Background: an optimization exercise with open tools, aiming at small area and a short achievable clock period. Do not read the settings as production practice. At most, simulation tests tie the RTL to the original design; equivalence was not proved. Not every run is shown, and edits may drop behaviour that the tests do not exercise. The RTL of run 2 was laid out without a check of its function. No activity file was given, so power comes from the tool's default toggle rates.

==> run_1/ir_drop.png <==
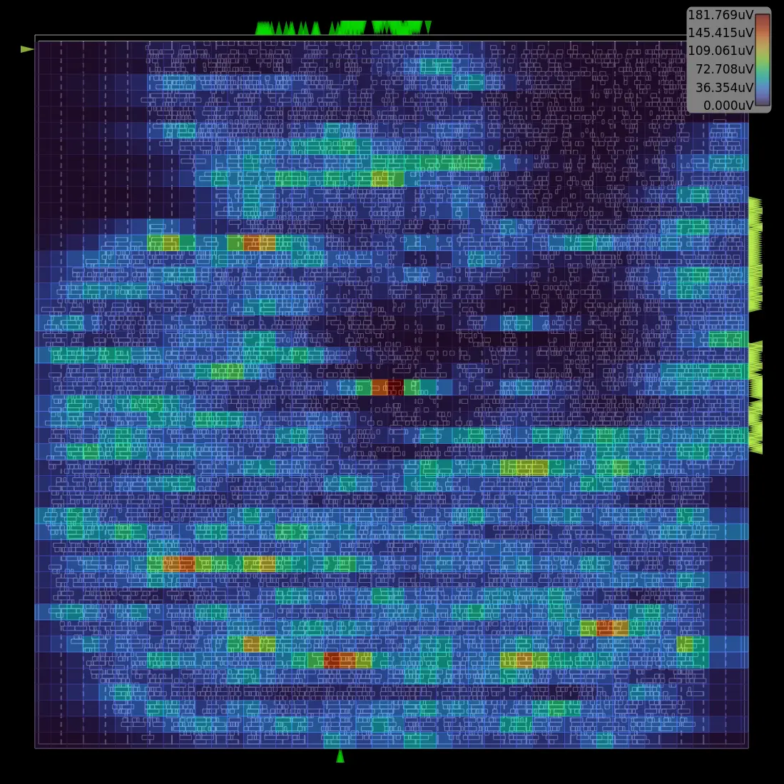
==> run_1/placement_by_type.png <==
Scale: 1 px per um.
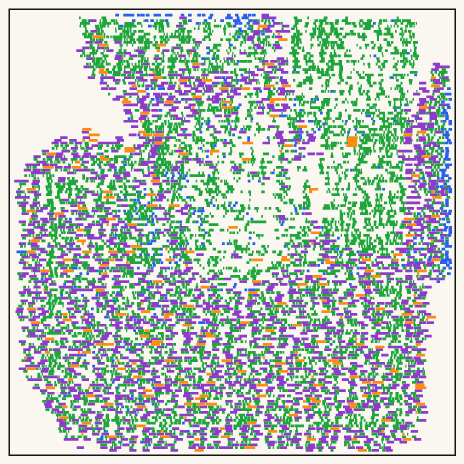
==> run_1/layer_met4.png <==
Scale: 1 px per um.
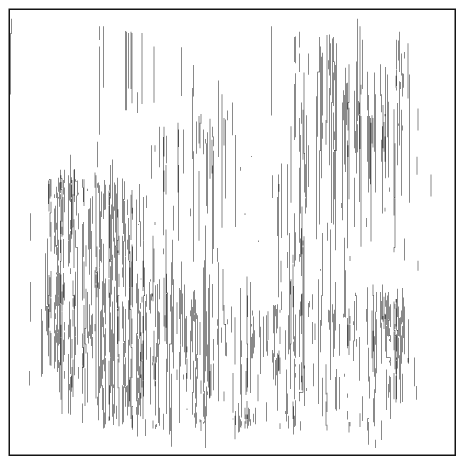
--- flow/design.v ---
module adder #(
    parameter  DW = 32
)(
    input  [   1:0]    opcode_i,
    input  [DW-1:0]    data0_i ,
    input  [DW-1:0]    data1_i ,
    output [DW-1:0]    result_o
);
    logic signed [DW-1:0]    data0_signed   ;
    logic signed [DW-1:0]    data1_signed   ;
    logic signed [DW-1:0]    result_signed  ;
    logic        [DW-1:0]    result_unsigned;
    assign data0_signed = data0_i;
    assign data1_signed = data1_i;
    assign result_signed   = data0_signed + data1_signed;
    assign result_unsigned = data0_i + data1_i;
    assign result_o = opcode_i[0] ? result_signed   :
                      opcode_i[1] ? result_unsigned : 'h0;
endmodule
module subtractor#(
    parameter  DW = 32
)(
    input              enable_i,
    input  [DW-1:0]    data0_i ,
    input  [DW-1:0]    data1_i ,
    output [DW-1:0]    result_o
);
    logic signed [DW-1:0]    data0_signed   ;
    logic signed [DW-1:0]    data1_signed   ;
    logic signed [DW-1:0]    result_signed  ;
    assign data0_signed = data0_i;
    assign data1_signed = data1_i;
    assign result_signed = (enable_i) ? (data0_signed - data1_signed) : 'h0;
    assign result_o = enable_i ? result_signed : 'h0;
endmodule
module shifter #(
    parameter DW          = 32 ,
    parameter SHIFT_WIDTH = 5
)(
    input  [   2:0]    opcode_i,
    input  [DW-1:0]    data0_i ,
    input  [DW-1:0]    data1_i ,
    output [DW-1:0]    result_o
);
    logic signed [DW-1:0]    data0_signed;
    logic signed [DW-1:0]    sra_res     ;
    assign data0_signed = data0_i;
    assign sra_res      = (data0_signed >>> data1_i[SHIFT_WIDTH-1:0]);
    assign result_o = (opcode_i[0]) ? (data0_i << data1_i[SHIFT_WIDTH-1:0]) :
                      (opcode_i[1]) ? (data0_i >> data1_i[SHIFT_WIDTH-1:0]) :
                      (opcode_i[2]) ? sra_res : 'h0;
endmodule
module comparator#(
    parameter DW = 32
)(
    input  [   5:0]    opcode_i,
    input  [DW-1:0]    data0_i ,
    input  [DW-1:0]    data1_i ,
    output [DW-1:0]    result_o
);
    logic signed [DW-1:0]    data0_signed;
    logic signed [DW-1:0]    data1_signed;
    logic                    compare_res ;
    assign data0_signed = data0_i;
    assign data1_signed = data1_i;
    assign compare_res = opcode_i[0] ? (data0_i == data1_i          ) :
                         opcode_i[1] ? (data0_i != data1_i          ) :
                         opcode_i[2] ? (data0_signed < data1_signed ) :
                         opcode_i[3] ? (data0_i < data1_i           ) :
                         opcode_i[4] ? (data0_signed >= data1_signed) :
                         opcode_i[5] ? (data0_i >= data1_i          ) : 'h0;
    assign result_o = {{(DW-1){1'b0}},compare_res};
endmodule
module alu #(
    parameter DW          = 32      ,  
    parameter SHIFT_WIDTH = 32         
)(
    input              clk_i        ,  
    input              resetn_i     ,  
    input  [   1:0]    adder_op_i   ,
    input  [   5:0]    compare_op_i ,
    input  [   2:0]    shift_op_i   ,
    input              sub_en_i     ,
    input              xor_en_i     ,
    input              or_en_i      ,
    input              and_en_i     ,
    input  [DW-1:0]    data0_i      ,
    input  [DW-1:0]    data1_i      ,
    output [DW-1:0]    result_o     ,
    input  [DW-1:0]    compare_data0,
    input  [DW-1:0]    compare_data1,
    output [DW-1:0]    compare_res_o
);
    logic [DW-1:0]    adder_res;
    logic             adder_en ;
    adder #(
        .DW          (DW                )
    ) adder_inst(
        .opcode_i    (adder_op_i        ),
        .data0_i     (data0_i           ),
        .data1_i     (data1_i           ),
        .result_o    (adder_res         )
    );
    assign adder_en = |adder_op_i;
    logic [DW-1:0]    sub_res;
    subtractor #(
        .DW          (DW                )
    ) subtractor_inst(
        .enable_i    (sub_en_i          ),
        .data0_i     (data0_i           ),
        .data1_i     (data1_i           ),
        .result_o    (sub_res           )
    );
    logic [DW-1:0]    shift_res;
    logic             shift_en ;
    shifter #(
        .DW            (DW                 ),
        .SHIFT_WIDTH   (SHIFT_WIDTH        )
    ) shifter_inst(
        .opcode_i       (shift_op_i        ),
        .data0_i        (data0_i           ),
        .data1_i        (data1_i           ),
        .result_o       (shift_res         )
    );
    assign shift_en = |shift_op_i;
    logic [DW-1:0]    compare_res;
    logic             compare_en ;
    comparator #(
        .DW          (DW           )
    ) comparator_inst(
        .opcode_i    (compare_op_i ),
        .data0_i     (compare_data0),
        .data1_i     (compare_data1),
        .result_o    (compare_res  )
    );
    assign compare_en = |compare_op_i;
    logic [DW-1:0]    xor_res;
    logic [DW-1:0]    or_res ;
    logic [DW-1:0]    and_res;
    assign xor_res = data0_i ^ data1_i;
    assign or_res  = data0_i | data1_i;
    assign and_res = data0_i & data1_i;
    assign result_o = adder_en   ? adder_res   :
                      sub_en_i   ? sub_res     :
                      shift_en   ? shift_res   :
                      compare_en ? compare_res :
                      xor_en_i   ? xor_res     :
                      or_en_i    ? or_res      :
                      and_en_i   ? and_res     : 'h0;
    assign compare_res_o = compare_res;
endmodule
module instr_fetch(
    input                 clk_i         ,  
    input                 clk_2x_i      ,  
    input                 resetn_i      ,  
    input  [32-1:0]    instr_i       ,  
    input  [32-1:0]    branch_addr_i ,  
    input                 branch_valid_i,  
    input                 branch_taken_i,  
    output [32-1:0]    pc_o          ,  
    output [32-1:0]    instr_o          
);
    logic branch_valid_d;
    logic [32-1:0]    pc_reg[0:1];
    always_ff @(posedge clk_i)
        begin
        if(!resetn_i)
            begin
            pc_reg[0] <= 32'h0;
            end
        else
            begin
            if(branch_valid_d & !branch_taken_i)
                begin
                pc_reg[0] <= pc_reg[1] + 4;
                end
            else if(branch_valid_i)
                begin
                pc_reg[0] <= branch_addr_i;
                end
            else
                begin
                pc_reg[0] <= pc_reg[0] + 4;
                end
            end
        end
    always_ff @(posedge clk_i)
        begin
        if(!resetn_i)
            begin
            pc_reg[1] <= 32'h0;
            end
        else
            begin
            if(branch_valid_i)
                begin
                pc_reg[1] <= pc_reg[0] + 4;
                end
            end
        end
    always_ff @(posedge clk_i)
        begin
        if(!resetn_i)
            begin
            branch_valid_d <= 'h0;
            end
        else
            begin
            branch_valid_d <= branch_valid_i;
            end
        end
    assign pc_o    = (branch_valid_d & !branch_taken_i) ? pc_reg[1] : pc_reg[0];
    assign instr_o = instr_i;
endmodule
module instr_decode(
    input                           clk_i            ,  
    input                           resetn_i         ,  
    input                           halt_i           ,  
    input  [          32-1:0]    pc_i             ,  
    input  [          32-1:0]    instr_i          ,  
    input  [          32-1:0]    rs1_data_i       ,  
    input  [          32-1:0]    rs2_data_i       ,  
    input  [5-1:0]    forward_rd_addr_i,  
    input  [          32-1:0]    forward_rd_data_i,  
    output [          32-1:0]    pc_o             ,  
    output [  7-1:0]    opcode_o         ,  
    output [          32-1:0]    exec_op_o        ,  
    output [5-1:0]    rd_addr_o        ,  
    output [  3-1:0]    funct3_o         ,  
    output [5-1:0]    rs1_addr_o       ,  
    output [5-1:0]    rs2_addr_o       ,  
    output [          32-1:0]    rs1_data_o       ,  
    output [          32-1:0]    rs2_data_o       ,  
    output                          rs_read_en_o     ,  
    output [  7-1:0]    funct7_o         ,  
    output [          32-1:0]    imm_i_data_o     ,  
    output [          32-1:0]    imm_s_data_o     ,  
    output [          32-1:0]    imm_b_data_o     ,  
    output [          32-1:0]    imm_u_data_o     ,  
    output [          32-1:0]    imm_j_data_o     ,  
    output [          32-1:0]    branch_addr_o    ,
    output                          branch_valid_o
);
    logic [1:0]    resetn_pipe  ;
    logic          decode_enable;
    always_ff @(posedge clk_i)
        begin
        if(!resetn_i)
            begin
            resetn_pipe <= 'h0;
            end
        else
            begin
            resetn_pipe <= {resetn_pipe[0],resetn_i};
            end
        end
    assign decode_enable = resetn_pipe[0];
    logic [  7-1:0]    opcode     ;  
    logic [5-1:0]    rd_addr    ;  
    logic [  3-1:0]    funct3     ;  
    logic [5-1:0]    rs1_addr   ;  
    logic [5-1:0]    rs2_addr   ;  
    logic [  7-1:0]    funct7     ;  
    logic [          32-1:0]    imm_i_data ;  
    logic [          32-1:0]    imm_s_data ;  
    logic [          32-1:0]    imm_b_data ;  
    logic [          32-1:0]    imm_u_data ;  
    logic [          32-1:0]    imm_j_data ;  
    logic [          32-1:0]    branch_addr;  
    assign opcode     = instr_i[6:0 ];
    assign rd_addr    = instr_i[11:7 ];
    assign funct3     = instr_i[14:12 ];
    assign rs1_addr   = instr_i[19:15];
    assign rs2_addr   = instr_i[24:20];
    assign funct7     = instr_i[31:25 ];
    assign imm_i_data  = {{20{instr_i[31]}},instr_i[31:20]}; 
    assign imm_s_data  = {{20{instr_i[31]}},instr_i[31:25],instr_i[11:7]}; 
    assign imm_b_data  = {{20{instr_i[31]}},instr_i[7],instr_i[30:25],instr_i[11:8],1'b0};  
    assign imm_u_data  = {instr_i[31:12],12'b0};  
    assign imm_j_data  = {{12{instr_i[31]}},instr_i[19:12],instr_i[20],instr_i[30:21],1'b0};  
    assign branch_addr = pc_i + $signed(imm_b_data);
    localparam [32:0] NOP        = 32'h0000_0000,  
                      ALU_ADD    = 32'h0000_0001,  
                      ALU_ADDU   = 32'h0000_0002,  
                      ALU_SUB    = 32'h0000_0004,  
                      ALU_SLL    = 32'h0000_0008,  
                      ALU_SRL    = 32'h0000_0010,  
                      ALU_SRA    = 32'h0000_0020,  
                      ALU_SLT    = 32'h0000_0040,  
                      ALU_SLTU   = 32'h0000_0080,  
                      ALU_XOR    = 32'h0000_0100,  
                      ALU_OR     = 32'h0000_0200,  
                      ALU_AND    = 32'h0000_0400,  
                      ALU_BEQ    = 32'h0000_0800,  
                      ALU_BNE    = 32'h0000_1000,  
                      ALU_BLT    = 32'h0000_2000,  
                      ALU_BLTU   = 32'h0000_4000,  
                      ALU_BGE    = 32'h0000_8000,  
                      ALU_BGEU   = 32'h0001_0000,  
                      INSTR_JUMP = 32'h0002_0000,  
                      LUI_AUIPC  = 32'h0004_0000,  
                      MEM_LB     = 32'h0008_0000,  
                      MEM_LH     = 32'h0010_0000,  
                      MEM_LW     = 32'h0020_0000,  
                      MEM_LBU    = 32'h0040_0000,  
                      MEM_LHU    = 32'h0080_0000,  
                      MEM_SB     = 32'h0100_0000,  
                      MEM_SH     = 32'h0200_0000,  
                      MEM_SW     = 32'h0400_0000;  
    logic [32-1:0] exec_op     ;
    logic             imm_instr   ;
    logic             branch_instr;
    always_comb
        begin
        imm_instr    = 1'b0;
        branch_instr = 1'b0;
        case(opcode)
            7'b0110011 :
                begin
                case(funct3)
                    3'b000 : exec_op <= (funct7 == 7'b0000000) ? ALU_ADD  :
                                              (funct7 == 7'b0100000) ? ALU_SUB  : NOP;
                    3'b001     : exec_op <= (funct7 == 7'b0000000) ? ALU_SLL  : NOP;
                    3'b010     : exec_op <= (funct7 == 7'b0000000) ? ALU_SLT  : NOP;
                    3'b011    : exec_op <= (funct7 == 7'b0000000) ? ALU_SLTU : NOP;
                    3'b100     : exec_op <= (funct7 == 7'b0000000) ? ALU_XOR  : NOP;
                    3'b101 : exec_op <= (funct7 == 7'b0000000) ? ALU_SRL  :
                                              (funct7 == 7'b0100000) ? ALU_SRA  : NOP;
                    3'b110      : exec_op <= (funct7 == 7'b0000000) ? ALU_OR   : NOP;
                    3'b111     : exec_op <= (funct7 == 7'b0000000) ? ALU_AND  : NOP;
                    default      : exec_op <= NOP;
                endcase
                end
            7'b0010011 :
                begin
                imm_instr = 1'b1;
                case(funct3)
                    3'b000      : exec_op <= ALU_ADD;
                    3'b001      : exec_op <= (funct7 == 7'b0000000) ? ALU_SLL : NOP;
                    3'b010      : exec_op <= ALU_SLT ;
                    3'b011     : exec_op <= ALU_SLTU;
                    3'b100      : exec_op <= ALU_XOR ;
                    3'b101 : exec_op <= (funct7 == 7'b0000000) ? ALU_SRL :
                                                (funct7 == 7'b0100000) ? ALU_SRA : NOP;
                    3'b110       : exec_op <= ALU_OR ;
                    3'b111      : exec_op <= ALU_AND;
                    default        : exec_op <= NOP    ;
                endcase
                end
            7'b1100011 :
                begin
                branch_instr = 1'b1;
                case(funct3)
                    3'b000  : exec_op <= ALU_BEQ ;
                    3'b001  : exec_op <= ALU_BNE ;
                    3'b100  : exec_op <= ALU_BLT ;
                    3'b101  : exec_op <= ALU_BGE ;
                    3'b110 : exec_op <= ALU_BLTU;
                    3'b111 : exec_op <= ALU_BGEU;
                    default   : exec_op <= NOP;
                endcase
                end
            7'b0110111   : exec_op <= LUI_AUIPC ;
            7'b0010111 : exec_op <= LUI_AUIPC ;
            7'b1101111   : exec_op <= INSTR_JUMP;
            7'b1100111  : exec_op <= INSTR_JUMP;
            7'b0000011  :
                begin
                case(funct3)
                    3'b000  : exec_op <= MEM_LB ;
                    3'b001  : exec_op <= MEM_LH ;
                    3'b010  : exec_op <= MEM_LW ;
                    3'b100 : exec_op <= MEM_LBU;
                    3'b101 : exec_op <= MEM_LHU;
                    default  : exec_op <= NOP;
                endcase
                end
            7'b0100011 :
                begin
                case(funct3)
                    3'b000  : exec_op <= MEM_SB;
                    3'b001  : exec_op <= MEM_SH;
                    3'b010  : exec_op <= MEM_SW;
                    default  : exec_op <= NOP   ;
                endcase
                end
            default : exec_op <= NOP;
        endcase
        end
    logic [          32-1:0]    pc_reg        ;  
    logic [          32-1:0]    pc_d_reg      ;  
    logic [          32-1:0]    rs1_addr_reg  ;  
    logic [          32-1:0]    rs2_addr_reg  ;  
    logic [5-1:0]    rd_addr_reg   ;  
    logic [  7-1:0]    opcode_reg    ;  
    logic [          32-1:0]    exec_op_reg   ;  
    logic [  3-1:0]    funct3_reg    ;  
    logic [  7-1:0]    funct7_reg    ;  
    logic [          32-1:0]    imm_i_data_reg;  
    logic [          32-1:0]    imm_s_data_reg;  
    logic [          32-1:0]    imm_b_data_reg;  
    logic [          32-1:0]    imm_u_data_reg;  
    logic [          32-1:0]    imm_j_data_reg;  
    logic [                2:0]    imm_instr_reg ;
    always_ff @(posedge clk_i)
        begin
        if(!resetn_i)
            begin
            pc_reg         <= 'h0;
            pc_d_reg       <= 'h0;
            rs1_addr_reg   <= 'h0;
            rs2_addr_reg   <= 'h0;
            opcode_reg     <= 'h0;
            exec_op_reg    <= 'h0;
            rd_addr_reg    <= 'h0;
            funct3_reg     <= 'h0;
            funct7_reg     <= 'h0;
            imm_i_data_reg <= 'h0;
            imm_s_data_reg <= 'h0;
            imm_b_data_reg <= 'h0;
            imm_u_data_reg <= 'h0;
            imm_j_data_reg <= 'h0;
            imm_instr_reg  <= 'h0;
            end
        else
            begin
                pc_reg         <= pc_i      ;
                pc_d_reg       <= pc_reg    ;
                rs1_addr_reg   <= rs1_addr  ;
                rs2_addr_reg   <= rs2_addr  ;
                opcode_reg     <= opcode    ;
                funct3_reg     <= funct3    ;
                funct7_reg     <= funct7    ;
                imm_i_data_reg <= imm_i_data;
                imm_s_data_reg <= imm_s_data;
                imm_b_data_reg <= imm_b_data;
                imm_u_data_reg <= imm_u_data;
                imm_j_data_reg <= imm_j_data;
                imm_instr_reg  <= {imm_instr_reg[1:0],imm_instr};
            if(halt_i)
                begin
                rd_addr_reg <= 'h0;
                exec_op_reg <= NOP;
                end
            else
                begin
                rd_addr_reg <= rd_addr;
                exec_op_reg <= exec_op;
                end
            end
        end
    logic                forward_en          ;
    logic [      2:0]    forward_rs1         ;
    logic [      2:0]    forward_rs2         ;
    logic [32-1:0]    forward_rd_addr[0:1];
    logic [32-1:0]    forward_rd_data[0:1];
    always_ff @(posedge clk_i)
        begin
        if(!resetn_i)
            begin
            forward_en         <= 'h0;
            forward_rd_addr[0] <= 'h0;
            forward_rd_data[0] <= 'h0;
            forward_rd_addr[1] <= 'h0;
            forward_rd_data[1] <= 'h0;
            end
        else
            begin
            forward_en         <= decode_enable     ;
            forward_rd_addr[0] <= forward_rd_addr_i ;
            forward_rd_data[0] <= forward_rd_data_i ;
            forward_rd_addr[1] <= forward_rd_addr[0];
            forward_rd_data[1] <= forward_rd_data[0];
            end
        end
    assign forward_rs1[0] = (forward_rd_addr_i == rs1_addr_reg) ? forward_en : 1'b0;
    assign forward_rs2[0] = (forward_rd_addr_i == rs2_addr_reg) ? forward_en & ~imm_instr_reg[0] : 1'b0;
    assign forward_rs1[1] = (forward_rd_addr[0] == rs1_addr_reg) ? forward_en : 1'b0;
    assign forward_rs2[1] = (forward_rd_addr[0] == rs2_addr_reg) ? forward_en & ~imm_instr_reg[1] : 1'b0;
    assign forward_rs1[2] = (forward_rd_addr[1] == rs1_addr_reg) ? forward_en : 1'b0;
    assign forward_rs2[2] = (forward_rd_addr[1] == rs2_addr_reg) ? forward_en & ~imm_instr_reg[2] : 1'b0;
    assign pc_o         = decode_enable ? pc_d_reg       : 'h0;
    assign opcode_o     = decode_enable ? opcode_reg     : 'h0;
    assign exec_op_o    = decode_enable ? exec_op_reg    : 'h0;
    assign rd_addr_o    = decode_enable ? rd_addr_reg    : 'h0;
    assign funct3_o     = decode_enable ? funct3_reg     : 'h0;
    assign funct7_o     = decode_enable ? funct7_reg     : 'h0;
    assign imm_i_data_o = decode_enable ? imm_i_data_reg : 'h0;
    assign imm_s_data_o = decode_enable ? imm_s_data_reg : 'h0;
    assign imm_b_data_o = decode_enable ? imm_b_data_reg : 'h0;
    assign imm_u_data_o = decode_enable ? imm_u_data_reg : 'h0;
    assign imm_j_data_o = decode_enable ? imm_j_data_reg : 'h0;
    assign rs1_addr_o   = decode_enable ? rs1_addr       : 'h0;
    assign rs2_addr_o   = decode_enable ? rs2_addr       : 'h0;
    assign rs_read_en_o = decode_enable;
    assign rs1_data_o   = forward_rs1[0] ? forward_rd_data_i  :
                          forward_rs1[1] ? forward_rd_data[0] :
                          forward_rs1[2] ? forward_rd_data[1] : rs1_data_i;
    assign rs2_data_o   = forward_rs2[0] ? forward_rd_data_i  :
                          forward_rs2[1] ? forward_rd_data[0] :
                          forward_rs2[2] ? forward_rd_data[1] : rs2_data_i;
    assign branch_addr_o  = branch_addr ;
    assign branch_valid_o = branch_instr;
endmodule
module instr_exec(
    input                           clk_i           ,  
    input                           resetn_i        ,  
    input                           halt_i          ,  
    input  [          32-1:0]    pc_i            ,  
    input  [  7-1:0]    opcode_i        ,  
    input  [          32-1:0]    exec_op_i       ,  
    input  [  3-1:0]    funct3_i        ,  
    input  [  7-1:0]    funct7_i        ,  
    input  [5-1:0]    rd_addr_i       ,  
    input  [          32-1:0]    imm_i_data_i    ,  
    input  [          32-1:0]    imm_s_data_i    ,  
    input  [          32-1:0]    imm_b_data_i    ,  
    input  [          32-1:0]    imm_u_data_i    ,  
    input  [          32-1:0]    imm_j_data_i    ,  
    input  [          32-1:0]    rs1_data_i      ,  
    input  [          32-1:0]    rs2_data_i      ,  
    output                          branch_en_o     ,  
    output [          32-1:0]    branch_addr_o   ,  
    output [          32-1:0]    mem_addr_o      ,  
    output                          mem_read_en_o   ,  
    output                          mem_write_en_o  ,  
    output [          32-1:0]    mem_write_data_o,  
    output [5-1:0]    rd_addr_o       ,  
    output                          rd_write_en_o   ,  
    output [                4:0]    rd_write_fmt_o  ,  
    output [          32-1:0]    rd_data_o          
);
    logic [1:0]    resetn_pipe;
    logic          exec_enable;
    always_ff @(posedge clk_i)
        begin
        if(!resetn_i)
            begin
            resetn_pipe <= 'h0;
            end
        else
            begin
            resetn_pipe <= {resetn_pipe[0],resetn_i};
            end
        end
    assign exec_enable = resetn_pipe[1];
    logic [      1:0]    adder_op     ;
    logic [      5:0]    compare_op   ;
    logic [      2:0]    shift_op     ;
    logic                sub_en       ;
    logic                xor_en       ;
    logic                and_en       ;
    logic                or_en        ;
    logic                branch_en    ;
    logic                rd_write_en  ;
    logic                mem_read_en  ;
    logic                mem_write_en ;
    logic [32-1:0]    compare_data0;
    logic [32-1:0]    compare_data1;
    logic [32-1:0]    compare_res  ;
    logic [      4:0]    rd_write_fmt ;
    assign adder_op   = exec_op_i[ 1:0] | exec_op_i[18] | {1'b0,(branch_en | mem_read_en | mem_write_en)};
    assign sub_en     = exec_op_i[   2];
    assign shift_op   = exec_op_i[ 5:3];
    assign compare_op = {exec_op_i[7:6],2'b00} | exec_op_i[16:11];
    assign xor_en = exec_op_i[ 8];
    assign or_en  = exec_op_i[ 9];
    assign and_en = exec_op_i[10];
    assign rd_write_en  = |exec_op_i & !exec_op_i[16:11] & !mem_write_en;
    assign rd_write_fmt = exec_op_i[23:19] ;
    assign mem_read_en  = |exec_op_i[23:19];
    assign mem_write_en = |exec_op_i[26:24];
    assign branch_en = exec_op_i[17] | (exec_op_i[16:11] && compare_res[0]);
    logic [32-1:0]    data0         ;
    logic [32-1:0]    data1         ;
    logic [32-1:0]    mem_addr      ;
    logic [32-1:0]    mem_write_data;
    logic [32-1:0]    rd_data       ;
    logic [32-1:0]    alu_result    ;
    logic [32-1:0]    branch_addr   ;
    always_comb
        begin
        case(opcode_i)
            7'b0110011 :
                begin
                data0         <= rs1_data_i;
                data1         <= rs2_data_i;
                compare_data0 <= rs1_data_i;
                compare_data1 <= rs2_data_i;
                rd_data       <= alu_result;
                mem_addr      <= 'h0       ;
                branch_addr   <= 'h0       ;
                end
            7'b0010011 :
                begin
                data0         <= rs1_data_i  ;
                data1         <= imm_i_data_i;
                compare_data0 <= rs1_data_i  ;
                compare_data1 <= rs2_data_i  ;
                rd_data       <= alu_result  ;
                mem_addr      <= 'h0         ;
                branch_addr   <= 'h0         ;
                end
            7'b1100011 :
                begin
                data0         <= pc_i        ;
                data1         <= imm_b_data_i;
                compare_data0 <= rs1_data_i  ;
                compare_data1 <= rs2_data_i  ;
                rd_data       <= 'h0         ;
                mem_addr      <= 'h0         ;
                branch_addr   <= alu_result  ;
                end
            7'b0110111 :
                begin
                data0         <= 'h0         ;
                data1         <= 'h0         ;
                compare_data0 <= 'h0         ;
                compare_data1 <= 'h0         ;
                rd_data       <= imm_u_data_i;
                mem_addr      <= 'h0         ;
                branch_addr   <= 'h0         ;
                end
            7'b0010111 :
                begin
                data0         <= pc_i        ;
                data1         <= imm_u_data_i;
                rd_data       <= alu_result  ;
                compare_data0 <= 'h0         ;
                compare_data1 <= 'h0         ;
                mem_addr      <= 'h0         ;
                branch_addr   <= 'h0         ;
                end
            7'b1101111 :
                begin
                data0         <= pc_i          ;
                data1         <= imm_j_data_i  ;
                compare_data0 <= 'h0           ;
                compare_data1 <= 'h0           ;
                rd_data       <= pc_i + 4;
                mem_addr      <= 'h0           ;
                branch_addr   <= alu_result    ;
                end
            7'b1100111 :
                begin
                data0         <= rs1_data_i    ;
                data1         <= imm_i_data_i  ;
                compare_data0 <= 'h0           ;
                compare_data1 <= 'h0           ;
                rd_data       <= pc_i + 4;
                mem_addr      <= 'h0           ;
                branch_addr   <= alu_result    ;
                end
            7'b0000011 :
                begin
                data0         <= rs1_data_i  ;
                data1         <= imm_i_data_i;
                compare_data0 <= 'h0         ;
                compare_data1 <= 'h0         ;
                rd_data       <= 'h0         ;
                mem_addr      <= alu_result  ;
                branch_addr   <= 'h0         ;
                end
            7'b0100011 :
                begin
                data0         <= rs1_data_i  ;
                data1         <= imm_s_data_i;
                compare_data0 <= 'h0         ;
                compare_data1 <= 'h0         ;
                rd_data       <= 'h0         ;
                mem_addr      <= alu_result  ;
                branch_addr   <= 'h0         ;
                end
            default :
                begin
                data0         <= 'h0;
                data1         <= 'h0;
                compare_data0 <= 'h0;
                compare_data1 <= 'h0;
                rd_data       <= 'h0;
                mem_addr      <= 'h0;
                branch_addr   <= 'h0;
                end
        endcase
        end
    assign mem_write_data = exec_op_i[24] ? {{(32-8){1'b0}},rs2_data_i[7:0]}   :
                            exec_op_i[25] ? {{(32-16){1'b0}},rs2_data_i[15:0]} :
                            exec_op_i[26] ? rs2_data_i : 'h0;
    alu #(
        .DW              (32         ),
        .SHIFT_WIDTH     (5  )
    ) alu_inst(
        .clk_i           (clk_i         ),
        .resetn_i        (resetn_i      ),
        .adder_op_i      (adder_op      ),
        .compare_op_i    (compare_op    ),
        .shift_op_i      (shift_op      ),
        .sub_en_i        (sub_en        ),
        .xor_en_i        (xor_en        ),
        .and_en_i        (and_en        ),
        .or_en_i         (or_en         ),
        .data0_i         (data0         ),
        .data1_i         (data1         ),
        .compare_data0   (compare_data0 ),
        .compare_data1   (compare_data1 ),
        .compare_res_o   (compare_res   ),
        .result_o        (alu_result    )
    );
    logic                          branch_en_reg     ;
    logic [          32-1:0]    branch_addr_reg   ;
    logic                          mem_write_en_reg  ;
    logic                          mem_read_en_reg   ;
    logic [          32-1:0]    mem_addr_reg      ;
    logic [          32-1:0]    mem_write_data_reg;
    logic [5-1:0]    rd_addr_reg       ;
    logic [                4:0]    rd_write_fmt_reg  ;
    logic [          32-1:0]    rd_data_reg       ;
    logic                          rd_write_en_reg   ;
    always_ff @(posedge clk_i)
        begin
        if(!resetn_i)
            begin
            branch_en_reg      <= 'h0;
            branch_addr_reg    <= 'h0;
            rd_addr_reg        <= 'h0;
            rd_write_en_reg    <= 'h0;
            rd_write_fmt_reg   <= 'h0;
            rd_data_reg        <= 'h0;
            mem_addr_reg       <= 'h0;
            mem_read_en_reg    <= 'h0;
            mem_write_en_reg   <= 'h0;
            mem_write_data_reg <= 'h0;
            end
        else
            begin
            if(!halt_i)
                begin
                branch_addr_reg    <= branch_addr   ;
                branch_en_reg      <= branch_en     ;
                rd_addr_reg        <= rd_addr_i     ;
                rd_write_en_reg    <= rd_write_en   ;
                rd_write_fmt_reg   <= rd_write_fmt  ;
                rd_data_reg        <= rd_data       ;
                mem_addr_reg       <= mem_addr      ;
                mem_read_en_reg    <= mem_read_en   ;
                mem_write_en_reg   <= mem_write_en  ;
                mem_write_data_reg <= mem_write_data;
                end
            else
                begin
                branch_en_reg      <= branch_en     ;
                branch_addr_reg    <= branch_addr   ;
                rd_addr_reg        <= rd_addr_i     ;
                rd_write_en_reg    <= 'h0           ;
                rd_write_fmt_reg   <= 'h0           ;
                rd_data_reg        <= rd_data       ;
                mem_addr_reg       <= mem_addr      ;
                mem_read_en_reg    <= 'h0           ;
                mem_write_en_reg   <= 'h0           ;
                mem_write_data_reg <= mem_write_data;
                end
            end
        end
    assign branch_en_o      = branch_en         ;
    assign branch_addr_o    = branch_addr_reg   ;
    assign rd_data_o        = rd_data_reg       ;
    assign rd_write_en_o    = rd_write_en_reg & exec_enable;
    assign rd_write_fmt_o   = rd_write_fmt_reg  ;
    assign rd_addr_o        = rd_addr_reg       ;
    assign mem_addr_o       = mem_addr_reg      ;
    assign mem_read_en_o    = mem_read_en_reg & exec_enable;
    assign mem_write_en_o   = mem_write_en_reg & exec_enable;
    assign mem_write_data_o = mem_write_data_reg;
endmodule
module mem_access(
    input                           clk_i           ,  
    input                           resetn_i        ,  
    input                           halt_i          ,  
    input  [          32-1:0]    mem_addr_i      ,  
    input                           mem_read_en_i   ,  
    input  [          32-1:0]    mem_read_data_i ,  
    input                           mem_write_en_i  ,  
    input  [          32-1:0]    mem_write_data_i,  
    input  [5-1:0]    rd_addr_i       ,  
    input                           rd_write_en_i   ,  
    input  [                4:0]    rd_write_fmt_i  ,  
    input  [          32-1:0]    rd_data_i       ,  
    output [          32-1:0]    mem_addr_o      ,  
    output                          mem_read_en_o   ,  
    output                          mem_write_en_o  ,  
    output [          32-1:0]    mem_write_data_o,  
    output [5-1:0]    rd_addr_o       ,  
    output                          rd_write_en_o   ,  
    output [          32-1:0]    rd_data_o          
);
    logic [2:0]    resetn_pipe;
    logic          mem_enable ;
    always_ff @(posedge clk_i)
        begin
        if(!resetn_i)
            begin
            resetn_pipe <= 'h0;
            end
        else
            begin
            resetn_pipe <= {resetn_pipe[1:0],resetn_i};
            end
        end
    assign mem_enable = resetn_pipe[2];
    logic                          mem_read_en_reg ;
    logic [5-1:0]    rd_addr_reg     ;
    logic                          rd_write_en_reg ;
    logic [                4:0]    rd_write_fmt_reg;
    logic [          32-1:0]    rd_data_reg     ;
    always_ff @(posedge clk_i)
        begin
        if(!resetn_i)
            begin
            mem_read_en_reg  <= 'h0;
            rd_addr_reg      <= 'h0;
            rd_write_en_reg  <= 'h0;
            rd_write_fmt_reg <= 'h0;
            rd_data_reg      <= 'h0;
            end
        else
            begin
            mem_read_en_reg  <= mem_read_en_i ;
            rd_addr_reg      <= rd_addr_i     ;
            rd_write_en_reg  <= rd_write_en_i ;
            rd_write_fmt_reg <= rd_write_fmt_i;
            rd_data_reg      <= rd_data_i     ;
            end
        end
    logic [32-1:0]    mem_addr_reg        ;
    logic                mem_write_en_reg    ;
    logic [32-1:0]    mem_write_data_reg  ;
    logic [32-1:0]    mem_read_data       ;
    logic                forward_mem_en      ;
    logic                forward_mem_en_reg  ;
    logic [32-1:0]    forward_mem_data_reg;
    always_ff @(posedge clk_i)
        begin
        if(!resetn_i)
            begin
            mem_addr_reg         <= 'h0;
            mem_write_en_reg     <= 'h0;
            mem_write_data_reg   <= 'h0;
            forward_mem_en_reg   <= 'h0;
            forward_mem_data_reg <= 'h0;
            end
        else
            begin
            mem_addr_reg         <= mem_addr_i        ;
            mem_write_en_reg     <= mem_write_en_i    ;
            mem_write_data_reg   <= mem_write_data_i  ;
            forward_mem_en_reg   <= forward_mem_en    ;
            forward_mem_data_reg <= mem_write_data_reg;
            end
        end
    assign forward_mem_en = (mem_addr_reg == mem_addr_i) ? (mem_write_en_reg & mem_read_en_i): 'h0;
    assign mem_read_data  = forward_mem_en_reg ? forward_mem_data_reg : mem_read_data_i;
    logic [32-1:0]    mem2rd_data;
    assign mem2rd_data = (mem_enable & mem_read_en_reg & rd_write_fmt_reg[0]) ? {{(32-8){mem_read_data[7]}},mem_read_data[7:0]}    :
                         (mem_enable & mem_read_en_reg & rd_write_fmt_reg[1]) ? {{(32-16){mem_read_data[15]}},mem_read_data[15:0]} :
                         (mem_enable & mem_read_en_reg & rd_write_fmt_reg[2]) ? mem_read_data :
                         (mem_enable & mem_read_en_reg & rd_write_fmt_reg[3]) ? {{(32-8){1'b0}},mem_read_data[7:0]}   :
                         (mem_enable & mem_read_en_reg & rd_write_fmt_reg[4]) ? {{(32-16){1'b0}},mem_read_data[15:0]} : 'h0;
    assign mem_addr_o       = mem_enable ? mem_addr_i : 'h0;
    assign mem_read_en_o    = mem_read_en_i & !halt_i & mem_enable;
    assign mem_write_en_o   = mem_write_en_i & !halt_i & mem_enable;
    assign mem_write_data_o = mem_enable ? mem_write_data_i : 'h0;
    assign rd_data_o        = (mem_read_en_reg & mem_enable ) ? mem2rd_data :
                              (!mem_read_en_reg & mem_enable) ? rd_data_reg : 'h0;
    assign rd_addr_o        = mem_enable ? rd_addr_reg     : 'h0;
    assign rd_write_en_o    = mem_enable ? rd_write_en_reg : 'h0;
endmodule
module reg_write(
    input                           clk_i        ,  
    input                           resetn_i     ,  
    input                           halt_i       ,  
    input  [5-1:0]    rd_addr_i    ,  
    input                           rd_write_en_i,  
    input  [          32-1:0]    rd_data_i    ,  
    output [5-1:0]    rd_addr_o    ,  
    output                          rd_write_en_o,  
    output [          32-1:0]    rd_data_o       
);
    logic          reg_enable ;
    logic [2:0]    resetn_pipe;
    always_ff @(posedge clk_i)
        begin
        if(!resetn_i)
            begin
            resetn_pipe <= 'h0;
            end
        else
            begin
            resetn_pipe <= {resetn_pipe[1:0],resetn_i};
            end
        end
    assign reg_enable = resetn_pipe[2];
    assign rd_addr_o     = rd_addr_i;
    assign rd_write_en_o = reg_enable & rd_write_en_i & !halt_i;
    assign rd_data_o     = rd_data_i;
endmodule
module sys_regs(
    input                           clk_i        ,  
    input                           resetn_i     ,  
    input  [5-1:0]    rs1_addr_i   ,  
    input  [5-1:0]    rs2_addr_i   ,  
    input                           read_en_i    ,  
    input  [5-1:0]    rd_addr_i    ,  
    input                           rd_write_en_i,  
    input  [          32-1:0]    rd_data_i    ,  
    output [          32-1:0]    rs1_data_o   ,  
    output [          32-1:0]    rs2_data_o      
);
    logic [32-1:0]    x0 ;  
    logic [32-1:0]    x1 ;
    logic [32-1:0]    x2 ;
    logic [32-1:0]    x3 ;
    logic [32-1:0]    x4 ;
    logic [32-1:0]    x5 ;
    logic [32-1:0]    x6 ;
    logic [32-1:0]    x7 ;
    logic [32-1:0]    x8 ;
    logic [32-1:0]    x9 ;
    logic [32-1:0]    x10;
    logic [32-1:0]    x11;
    logic [32-1:0]    x12;
    logic [32-1:0]    x13;
    logic [32-1:0]    x14;
    logic [32-1:0]    x15;
    logic [32-1:0]    x16;
    logic [32-1:0]    x17;
    logic [32-1:0]    x18;
    logic [32-1:0]    x19;
    logic [32-1:0]    x20;
    logic [32-1:0]    x21;
    logic [32-1:0]    x22;
    logic [32-1:0]    x23;
    logic [32-1:0]    x24;
    logic [32-1:0]    x25;
    logic [32-1:0]    x26;
    logic [32-1:0]    x27;
    logic [32-1:0]    x28;
    logic [32-1:0]    x29;
    logic [32-1:0]    x30;
    logic [32-1:0]    x31;
    always_ff @(posedge clk_i)
        begin
        if(!resetn_i)
            begin
            x0  <= 32'h0;;
            x1  <= 32'h0;;
            x2  <= 32'h0;;
            x3  <= 32'h0;;
            x4  <= 32'h0;;
            x5  <= 32'h0;;
            x6  <= 32'h0;;
            x7  <= 32'h0;;
            x8  <= 32'h0;;
            x9  <= 32'h0;;
            x10 <= 32'h0;;
            x11 <= 32'h0;;
            x12 <= 32'h0;;
            x13 <= 32'h0;;
            x14 <= 32'h0;;
            x15 <= 32'h0;;
            x16 <= 32'h0;;
            x17 <= 32'h0;;
            x18 <= 32'h0;;
            x19 <= 32'h0;;
            x20 <= 32'h0;;
            x21 <= 32'h0;;
            x22 <= 32'h0;;
            x23 <= 32'h0;;
            x24 <= 32'h0;;
            x25 <= 32'h0;;
            x26 <= 32'h0;;
            x27 <= 32'h0;;
            x28 <= 32'h0;;
            x29 <= 32'h0;;
            x30 <= 32'h0;;
            x31 <= 32'h0;;
            end
        else
            begin
            if(rd_write_en_i)
                case(rd_addr_i)
                    5'h01  : x1  <= rd_data_i;
                    5'h02  : x2  <= rd_data_i;
                    5'h03  : x3  <= rd_data_i;
                    5'h04  : x4  <= rd_data_i;
                    5'h05  : x5  <= rd_data_i;
                    5'h06  : x6  <= rd_data_i;
                    5'h07  : x7  <= rd_data_i;
                    5'h08  : x8  <= rd_data_i;
                    5'h09  : x9  <= rd_data_i;
                    5'h0A : x10 <= rd_data_i;
                    5'h0B : x11 <= rd_data_i;
                    5'h0C : x12 <= rd_data_i;
                    5'h0D : x13 <= rd_data_i;
                    5'h0E : x14 <= rd_data_i;
                    5'h0F : x15 <= rd_data_i;
                    5'h10 : x16 <= rd_data_i;
                    5'h11 : x17 <= rd_data_i;
                    5'h12 : x18 <= rd_data_i;
                    5'h13 : x19 <= rd_data_i;
                    5'h14 : x20 <= rd_data_i;
                    5'h15 : x21 <= rd_data_i;
                    5'h16 : x22 <= rd_data_i;
                    5'h17 : x23 <= rd_data_i;
                    5'h18 : x24 <= rd_data_i;
                    5'h19 : x25 <= rd_data_i;
                    5'h1A : x26 <= rd_data_i;
                    5'h1B : x27 <= rd_data_i;
                    5'h1C : x28 <= rd_data_i;
                    5'h1D : x29 <= rd_data_i;
                    5'h1E : x30 <= rd_data_i;
                    5'h1F : x31 <= rd_data_i;
                    default : ;
                endcase
            end
        end
    logic [32-1:0]    rs1_data_reg;
    always_ff @(posedge clk_i)
        begin
        if(!resetn_i)
            begin
            rs1_data_reg <= 32'h0;
            end
        else
            begin
            if(read_en_i)
                begin
                case(rs1_addr_i)
                    5'h00  : rs1_data_reg <= 32'h0;
                    5'h01  : rs1_data_reg <= x1;
                    5'h02  : rs1_data_reg <= x2;
                    5'h03  : rs1_data_reg <= x3;
                    5'h04  : rs1_data_reg <= x4;
                    5'h05  : rs1_data_reg <= x5;
                    5'h06  : rs1_data_reg <= x6;
                    5'h07  : rs1_data_reg <= x7;
                    5'h08  : rs1_data_reg <= x8;
                    5'h09  : rs1_data_reg <= x9;
                    5'h0A : rs1_data_reg <= x10;
                    5'h0B : rs1_data_reg <= x11;
                    5'h0C : rs1_data_reg <= x12;
                    5'h0D : rs1_data_reg <= x13;
                    5'h0E : rs1_data_reg <= x14;
                    5'h0F : rs1_data_reg <= x15;
                    5'h10 : rs1_data_reg <= x16;
                    5'h11 : rs1_data_reg <= x17;
                    5'h12 : rs1_data_reg <= x18;
                    5'h13 : rs1_data_reg <= x19;
                    5'h14 : rs1_data_reg <= x20;
                    5'h15 : rs1_data_reg <= x21;
                    5'h16 : rs1_data_reg <= x22;
                    5'h17 : rs1_data_reg <= x23;
                    5'h18 : rs1_data_reg <= x24;
                    5'h19 : rs1_data_reg <= x25;
                    5'h1A : rs1_data_reg <= x26;
                    5'h1B : rs1_data_reg <= x27;
                    5'h1C : rs1_data_reg <= x28;
                    5'h1D : rs1_data_reg <= x29;
                    5'h1E : rs1_data_reg <= x30;
                    5'h1F : rs1_data_reg <= x31;
                    default : ;
                endcase
                end
            end
        end
    assign rs1_data_o = rs1_data_reg;
    logic [32-1:0]    rs2_data_reg;
    always_ff @(posedge clk_i)
        begin
        if(!resetn_i)
            begin
            rs2_data_reg <= 32'h0;
            end
        else
            begin
            if(read_en_i)
                begin
                case(rs2_addr_i)
                    5'h00  : rs2_data_reg <= 32'h0;
                    5'h01  : rs2_data_reg <= x1;
                    5'h02  : rs2_data_reg <= x2;
                    5'h03  : rs2_data_reg <= x3;
                    5'h04  : rs2_data_reg <= x4;
                    5'h05  : rs2_data_reg <= x5;
                    5'h06  : rs2_data_reg <= x6;
                    5'h07  : rs2_data_reg <= x7;
                    5'h08  : rs2_data_reg <= x8;
                    5'h09  : rs2_data_reg <= x9;
                    5'h0A : rs2_data_reg <= x10;
                    5'h0B : rs2_data_reg <= x11;
                    5'h0C : rs2_data_reg <= x12;
                    5'h0D : rs2_data_reg <= x13;
                    5'h0E : rs2_data_reg <= x14;
                    5'h0F : rs2_data_reg <= x15;
                    5'h10 : rs2_data_reg <= x16;
                    5'h11 : rs2_data_reg <= x17;
                    5'h12 : rs2_data_reg <= x18;
                    5'h13 : rs2_data_reg <= x19;
                    5'h14 : rs2_data_reg <= x20;
                    5'h15 : rs2_data_reg <= x21;
                    5'h16 : rs2_data_reg <= x22;
                    5'h17 : rs2_data_reg <= x23;
                    5'h18 : rs2_data_reg <= x24;
                    5'h19 : rs2_data_reg <= x25;
                    5'h1A : rs2_data_reg <= x26;
                    5'h1B : rs2_data_reg <= x27;
                    5'h1C : rs2_data_reg <= x28;
                    5'h1D : rs2_data_reg <= x29;
                    5'h1E : rs2_data_reg <= x30;
                    5'h1F : rs2_data_reg <= x31;
                    default : ;
                endcase
                end
            end
        end
    assign rs2_data_o  = rs2_data_reg;
endmodule
module halt_ctrl(
    input     clk_i           ,
    input     resetn_i        ,
    input     branch_en_i     ,
    output    halt_decode_o   ,
    output    halt_exec_o     ,
    output    halt_mem_o      ,
    output    halt_reg_write_o
);
    logic [3:0] halt_pipe;
    always_ff @(posedge clk_i)
        begin
        if(!resetn_i)
            begin
            halt_pipe <= 'h0;
            end
        else
            begin
            halt_pipe <= {halt_pipe[2:0],branch_en_i};
            end
        end
    assign halt_decode_o    = 1'b0; 
    assign halt_exec_o      = 1'b0; 
    assign halt_mem_o       = 1'b0; 
    assign halt_reg_write_o = 1'b0; 
endmodule
module riscv(
    input                 clk_i           ,  
    input                 resetn_i        ,  
    output [32-1:0]    instr_addr_o    ,  
    input  [32-1:0]    instr_i         ,  
    output [32-1:0]    mem_addr_o      ,  
    output                mem_read_en_o   ,  
    input  [32-1:0]    mem_read_data_i ,  
    output                mem_write_en_o  ,  
    output [32-1:0]    mem_write_data_o   
);
    logic [32-1:0]    fetch_instr   ;  
    logic [32-1:0]    fetch_pc      ;  
    logic [32-1:0]    fetch_rs1_data;  
    logic [32-1:0]    fetch_rs2_data;  
    logic [          32-1:0]    decode_pc          ;  
    logic [  7-1:0]    decode_opcode      ;  
    logic [          32-1:0]    decode_exec_op     ;  
    logic [5-1:0]    decode_rd_addr     ;  
    logic [  3-1:0]    decode_funct3      ;  
    logic [5-1:0]    decode_rs1_addr    ;  
    logic [5-1:0]    decode_rs2_addr    ;  
    logic                          decode_rs_read_en  ;  
    logic [  7-1:0]    decode_funct7      ;  
    logic [          32-1:0]    decode_rs1_data    ;  
    logic [          32-1:0]    decode_rs2_data    ;  
    logic [          32-1:0]    decode_imm_i_data  ;  
    logic [          32-1:0]    decode_imm_s_data  ;  
    logic [          32-1:0]    decode_imm_b_data  ;  
    logic [          32-1:0]    decode_imm_u_data  ;  
    logic [          32-1:0]    decode_imm_j_data  ;  
    logic [          32-1:0]    decode_branch_addr ;
    logic                          decode_branch_valid;
    logic [          32-1:0]    exec_mem_addr      ;  
    logic                          exec_mem_read_en   ;  
    logic                          exec_mem_write_en  ;  
    logic [          32-1:0]    exec_mem_write_data;  
    logic [5-1:0]    exec_rd_addr       ;  
    logic                          exec_rd_write_en   ;  
    logic [                4:0]    exec_rd_write_fmt  ;  
    logic [          32-1:0]    exec_rd_data       ;  
    logic                          exec_branch_en     ;  
    logic [          32-1:0]    exec_branch_addr   ;  
    logic [5-1:0]    mem_rd_addr    ;  
    logic                          mem_rd_write_en;  
    logic [          32-1:0]    mem_rd_data    ;  
    logic [          32-1:0]    mem_addr       ;  
    logic                          mem_read_en    ;  
    logic                          mem_write_en   ;  
    logic [          32-1:0]    mem_write_data ;  
    logic [5-1:0]    reg_write_rd_addr    ;  
    logic                          reg_write_rd_write_en;  
    logic [          32-1:0]    reg_write_rd_data    ;  
    logic    halt_decode    ;  
    logic    halt_exec      ;  
    logic    halt_mem       ;  
    logic    halt_reg_write ;  
    instr_fetch instr_fetch_inst(
        .clk_i             (clk_i                        ),
        .resetn_i          (resetn_i                     ),
        .instr_i           (instr_i                      ),
        .branch_valid_i    (decode_branch_valid          ),
        .branch_addr_i     (decode_branch_addr           ),
        .branch_taken_i    (exec_branch_en               ),
        .pc_o              (fetch_pc                     ),
        .instr_o           (fetch_instr                  )
    );
    assign instr_addr_o = fetch_pc;  
    instr_decode instr_decode_inst(
        .clk_i             (clk_i                        ),
        .resetn_i          (resetn_i                     ),
        .halt_i            (halt_decode                  ),
        .pc_i              (fetch_pc                     ),
        .instr_i           (fetch_instr                  ),
        .rs1_data_i        (fetch_rs1_data               ),
        .rs2_data_i        (fetch_rs2_data               ),
        .forward_rd_addr_i (exec_rd_addr                 ),
        .forward_rd_data_i (exec_rd_data                 ),
        .pc_o              (decode_pc                    ),
        .opcode_o          (decode_opcode                ),
        .exec_op_o         (decode_exec_op               ),
        .funct3_o          (decode_funct3                ),
        .funct7_o          (decode_funct7                ),
        .rs1_addr_o        (decode_rs1_addr              ),
        .rs2_addr_o        (decode_rs2_addr              ),
        .rs1_data_o        (decode_rs1_data              ),
        .rs2_data_o        (decode_rs2_data              ),
        .rs_read_en_o      (decode_rs_read_en            ),
        .rd_addr_o         (decode_rd_addr               ),
        .imm_i_data_o      (decode_imm_i_data            ),
        .imm_s_data_o      (decode_imm_s_data            ),
        .imm_b_data_o      (decode_imm_b_data            ),
        .imm_u_data_o      (decode_imm_u_data            ),
        .imm_j_data_o      (decode_imm_j_data            ),
        .branch_addr_o     (decode_branch_addr           ),
        .branch_valid_o    (decode_branch_valid          )
    );
    instr_exec instr_exec_inst (
        .clk_i             (clk_i                        ),
        .resetn_i          (resetn_i                     ),
        .halt_i            (halt_exec                    ),
        .pc_i              (decode_pc                    ),
        .opcode_i          (decode_opcode                ),
        .exec_op_i         (decode_exec_op               ),
        .funct3_i          (decode_funct3                ),
        .funct7_i          (decode_funct7                ),
        .rd_addr_i         (decode_rd_addr               ),
        .imm_i_data_i      (decode_imm_i_data            ),
        .imm_s_data_i      (decode_imm_s_data            ),
        .imm_b_data_i      (decode_imm_b_data            ),
        .imm_u_data_i      (decode_imm_u_data            ),
        .imm_j_data_i      (decode_imm_j_data            ),
        .rs1_data_i        (decode_rs1_data              ),
        .rs2_data_i        (decode_rs2_data              ),
        .branch_en_o       (exec_branch_en               ),
        .branch_addr_o     (exec_branch_addr             ),
        .mem_addr_o        (exec_mem_addr                ),
        .mem_read_en_o     (exec_mem_read_en             ),
        .mem_write_en_o    (exec_mem_write_en            ),
        .mem_write_data_o  (exec_mem_write_data          ),
        .rd_addr_o         (exec_rd_addr                 ),
        .rd_write_en_o     (exec_rd_write_en             ),
        .rd_write_fmt_o    (exec_rd_write_fmt            ),
        .rd_data_o         (exec_rd_data                 )
    );
    mem_access mem_access_inst(
        .clk_i             (clk_i                        ),
        .resetn_i          (resetn_i                     ),
        .halt_i            (halt_mem                     ),
        .mem_addr_i        (exec_mem_addr                ),
        .mem_read_en_i     (exec_mem_read_en             ),
        .mem_read_data_i   (mem_read_data_i              ),
        .mem_write_en_i    (exec_mem_write_en            ),
        .mem_write_data_i  (exec_mem_write_data          ),
        .rd_addr_i         (exec_rd_addr                 ),
        .rd_write_en_i     (exec_rd_write_en             ),
        .rd_write_fmt_i    (exec_rd_write_fmt            ),
        .rd_data_i         (exec_rd_data                 ),
        .mem_addr_o        (mem_addr                     ),
        .mem_read_en_o     (mem_read_en                  ),
        .mem_write_en_o    (mem_write_en                 ),
        .mem_write_data_o  (mem_write_data               ),
        .rd_addr_o         (mem_rd_addr                  ),
        .rd_write_en_o     (mem_rd_write_en              ),
        .rd_data_o         (mem_rd_data                  )
    );
    assign mem_addr_o       = mem_addr      ;
    assign mem_read_en_o    = mem_read_en   ;
    assign mem_write_en_o   = mem_write_en  ;
    assign mem_write_data_o = mem_write_data;
    reg_write reg_write_inst(
        .clk_i             (clk_i                        ),
        .resetn_i          (resetn_i                     ),
        .halt_i            (halt_reg_write               ),
        .rd_addr_i         (mem_rd_addr                  ),
        .rd_write_en_i     (mem_rd_write_en              ),
        .rd_data_i         (mem_rd_data                  ),
        .rd_addr_o         (reg_write_rd_addr            ),
        .rd_write_en_o     (reg_write_rd_write_en        ),
        .rd_data_o         (reg_write_rd_data            )
    );
    sys_regs sys_regs_inst(
        .clk_i             (clk_i                        ),
        .resetn_i          (resetn_i                     ),
        .read_en_i         (decode_rs_read_en            ),
        .rs1_addr_i        (decode_rs1_addr              ),
        .rs2_addr_i        (decode_rs2_addr              ),
        .rs1_data_o        (fetch_rs1_data               ),
        .rs2_data_o        (fetch_rs2_data               ),
        .rd_addr_i         (reg_write_rd_addr            ),
        .rd_write_en_i     (reg_write_rd_write_en        ),
        .rd_data_i         (reg_write_rd_data            )
    );
    halt_ctrl halt_ctrl_inst(
        .clk_i             (clk_i                        ),
        .resetn_i          (resetn_i                     ),
        .branch_en_i       (exec_branch_en               ),
        .halt_decode_o     (halt_decode                  ),
        .halt_exec_o       (halt_exec                    ),
        .halt_mem_o        (halt_mem                     ),
        .halt_reg_write_o  (halt_reg_write               )
    );
endmodule
--- flow/constraint.sdc ---
create_clock -name core_clock -period 10.0 [get_ports {clk_i}]
set_input_delay 2.0000 -clock core_clock [delete_from_list [all_inputs] [get_ports {clk_i}]]
set_output_delay 2.0000 -clock core_clock [all_outputs]
set_load 0.01 [all_outputs]
--- flow/config.mk ---
export PLATFORM = sky130hd
export DESIGN_NAME = riscv
export DESIGN_NICKNAME = riscv
export VERILOG_FILES = /design/flow/design.v
export SDC_FILE = /design/flow/constraint.sdc
export NUM_CORES = 4
export LEC_CHECK = 0
export CAP_MARGIN = 20
export CORE_MARGIN = 2
export CORE_UTILIZATION = 40
export PLACE_DENSITY = 0.6
export SLEW_MARGIN = 20
--- flow/run.sh ---
#!/bin/bash
# synth_recipe.tcl (not shown) runs the flow's synth.tcl, then flattens the netlist and writes it again
# the make line also repeats each setting of config.mk as NAME=value (left out here)
make -C /OpenROAD-flow-scripts/flow DESIGN_CONFIG=/design/flow/config.mk WORK_HOME=/design/flow/orfs CLKGATE_MAP_FILE= SYNTH_SCRIPT=/design/flow/synth_recipe.tcl finish
==> summary.json, run 1 <==
{
  "non_clock_buffer_area_share": {"value": 4.218, "unit": "%"},
  "post_route_cells_drive_above_1_share": {"value": 8.657, "unit": "%"},
  "groute.usage.overall": {"value": 40.71, "unit": "%"},
  "well_tap_count": {"value": 2526},
  "grt_pass1_vias": {"value": 74028},
  "sequential_fraction_of_the_synthesis_area": {"value": 39.65, "unit": "%"},
  "final.fill_count": {"value": 18634},
  "worst_slew_pin_slew": {"value": 1.262, "unit": "ns"},
  "wl_met3": {"value": 61220, "unit": "um"},
  "ioPinCount": {"value": 164},
  "synthSimpleGateAreaFrac": {"value": 17.29, "unit": "%"},
  "critPathBufInv": {"value": 4},
  "worst_slack": {"value": 0.4665, "unit": "ns"},
  "number_of_diodes": {"value": 27},
  "cts_inserted_buffers": {"value": 167},
  "power.largest_group": {"value": "clock"},
  "power.share.combinational": {"value": 3.8, "unit": "%"},
  "timing.max_cap.violations": {"value": 0},
  "clk_share": {"value": 6.647, "unit": "%"},
  "start_util": {"value": 40.29, "unit": "%"},
  "largest_family_of_logic_cells_by_synthesized_area": {"value": "compound AO/OA/AOI/OAI gates"},
  "postSynthAreaPerCell": {"value": 8.414, "unit": "um^2"},
  "cp_cell_sequence": {"value": "xnor2_1 -> nand4_1 -> nor2_4 -> buf_4 -> mux2i_1 -> a211oi_1 -> a21oi_1 -> or2_2 -> ha_1 -> nand4_1 -> nor4_1 -> nand4_1 -> a211o_1 -> a211oi_1 -> or3b_2 -> a31o_2 -> buf_6 -> mux2i_1 -> inv_1 -> clkdlybuf4s50_1"},
  "num-clock-buffers": {"value": 231},
  "run_status": {"value": "timing/DRC/antenna clean"},
  "grt_max_degree": {"value": 195},
  "timing.critical_path.to": {"value": "instr_addr_o[31]"},
  "crit_start": {"value": "instr_decode_inst.imm_j_data_reg[1]$_SDFF_PN0_"},
  "layout_common_cells": {"value": "1534 x dfxtp_1, 1398 x nor2_1, 1094 x a211oi_1, 509 x a22oi_1, 364 x nand2_1"},
  "synthesis.area": {"value": 77590, "unit": "um^2"},
  "timing.critical_path.slowest_cell_delay": {"value": 0.53, "unit": "ns"},
  "worst_hold_slack": {"value": 0.3941, "unit": "ns"},
  "finish.instance_area": {"value": 88160, "unit": "um^2"},
  "htree_num_levels": {"value": 4}
}
Notes on ir_drop.png above:
Pwr Density: 150.8 nW/um^2
net load switching power: 0.003231 W
final total power: 0.01330 W
total internal power: 0.01007 W

Notes on placement_by_type.png above:
other buffers and delay cells -> blue  # cells 431, share of their area 4.4%
flops -> purple  # cells 1537, share of their area 36%
combinational and other logic -> green  # cells 6783, share of their area 52%
clock drivers and dummy loads -> orange  # cells 305, share of their area 6.9%

Notes on layer_met4.png above:
main direction = vertical
share of all routed wire = 7.0%
longest straight run = 150 um
wire length on this layer = 29.3 mm

==> run_1/placement.png <==
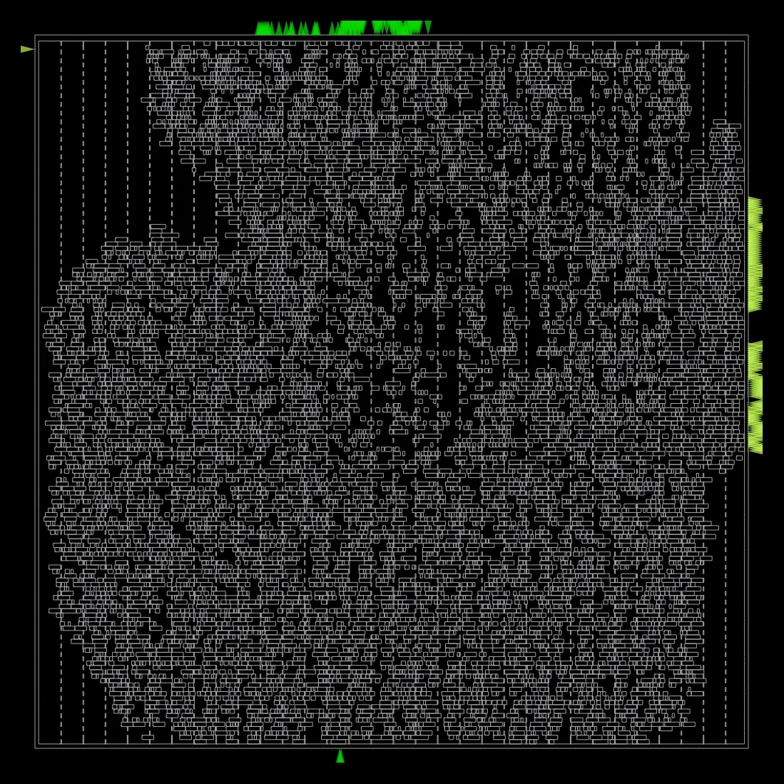

==> run 2: a larger rewrite; changed files in full <==
==> flow/design.v <==
module riscv(
    input                 clk_i           ,
    input                 resetn_i        ,
    output [32-1:0]    instr_addr_o    ,
    input  [32-1:0]    instr_i         ,
    output [32-1:0]    mem_addr_o      ,
    output                mem_read_en_o   ,
    input  [32-1:0]    mem_read_data_i ,
    output                mem_write_en_o  ,
    output [32-1:0]    mem_write_data_o
);
    logic s0, s1;
    always_ff @(posedge clk_i)
        begin
        s0 <= resetn_i;
        s1 <= resetn_i & s0;
        end
    wire [31:0] ins = instr_i;
    wire [ 6:0] opc = ins[6:0];
    wire [ 2:0] f3  = ins[14:12];
    wire [ 6:0] f7  = ins[31:25];
    wire [ 4:0] rs1 = ins[19:15];
    wire [ 4:0] rs2 = ins[24:20];
    wire is_op    = (opc == 7'b0110011    );
    wire is_opi   = (opc == 7'b0010011);
    wire is_lui   = (opc == 7'b0110111   );
    wire is_auipc = (opc == 7'b0010111 );
    wire is_jal   = (opc == 7'b1101111   );
    wire is_jalr  = (opc == 7'b1100111  );
    wire is_br    = (opc == 7'b1100011);
    wire is_ld    = (opc == 7'b0000011  );
    wire is_st    = (opc == 7'b0100011 );
    wire f7_0 = (f7 == 7'b0000000);
    wire f7_1 = (f7 == 7'b0100000);
    wire op_ok  = is_op & f7_0;
    wire d_add  = (op_ok | (is_op & f7_1) | is_opi) & (f3 == 3'd0);
    wire d_sub  = is_op & f7_1 & (f3 == 3'd0);
    wire d_sll  = (is_op | is_opi) & f7_0 & (f3 == 3'd1);
    wire d_sr   = (is_op | is_opi) & (f7_0 | f7_1) & (f3 == 3'd5);
    wire d_slt  = (op_ok | is_opi) & (f3 == 3'd2);
    wire d_sltu = (op_ok | is_opi) & (f3 == 3'd3);
    wire d_xor  = (op_ok | is_opi) & (f3 == 3'd4);
    wire d_or   = (op_ok | is_opi) & (f3 == 3'd6);
    wire d_and  = (op_ok | is_opi) & (f3 == 3'd7);
    wire d_u    = is_lui | is_auipc | is_jal | is_jalr;
    wire d_ld   = is_ld & ((f3 == 3'd0) | (f3 == 3'd1) | (f3 == 3'd2) |
                           (f3 == 3'd4) | (f3 == 3'd5));
    wire d_st   = is_st & ((f3 == 3'd0) | (f3 == 3'd1) | (f3 == 3'd2));
    wire d_rdwe = d_add | d_sll | d_sr | d_slt | d_sltu | d_xor | d_or |
                  d_and | d_u | d_ld;
    logic e_add, e_sub, e_sll, e_sr, e_sra, e_slt, e_sltu, e_xor, e_or, e_and;
    logic e_u, e_ld, e_st, e_rdwe;
    logic imm0, imm1;
    always_ff @(posedge clk_i)
        begin
        if(!resetn_i)
            begin
            {e_add, e_sub, e_sll, e_sr, e_slt, e_sltu, e_xor, e_or, e_and} <= '0;
            {e_u, e_ld, e_st, e_rdwe} <= '0;
            imm0 <= 1'b0;
            imm1 <= 1'b0;
            end
        else
            begin
            e_add  <= d_add ;
            e_sub  <= d_sub ;
            e_sll  <= d_sll ;
            e_sr   <= d_sr  ;
            e_slt  <= d_slt ;
            e_sltu <= d_sltu;
            e_xor  <= d_xor ;
            e_or   <= d_or  ;
            e_and  <= d_and ;
            e_u    <= d_u   ;
            e_ld   <= d_ld  ;
            e_st   <= d_st  ;
            e_rdwe <= d_rdwe;
            imm0   <= is_opi;
            imm1   <= imm0;
            end
        end
    logic [11:0] e_imm    ;
    logic [ 4:0] e_rd     ;
    logic        e_use_rs2;
    logic        e_sra_f  ;
    logic [ 2:0] e_fmt    ;  
    logic [ 1:0] e_stsz   ;  
    logic        e_br_eq  ;
    logic        e_br_u   ;
    logic        e_br_inv ;
    logic [31:0] e_u_val  ;
    logic [31:0] pc_d     ;
    wire [31:0] imm_u  = {ins[31:12], 12'b0};
    wire [31:0] pc_d4  = pc_d + 32'd4;                          
    wire [31:0] pc_du  = {pc_d[31:12] + ins[31:12], pc_d[11:0]};  
    always_ff @(posedge clk_i)
        begin
        e_imm     <= is_st ? {ins[31:25], ins[11:7]} : ins[31:20];
        e_rd      <= ins[11:7];
        e_use_rs2 <= is_op;
        e_sra_f   <= f7_1;
        e_fmt     <= {(f3[1:0] == 2'b00), (f3[1:0] == 2'b01), ~f3[2]};
        e_stsz    <= {(f3[1:0] == 2'b10), (f3[1:0] == 2'b01)};
        e_br_eq   <= ~f3[2];
        e_br_u    <= f3[1];
        e_br_inv  <= f3[0];
        e_u_val   <= is_lui ? imm_u : is_auipc ? pc_du : pc_d4;
        end
    logic [31:0] pc0, pc1;
    logic        br_f, br_c;  
    logic        sel_pc1;
    wire [31:0] imm_b = {{20{ins[31]}}, ins[7], ins[30:25], ins[11:8], 1'b0};
    wire [31:0] pc_o  = sel_pc1 ? pc1 : pc0;
    always_ff @(posedge clk_i)
        begin
        if(!resetn_i)
            begin
            pc0  <= 32'h0;
            br_f <= 1'b0;
            br_c <= 1'b0;
            pc_d <= 32'h0;
            end
        else
            begin
            pc0  <= sel_pc1 ? pc1 + 32'd4 : is_br ? pc0 + imm_b : pc0 + 32'd4;
            br_f <= is_br & ~f3[2] &  f3[1];
            br_c <= is_br & ( f3[2] | ~f3[1]);
            pc_d <= pc_o;
            end
        pc1 <= pc0 + 32'd4;
        end
    assign instr_addr_o = pc_o;
    logic [31:0] op_a, op_b_rs2;    
    logic [31:0] ex_rd;             
    logic [31:0] mem_rd;            
    logic [ 4:0] ex_rd_addr;
    logic [ 4:0] mem_rd_addr;
    wire [31:0] imm_s = {{20{e_imm[11]}}, e_imm};
    wire [31:0] op_b  = e_use_rs2 ? op_b_rs2 : imm_s;
    wire [31:0] sum = op_a + (op_b ^ {32{e_sub}}) + {31'b0, e_sub};
    wire        cmp_eq  = (op_a == op_b_rs2);
    wire        cmp_ltu = (op_a < op_b_rs2);
    wire        cmp_lt  = cmp_ltu ^ op_a[31] ^ op_b_rs2[31];
    logic [31:0] sh_in, sh_rev;
    always_comb
        for (int i = 0; i < 32; i++)
            sh_in[i] = e_sll ? op_a[31-i] : op_a[i];
    wire        sh_fill = e_sr & e_sra_f & op_a[31];
    wire [32:0] sh_ext  = {sh_fill, sh_in};
    wire [32:0] sh_res  = $signed(sh_ext) >>> op_b[4:0];
    always_comb
        for (int i = 0; i < 32; i++)
            sh_rev[i] = sh_res[31-i];
    wire [31:0] rd_data = ({32{e_add }} & sum                     ) |
                          ({32{e_sll }} & sh_rev                  ) |
                          ({32{e_sr  }} & sh_res[31:0]            ) |
                          ({32{e_slt }} & {31'b0, cmp_lt }        ) |
                          ({32{e_sltu}} & {31'b0, cmp_ltu}        ) |
                          ({32{e_xor }} & (op_a ^ op_b)           ) |
                          ({32{e_or  }} & (op_a | op_b)           ) |
                          ({32{e_and }} & (op_a & op_b)           ) |
                          ({32{e_u   }} & e_u_val                 );
    wire br_cond = e_br_eq ? cmp_eq : (e_br_u ? cmp_ltu : cmp_lt);
    assign sel_pc1 = br_f | (br_c & (br_cond ~^ e_br_inv));
    logic [31:0] ex_addr, ex_wdata, st_hold;
    logic        ex_addr_eq;
    logic        ex_rdwe, ex_ld, ex_st, ex_re_o, ex_we_o;
    logic [ 2:0] ex_fmt;
    always_ff @(posedge clk_i)
        begin
        if(!resetn_i)
            begin
            ex_rdwe <= 1'b0;
            ex_ld   <= 1'b0;
            ex_st   <= 1'b0;
            ex_re_o <= 1'b0;
            ex_we_o <= 1'b0;
            end
        else
            begin
            ex_rdwe <= e_rdwe;
            ex_ld   <= e_ld;
            ex_st   <= e_st;
            ex_re_o <= e_ld & s1;
            ex_we_o <= e_st & s1;
            end
        ex_rd      <= rd_data;
        ex_rd_addr <= e_rd;
        ex_addr    <= sum;
        ex_addr_eq <= (sum == ex_addr);
        ex_wdata   <= {e_stsz[1] ? op_b_rs2[31:16] : 16'h0,
                       (e_stsz[1] | e_stsz[0]) ? op_b_rs2[15:8] : 8'h0,
                       op_b_rs2[7:0]};
        ex_fmt     <= e_fmt;
        if(ex_st)
            st_hold <= ex_wdata;
        end
    assign mem_addr_o       = ex_addr ;
    assign mem_read_en_o    = ex_re_o ;
    assign mem_write_en_o   = ex_we_o ;
    assign mem_write_data_o = ex_wdata;
    logic       m_we, m_st, m_fwd, m_ld;
    logic [2:0] m_fmt;
    always_ff @(posedge clk_i)
        begin
        if(!resetn_i)
            begin
            m_we  <= 1'b0;
            m_st  <= 1'b0;
            m_fwd <= 1'b0;
            end
        else
            begin
            m_we  <= ex_rdwe & s1;
            m_st  <= ex_st;
            m_fwd <= ex_addr_eq & m_st & ex_ld;
            end
        m_ld        <= ex_ld & s1;
        m_fmt       <= ex_fmt;
        mem_rd      <= ex_rd;
        mem_rd_addr <= ex_rd_addr;
        end
    wire [31:0] mrd = m_fwd ? st_hold : mem_read_data_i;
    wire        m_sb = m_fmt[0] & mrd[7];
    wire        m_sh = m_fmt[0] & mrd[15];
    wire [31:0] ld_val = {m_fmt[2] ? {16{m_sb}} : m_fmt[1] ? {16{m_sh}} : mrd[31:16],
                          m_fmt[2] ? { 8{m_sb}} : mrd[15:8],
                          mrd[7:0]};
    wire [31:0] wb_data = m_ld ? ld_val : mem_rd;
    logic [31:0] xr [1:31];
    logic [31:1] xv;
    always_ff @(posedge clk_i)
        for (int k = 1; k < 32; k++)
            if(m_we && mem_rd_addr == k)
                xr[k] <= wb_data;
    always_ff @(posedge clk_i)
        if(!resetn_i)
            xv <= '0;
        else
            for (int k = 1; k < 32; k++)
                if(m_we && mem_rd_addr == k)
                    xv[k] <= 1'b1;
    wire fe = resetn_i & s0;
    wire f1e = fe & (e_rd        == rs1);
    wire f10 = fe & (ex_rd_addr  == rs1);
    wire f11 = fe & s1 & (mem_rd_addr == rs1);
    wire f2e = fe & ~is_opi & (e_rd        == rs2);
    wire f20 = fe & ~imm0   & (ex_rd_addr  == rs2);
    wire f21 = fe & ~imm1 & s1 & (mem_rd_addr == rs2);
    logic [31:0] rf1, rf2;
    always_comb
        begin
        rf1 = '0;
        rf2 = '0;
        for (int k = 1; k < 32; k++)
            begin
            rf1 = rf1 | ({32{xv[k] & (rs1 == k)}} & xr[k]);
            rf2 = rf2 | ({32{xv[k] & (rs2 == k)}} & xr[k]);
            end
        end
    always_ff @(posedge clk_i)
        begin
        op_a     <= f1e ? rd_data : f10 ? ex_rd : f11 ? mem_rd : rf1;
        op_b_rs2 <= f2e ? rd_data : f20 ? ex_rd : f21 ? mem_rd : rf2;
        end
endmodule
==> flow/config.mk <==
export PLATFORM = sky130hd
export DESIGN_NAME = riscv
export DESIGN_NICKNAME = riscv
export VERILOG_FILES = /design/flow/design.v
export SDC_FILE = /design/flow/constraint.sdc
export NUM_CORES = 4
export LEC_CHECK = 0
export CAP_MARGIN = 20
export CORE_MARGIN = 2
export CORE_UTILIZATION = 40
export PLACE_DENSITY = 0.6
export SETUP_SLACK_MARGIN = 5
export SLEW_MARGIN = 20
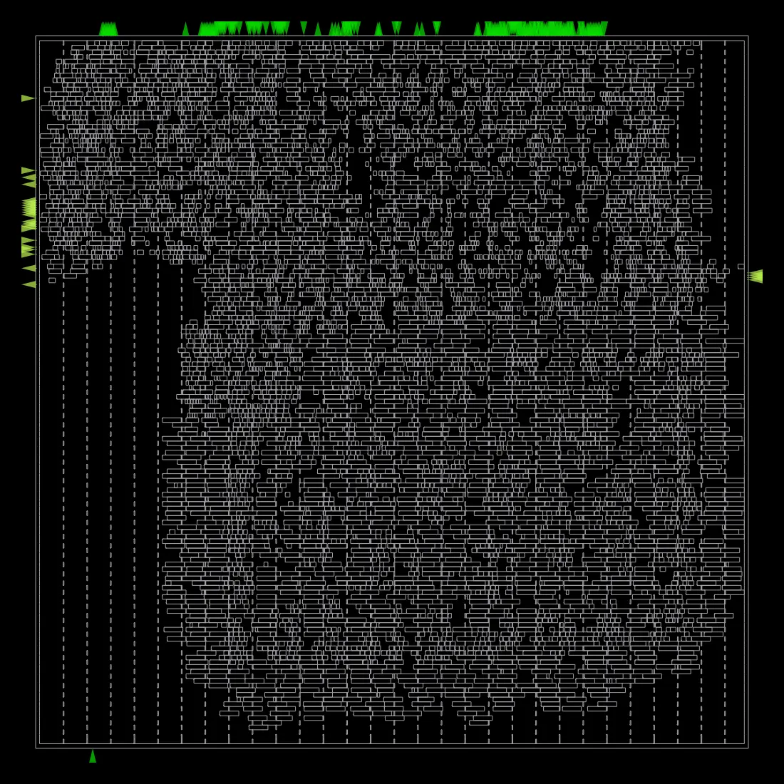
(run_2/placement.png)
layout filler cell count: 15052
final sequential cell count: 1445
standard-cell row count: 151
placeable core region: 169100 um^2

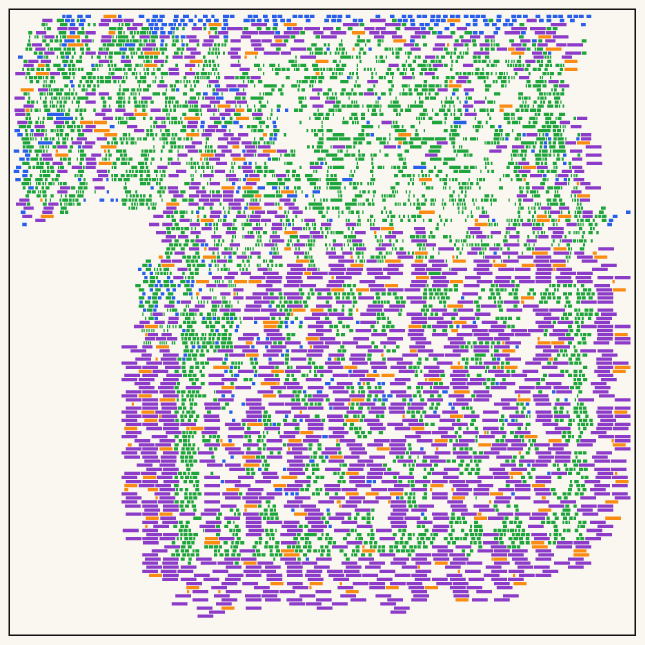
(run_2/placement_by_type.png)
Scale: 1.5 px per um.
other buffers and delay cells -> blue  # cells 403, share of their area 4.8%
clock drivers and dummy loads -> orange  # cells 284, share of their area 6.9%
combinational and other logic -> green  # cells 3926, share of their area 37%
flops -> purple  # cells 1445, share of their area 51%

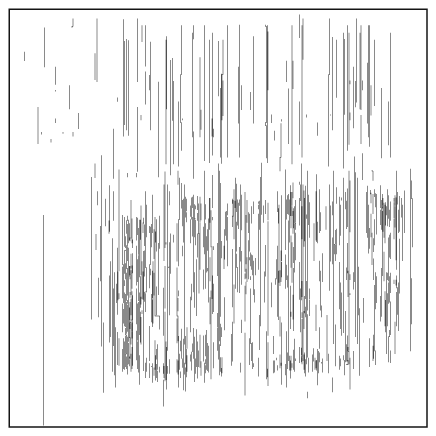
(run_2/layer_met4.png)
Scale: 1 px per um.
longest straight run = 210 um
share of all routed wire = 7.9%
main direction = vertical

==> summary.json, run 2 <==
{
  "postSynthAreaPerCell": {"value": 11.71, "unit": "um^2", "change": "+39%"},
  "timing.critical_path.to": {"value": "instr_addr_o[30]"},
  "holdCritPathClass": {"value": "reg2reg"},
  "timing.critical_path.slowest_cell_delay": {"value": 0.34, "unit": "ns", "change": "-0.19 ns"},
  "worst_slack": {"value": 3.992, "unit": "ns", "change": "+3.526 ns"},
  "synthSimpleGateAreaFrac": {"value": 9.902, "unit": "%", "change": "-7.4 points"},
  "ioPinCount": {"value": 164, "change": "unchanged"},
  "critPathBufInv": {"value": 4, "change": "unchanged"},
  "grt_pass1_vias": {"value": 55080, "change": "-26%"},
  "grt_max_degree": {"value": 65, "change": "-67%"},
  "start_util": {"value": 40.22, "unit": "%", "change": "-0.067 points"},
  "cts_inserted_buffers": {"value": 155, "change": "-7.2%"},
  "overall_via_count_from_detail_route": {"value": 58926},
  "synth_warnings": {"value": 2},
  "power.largest_group": {"value": "sequential cells"},
  "timing.max_cap.violations": {"value": 0, "change": "unchanged"},
  "post_route_cells_drive_above_1_share": {"value": 15.12, "unit": "%", "change": "+6.5 points"},
  "wl_met3": {"value": 51270, "unit": "um", "change": "-16%"},
  "clk_share": {"value": 6.664, "unit": "%", "change": "+0.016 points"},
  "internal_power": {"value": 0.009980, "unit": "W", "change": "-0.87%"},
  "power_per_cell_area": {"value": 162.3, "unit": "nW/um^2", "change": "+7.6%"},
  "root_buffer": {"value": "clkbuf_16"},
  "htree_num_levels": {"value": 4, "change": "unchanged"},
  "power.share.combinational": {"value": 4.0, "unit": "%", "change": "+0.2 points"},
  "run_status": {"value": "timing/DRC/antenna clean"},
  "number_of_diodes": {"value": 4, "change": "-85%"},
  "flow.area_growth_from_synthesis": {"value": 17.02, "unit": "%"},
  "non_clock_buffer_area_share": {"value": 4.659, "unit": "%", "change": "+0.44 points"},
  "worst_slew_pin_slew": {"value": 1.211, "unit": "ns", "change": "-0.05139 ns"},
  "cp_cell_sequence": {"value": "inv_1 -> ha_1 -> nand4_1 -> nor2b_2 -> nor2_1 -> a21oi_1 -> o211ai_1 -> xor2_1 -> o22ai_2 -> xnor2_2 -> a21o_4 -> buf_12 -> buf_12 -> mux2_4 -> buf_6"},
  "groute.usage.overall": {"value": 35.78, "unit": "%", "change": "-4.9 points"},
  "finish.instance_area": {"value": 79590, "unit": "um^2", "change": "-9.7%"},
  "worst_clock_skew": {"value": 0.04970, "unit": "ns"},
  "num-clock-buffers": {"value": 186, "change": "-19%"},
  "synthesis.area": {"value": 68020, "unit": "um^2", "change": "-12%"},
  "sequential_fraction_of_the_synthesis_area": {"value": 57.60, "unit": "%", "change": "+18 points"},
  "layout_common_cells": {"value": "1024 x edfxtp_1, 379 x a22oi_1, 367 x dfxtp_1, 336 x nor2_1, 298 x nand2_1"},
  "crit_start": {"value": "op_b_rs2[5]$_DFF_P_"},
  "power_switching": {"value": 0.002936, "unit": "W", "change": "-9.1%"},
  "worst_hold_slack": {"value": 0.3272, "unit": "ns", "change": "-0.06699 ns"},
  "well_tap_count": {"value": 2218, "change": "-12%"}
}
==> run_2/ir_drop.png <==
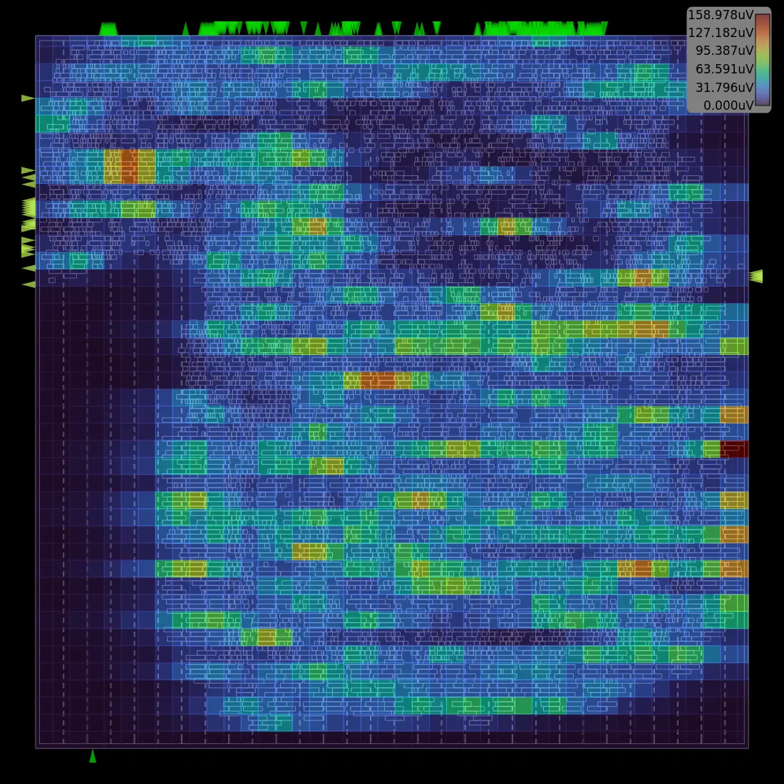

## Run 3: files that changed since run 2, shown whole
removed: flow/run.sh
==> flow/design.v <==
module br_unit(
    input  [31:0] rs1_i    ,
    input  [31:0] rs2_i    ,
    input         sgn_i    ,  
    input         br_f_i   ,  
    input         k_eq_i   ,  
    input         k_ne_i   ,  
    input         k_lt_i   ,  
    input         k_ge_i   ,  
    input  [31:0] pc0_i    ,
    input  [31:0] pc1_i    ,
    output        sel_pc1_o,
    output [31:0] pc_o     ,
    output        lt_o
);
    logic [31:0] cg [0:5];
    logic [31:0] cp [0:5];
    always_comb
        begin
        for (int i = 0; i < 32; i++)
            begin
            cg[0][i] = (i == 31) ? ((rs1_i[31] ^ sgn_i) & ~(rs2_i[31] ^ sgn_i))
                                 : (rs1_i[i] & ~rs2_i[i]);
            cp[0][i] = ~(rs1_i[i] ^ rs2_i[i]);
            end
        for (int l = 1; l < 6; l++)
            begin
            cg[l] = '0;
            cp[l] = '0;
            for (int i = 0; i < (32 >> l); i++)
                begin
                cg[l][i] = cg[l-1][2*i+1] | (cp[l-1][2*i+1] & cg[l-1][2*i]);
                cp[l][i] = cp[l-1][2*i+1] & cp[l-1][2*i];
                end
            end
        end
    wire ge = cg[5][0] | cp[5][0];   
    wire eq = cp[5][0];
    assign lt_o      = ~ge;
    assign sel_pc1_o = br_f_i | (k_eq_i & ~eq) | (k_ne_i & eq) |
                       (k_lt_i & ge) | (k_ge_i & ~ge);
    assign pc_o      = sel_pc1_o ? pc1_i : pc0_i;
endmodule
module br_target(
    input  [31:0] pc_i    ,
    input  [31:0] instr_i ,
    output [31:0] target_o
);
    wire [12:0] lo_b = {instr_i[31], instr_i[7], instr_i[30:25], instr_i[11:8], 1'b0};
    wire [13:0] lo   = {1'b0, pc_i[12:0]} + {1'b0, lo_b};
    wire [18:0] hp   = pc_i[31:13] + 19'd1;
    wire [18:0] hm   = pc_i[31:13] - 19'd1;
    wire        hk   = lo[13] == instr_i[31];
    wire [18:0] hi   = ({19{hk}} & pc_i[31:13]) |
                       ({19{~hk &  lo[13]}} & hp) |
                       ({19{~hk & ~lo[13]}} & hm);
    assign target_o = {hi, lo[12:0]};
endmodule
module riscv(
    input                 clk_i           ,
    input                 resetn_i        ,
    output [32-1:0]    instr_addr_o    ,
    input  [32-1:0]    instr_i         ,
    output [32-1:0]    mem_addr_o      ,
    output                mem_read_en_o   ,
    input  [32-1:0]    mem_read_data_i ,
    output                mem_write_en_o  ,
    output [32-1:0]    mem_write_data_o
);
    logic s0, s1;
    always_ff @(posedge clk_i)
        begin
        s0 <= resetn_i;
        s1 <= resetn_i & s0;
        end
    wire [31:0] ins = instr_i;
    wire [ 6:0] opc = ins[6:0];
    wire [ 2:0] f3  = ins[14:12];
    wire [ 6:0] f7  = ins[31:25];
    wire [ 4:0] rs1 = ins[19:15];
    wire [ 4:0] rs2 = ins[24:20];
    wire is_op    = (opc == 7'b0110011    );
    wire is_opi   = (opc == 7'b0010011);
    wire is_lui   = (opc == 7'b0110111   );
    wire is_auipc = (opc == 7'b0010111 );
    wire is_jal   = (opc == 7'b1101111   );
    wire is_jalr  = (opc == 7'b1100111  );
    wire is_br    = (opc == 7'b1100011);
    wire is_ld    = (opc == 7'b0000011  );
    wire is_st    = (opc == 7'b0100011 );
    wire f7_0 = (f7 == 7'b0000000);
    wire f7_1 = (f7 == 7'b0100000);
    wire op_ok  = is_op & f7_0;
    wire d_u    = is_lui | is_auipc | is_jal | is_jalr;  
    wire d_add  = ((op_ok | (is_op & f7_1) | is_opi) & (f3 == 3'd0)) | d_u;
    wire d_sub  = is_op & f7_1 & (f3 == 3'd0);
    wire d_sll  = (is_op | is_opi) & f7_0 & (f3 == 3'd1);
    wire d_sr   = (is_op | is_opi) & (f7_0 | f7_1) & (f3 == 3'd5);
    wire d_slt  = (op_ok | is_opi) & ((f3 == 3'd2) | (f3 == 3'd3));
    wire d_xor  = (op_ok | is_opi) & (f3 == 3'd4);
    wire d_or   = (op_ok | is_opi) & (f3 == 3'd6);
    wire d_and  = (op_ok | is_opi) & (f3 == 3'd7);
    wire d_ld   = is_ld & ((f3 == 3'd0) | (f3 == 3'd1) | (f3 == 3'd2) |
                           (f3 == 3'd4) | (f3 == 3'd5));
    wire d_st   = is_st & ((f3 == 3'd0) | (f3 == 3'd1) | (f3 == 3'd2));
    wire d_rdwe = d_add | d_sll | d_sr | d_slt | d_xor | d_or |
                  d_and | d_ld;
    logic e_add, e_sub, e_sll, e_sr, e_sra, e_slt, e_xor, e_or, e_and;
    logic e_ld, e_st, e_rdwe;
    logic imm0, imm1;
    always_ff @(posedge clk_i)
        begin
        if(!resetn_i)
            begin
            {e_add, e_sub, e_sll, e_sr, e_slt, e_xor, e_or, e_and} <= '0;
            {e_ld, e_st, e_rdwe} <= '0;
            imm0 <= 1'b0;
            imm1 <= 1'b0;
            end
        else
            begin
            e_add  <= d_add ;
            e_sub  <= d_sub ;
            e_sll  <= d_sll ;
            e_sr   <= d_sr  ;
            e_slt  <= d_slt ;
            e_xor  <= d_xor ;
            e_or   <= d_or  ;
            e_and  <= d_and ;
            e_ld   <= d_ld  ;
            e_st   <= d_st  ;
            e_rdwe <= d_rdwe;
            imm0   <= is_opi;
            imm1   <= imm0;
            end
        end
    logic [ 4:0] e_rd     ;
    logic        e_sra_f  ;
    logic [ 2:0] e_fmt    ;  
    logic [ 1:0] e_stsz   ;  
    logic        e_sgn    ;  
    logic [31:0] pc_d     ;
    always_ff @(posedge clk_i)
        begin
        e_rd      <= ins[11:7];
        e_sra_f   <= f7_1;
        e_fmt     <= {(f3[1:0] == 2'b00), (f3[1:0] == 2'b01), ~f3[2]};
        e_stsz    <= {(f3[1:0] == 2'b10), (f3[1:0] == 2'b01)};
        e_sgn     <= ~f3[1] | (f3 == 3'd2);
        end
    logic [31:0] pc0, pc1;
    logic        br_f;        
    logic        k_eq, k_ne, k_lt, k_ge;  
    logic        sel_pc1;
    wire [31:0] br_tgt;
    wire [31:0] pc_o;
    br_target br_target_inst(
        .pc_i      (pc0     ),
        .instr_i   (ins     ),
        .target_o  (br_tgt  )
    );
    wire [31:0] pc0_4 = pc0 + 32'd4;
    wire [31:0] pc1_4 = pc1 + 32'd4;
    always_ff @(posedge clk_i)
        begin
        if(!resetn_i)
            begin
            pc0  <= 32'h0;
            br_f <= 1'b0;
            k_eq <= 1'b0;
            k_ne <= 1'b0;
            k_lt <= 1'b0;
            k_ge <= 1'b0;
            end
        else
            begin
            pc0  <= ({32{ sel_pc1         }} & pc1_4 ) |
                    ({32{~sel_pc1 &  is_br}} & br_tgt) |
                    ({32{~sel_pc1 & ~is_br}} & pc0_4 );
            br_f <= is_br & ~f3[2] &  f3[1];
            k_eq <= is_br & (f3 == 3'd0);
            k_ne <= is_br & (f3 == 3'd1);
            k_lt <= is_br & f3[2] & ~f3[0];
            k_ge <= is_br & f3[2] &  f3[0];
            end
        pc1 <= pc0_4;
        pc_d <= pc_o;  
        end
    assign instr_addr_o = pc_o;
    logic [31:0] op_a, op_b_rs2;    
    logic [31:0] op_b;              
    logic [31:0] ex_rd;             
    logic [31:0] mem_rd;            
    logic [ 4:0] ex_rd_addr;
    logic [ 4:0] mem_rd_addr;
    wire [31:0] sum = op_a + (op_b ^ {32{e_sub}}) + {31'b0, e_sub};
    wire        cmp_lt;
    br_unit br_unit_inst(
        .rs1_i     (op_a    ),
        .rs2_i     (op_b_rs2),
        .sgn_i     (e_sgn   ),
        .br_f_i    (br_f    ),
        .k_eq_i    (k_eq    ),
        .k_ne_i    (k_ne    ),
        .k_lt_i    (k_lt    ),
        .k_ge_i    (k_ge    ),
        .pc0_i     (pc0     ),
        .pc1_i     (pc1     ),
        .sel_pc1_o (sel_pc1 ),
        .pc_o      (pc_o    ),
        .lt_o      (cmp_lt  )
    );
    logic [31:0] sh_in, sh_rev;
    always_comb
        for (int i = 0; i < 32; i++)
            sh_in[i] = e_sll ? op_a[31-i] : op_a[i];
    wire        sh_fill = e_sr & e_sra_f & op_a[31];
    wire [32:0] sh_ext  = {sh_fill, sh_in};
    wire [32:0] sh_res  = $signed(sh_ext) >>> op_b[4:0];
    always_comb
        for (int i = 0; i < 32; i++)
            sh_rev[i] = sh_res[31-i];
    wire [31:0] rd_data = ({32{e_add }} & sum                     ) |
                          ({32{e_sll }} & sh_rev                  ) |
                          ({32{e_sr  }} & sh_res[31:0]            ) |
                          ({32{e_slt }} & {31'b0, cmp_lt }        ) |
                          ({32{e_xor }} & (op_a ^ op_b)           ) |
                          ({32{e_or  }} & (op_a | op_b)           ) |
                          ({32{e_and }} & (op_a & op_b)           ) |
                          32'h0;
    logic [31:0] ex_addr, ex_wdata;
    logic        ex_addr_eq;
    logic        ex_rdwe, ex_ld, ex_st, ex_re_o, ex_we_o;
    logic [ 2:0] ex_fmt;
    always_ff @(posedge clk_i)
        begin
        if(!resetn_i)
            begin
            ex_rdwe <= 1'b0;
            ex_ld   <= 1'b0;
            ex_st   <= 1'b0;
            ex_re_o <= 1'b0;
            ex_we_o <= 1'b0;
            end
        else
            begin
            ex_rdwe <= e_rdwe;
            ex_ld   <= e_ld;
            ex_st   <= e_st;
            ex_re_o <= e_ld & s1;
            ex_we_o <= e_st & s1;
            end
        ex_rd      <= e_ld ? ex_wdata : rd_data;
        ex_rd_addr <= e_rd;
        ex_addr    <= sum;
        ex_addr_eq <= (sum == ex_addr);
        ex_wdata   <= {e_stsz[1] ? op_b_rs2[31:16] : 16'h0,
                       (e_stsz[1] | e_stsz[0]) ? op_b_rs2[15:8] : 8'h0,
                       op_b_rs2[7:0]};
        ex_fmt     <= e_fmt;
        end
    assign mem_addr_o       = ex_addr ;
    assign mem_read_en_o    = ex_re_o ;
    assign mem_write_en_o   = ex_we_o ;
    assign mem_write_data_o = ex_wdata;
    logic       m_we, m_st, m_fwd, m_ld, m_ldf;
    logic [2:0] m_fmt;
    always_ff @(posedge clk_i)
        begin
        if(!resetn_i)
            begin
            m_we  <= 1'b0;
            m_st  <= 1'b0;
            m_fwd <= 1'b0;
            end
        else
            begin
            m_we  <= ex_rdwe & s1;
            m_st  <= ex_st;
            m_fwd <= ex_addr_eq & m_st & ex_ld;
            end
        m_ld        <= ex_ld & s1;
        m_ldf       <= ex_ld;
        m_fmt       <= ex_fmt;
        mem_rd      <= ex_rd;
        mem_rd_addr <= ex_rd_addr;
        end
    wire [31:0] mrd = m_fwd ? mem_rd : mem_read_data_i;
    wire        m_sb = m_fmt[0] & mrd[7];
    wire        m_sh = m_fmt[0] & mrd[15];
    wire [31:0] ld_val = {m_fmt[2] ? {16{m_sb}} : m_fmt[1] ? {16{m_sh}} : mrd[31:16],
                          m_fmt[2] ? { 8{m_sb}} : mrd[15:8],
                          mrd[7:0]};
    wire [31:0] wb_data = m_ld ? ld_val : mem_rd;
    logic [31:0] xr [1:31];
    logic [31:1] xv;
    always_ff @(posedge clk_i)
        for (int k = 1; k < 32; k++)
            if(m_we && mem_rd_addr == k)
                xr[k] <= wb_data;
    always_ff @(posedge clk_i)
        if(!resetn_i)
            xv <= '0;
        else
            for (int k = 1; k < 32; k++)
                if(m_we && mem_rd_addr == k)
                    xv[k] <= 1'b1;
    wire fe = resetn_i & s0;
    wire f1e = fe & (e_rd        == rs1);
    wire f10 = fe & (ex_rd_addr  == rs1);
    wire f11 = fe & s1 & (mem_rd_addr == rs1);
    wire g10 = f10 & ~ex_ld;           
    wire g11 = ~f10 & f11 & ~m_ldf;    
    wire g1r = ~f10 & ~f11;            
    wire f2e = fe & ~is_opi & (e_rd        == rs2);
    wire f20 = fe & ~imm0   & (ex_rd_addr  == rs2);
    wire f21 = fe & ~imm1 & s1 & (mem_rd_addr == rs2);
    wire g20 = f20 & ~ex_ld;
    wire g21 = ~f20 & f21 & ~m_ldf;
    wire g2r = ~f20 & ~f21;
    wire [31:0] imm_is = is_st               ? {{20{ins[31]}}, ins[31:25], ins[11:7]} :
                         (is_lui | is_auipc) ? {ins[31:12], 12'b0}                    :
                         (is_jal | is_jalr)  ? 32'd4                                  :
                                               {{20{ins[31]}}, ins[31:20]};
    wire        a_pc   = is_auipc | is_jal | is_jalr;  
    logic [31:0] rf1, rf2;
    always_comb
        begin
        rf1 = '0;
        rf2 = '0;
        for (int k = 1; k < 32; k++)
            begin
            rf1 = rf1 | ({32{xv[k] & (rs1 == k)}} & xr[k]);
            rf2 = rf2 | ({32{xv[k] & (rs2 == k)}} & xr[k]);
            end
        end
    wire [31:0] fwd1 = ({32{g10}} & ex_rd) | ({32{g11}} & mem_rd) | ({32{g1r}} & rf1);
    wire [31:0] fwd2 = ({32{g20}} & ex_rd) | ({32{g21}} & mem_rd) | ({32{g2r}} & rf2);
    always_ff @(posedge clk_i)
        begin
        op_a     <= is_lui ? 32'h0 : a_pc ? (s0 ? pc_d : 32'h0) :
                    f1e ? rd_data : fwd1;
        op_b_rs2 <= f2e ? rd_data : fwd2;
        op_b     <= ~is_op ? imm_is :
                    f2e ? rd_data : fwd2;
        end
endmodule
==> flow/flow/run.sh <==
#!/bin/bash
set -euo pipefail
export CTS_ARGS="-sink_clustering_enable -repair_clock_nets -dont_use_dummy_load -sink_clustering_size 30 -sink_clustering_max_diameter 100"
export BUFFER_PORTS_ARGS="-buffer_cell sky130_fd_sc_hd__buf_2"
bash standard.sh > standard.log 2>&1
==> flow/standard.sh <==
#!/bin/bash
# synth_recipe.tcl (not shown) runs the flow's synth.tcl, then flattens the netlist and writes it again
# the make line also repeats each setting of config.mk as NAME=value (left out here)
make -C /OpenROAD-flow-scripts/flow DESIGN_CONFIG=/design/flow/config.mk WORK_HOME=/design/flow/orfs CLKGATE_MAP_FILE= SYNTH_SCRIPT=/design/flow/synth_recipe.tcl "${@:-finish}"
==> flow/config.mk <==
export PLATFORM = sky130hd
export DESIGN_NAME = riscv
export DESIGN_NICKNAME = riscv
export VERILOG_FILES = /design/flow/design.v
export SDC_FILE = /design/flow/constraint.sdc
export NUM_CORES = 4
export LEC_CHECK = 0
export CAP_MARGIN = 20
export CORE_MARGIN = 2
export CORE_UTILIZATION = 40
export PLACE_DENSITY = 0.6
export SETUP_SLACK_MARGIN = 5
export SLEW_MARGIN = 20
export SYNTH_HIERARCHICAL = 1
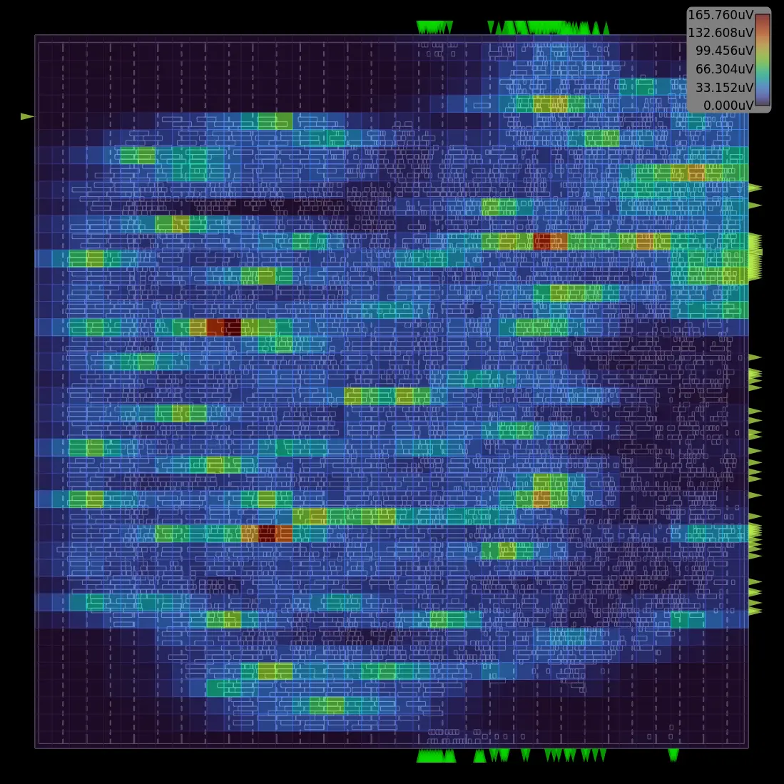
(run_3/ir_drop.png)
final total power: 0.01089 W
net load switching power: 0.002941 W
Pwr Density: 147.4 nW/um^2
total internal power: 0.007949 W

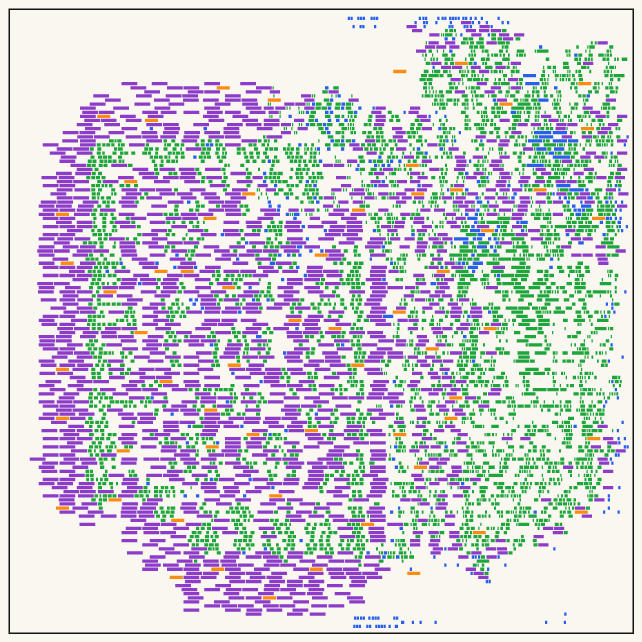
(run_3/placement_by_type.png)
Scale: 1.5 px per um.
other buffers and delay cells -> blue  # cells 397, share of their area 4.3%
flops -> purple  # cells 1401, share of their area 54%
clock drivers -> orange  # cells 60, share of their area 2.1%
combinational and other logic -> green  # cells 3790, share of their area 40%

==> summary.json, run 3 <==
{
  "portBuffers": {"value": 163},
  "critPathBufInv": {"value": 4, "change": "unchanged"},
  "start_util": {"value": 40.36, "unit": "%", "change": "+0.14 points"},
  "layout_common_cells": {"value": "992 x edfxtp_1, 410 x a221oi_1, 385 x a22o_1, 355 x dfxtp_1, 288 x nand2_1"},
  "cts_tree": {"value": "done"},
  "power.share.combinational": {"value": 13.9, "unit": "%", "change": "+9.9 points"},
  "rows": {"value": 150, "change": "-0.66%"},
  "worst_hold_slack": {"value": 0.3444, "unit": "ns", "change": "+0.01720 ns"},
  "synthesis.area": {"value": 67570, "unit": "um^2", "change": "-0.66%"},
  "post_route_cells_drive_above_1_share": {"value": 15.30, "unit": "%", "change": "+0.18 points"},
  "design.core.area": {"value": 167400, "unit": "um^2", "change": "-0.99%"},
  "wl_met3": {"value": 49010, "unit": "um", "change": "-4.4%"},
  "non_clock_buffer_area_share": {"value": 4.113, "unit": "%", "change": "-0.55 points"},
  "synthXorXnorAreaFrac": {"value": 2.485, "unit": "%"},
  "final.fill_count": {"value": 15321, "change": "+1.8%"},
  "worst_slack": {"value": 4.475, "unit": "ns", "change": "+0.4825 ns"},
  "number_of_diodes": {"value": 9, "change": "+5"},
  "worst_clock_skew": {"value": 0.1587, "unit": "ns", "change": "+0.1090 ns"},
  "clock_power_share": {"value": 26.6, "unit": "%"},
  "postSynthAreaPerCell": {"value": 11.93, "unit": "um^2", "change": "+1.9%"},
  "synthSimpleGateAreaFrac": {"value": 9.809, "unit": "%", "change": "-0.093 points"},
  "finish.instance_area": {"value": 73880, "unit": "um^2", "change": "-7.2%"},
  "timing_hold_violations_final": {"value": 0},
  "flow.area_growth_from_synthesis": {"value": 9.348, "unit": "%"},
  "clock_tree.buffer_depth": {"value": 3},
  "run_status": {"value": "timing/DRC/antenna clean"},
  "synth_warnings": {"value": 11, "change": "+9"},
  "cp_cell_sequence": {"value": "ha_4 -> and2_4 -> a221o_1 -> a221oi_2 -> o2111ai_4 -> buf_12 -> buf_12 -> nor2_4 -> buf_12 -> a311o_1 -> buf_2"},
  "cts_inserted_buffers": {"value": 60, "change": "-61%"},
  "postRouteAntennaNets": {"value": 0},
  "reg2reg_from": {"value": "op_b[0]$_DFF_P_"},
  "timing.max_cap.violations": {"value": 0, "change": "unchanged"},
  "seq_cell_count": {"value": 1401, "change": "-3.0%"},
  "sequential_fraction_of_the_synthesis_area": {"value": 56.21, "unit": "%", "change": "-1.4 points"},
  "overall_via_count_from_detail_route": {"value": 58474, "change": "-0.77%"},
  "dpl.hpwl": {"value": 203000, "unit": "um"},
  "holdCritPathClass": {"value": "reg2reg"},
  "grt_max_degree": {"value": 59, "change": "-9.2%"},
  "clk_share": {"value": 2.032, "unit": "%", "change": "-4.6 points"},
  "ioPinCount": {"value": 164, "change": "unchanged"},
  "root_buffer": {"value": "clkbuf_16"},
  "power.largest_group": {"value": "sequential cells"},
  "well_tap_count": {"value": 2204, "change": "-0.63%"},
  "crit_path_frequent_cell": {"value": "buf_12"},
  "grt_pass1_vias": {"value": 54355, "change": "-1.3%"}
}
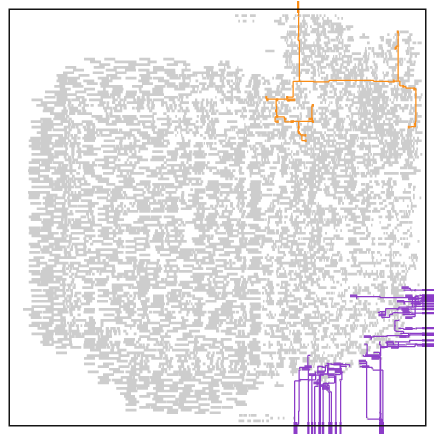
(run_3/io_fan.png)
Scale: 1 px per um.
resetn_i -> orange  # direction input, edge top, end cells 24, buffers 1, wire 474 um
mem_addr_o -> purple  # direction output, edge 16 right, 16 bottom, end cells 32, buffers 32, wire 1830 um

## re-timing with driven ports
No port has a modelled driver above. Below, the same layouts with a new extraction and two added sets of constraints. Step 1 (the two cells are an assumption about what drives the block):
set clk [get_ports {clk_i}]
set_driving_cell -lib_cell sky130_fd_sc_hd__clkbuf_16 $clk
set_driving_cell -lib_cell sky130_fd_sc_hd__buf_2 [delete_from_list [all_inputs] $clk]
Step 2, shift: input delay + t, output delay - t, t = (earliest + latest rising clock arrival at the registers) / 2. This alone moves slack from input paths to output paths. a / b / c = ideal ports / drivers / drivers and shift; a / b = the first two.
run	shift t [ns]	slack for setup (ns)	worst hold slack (ns)
run 1	0.941	0.466 / 0.380 / 1.073	0.394 / 0.394 / 0.394
run 2	0.887	3.992 / 3.910 / 4.007	0.327 / 0.327 / 0.327
run 3	0.803	4.475 / 4.390 / 3.978	0.344 / 0.344 / 0.344
After both steps setup and hold are still met in every run listed. For run 3, which loses most, drivers alone change the setup slack by -0.085 ns; drivers and shift together by -0.497 ns.
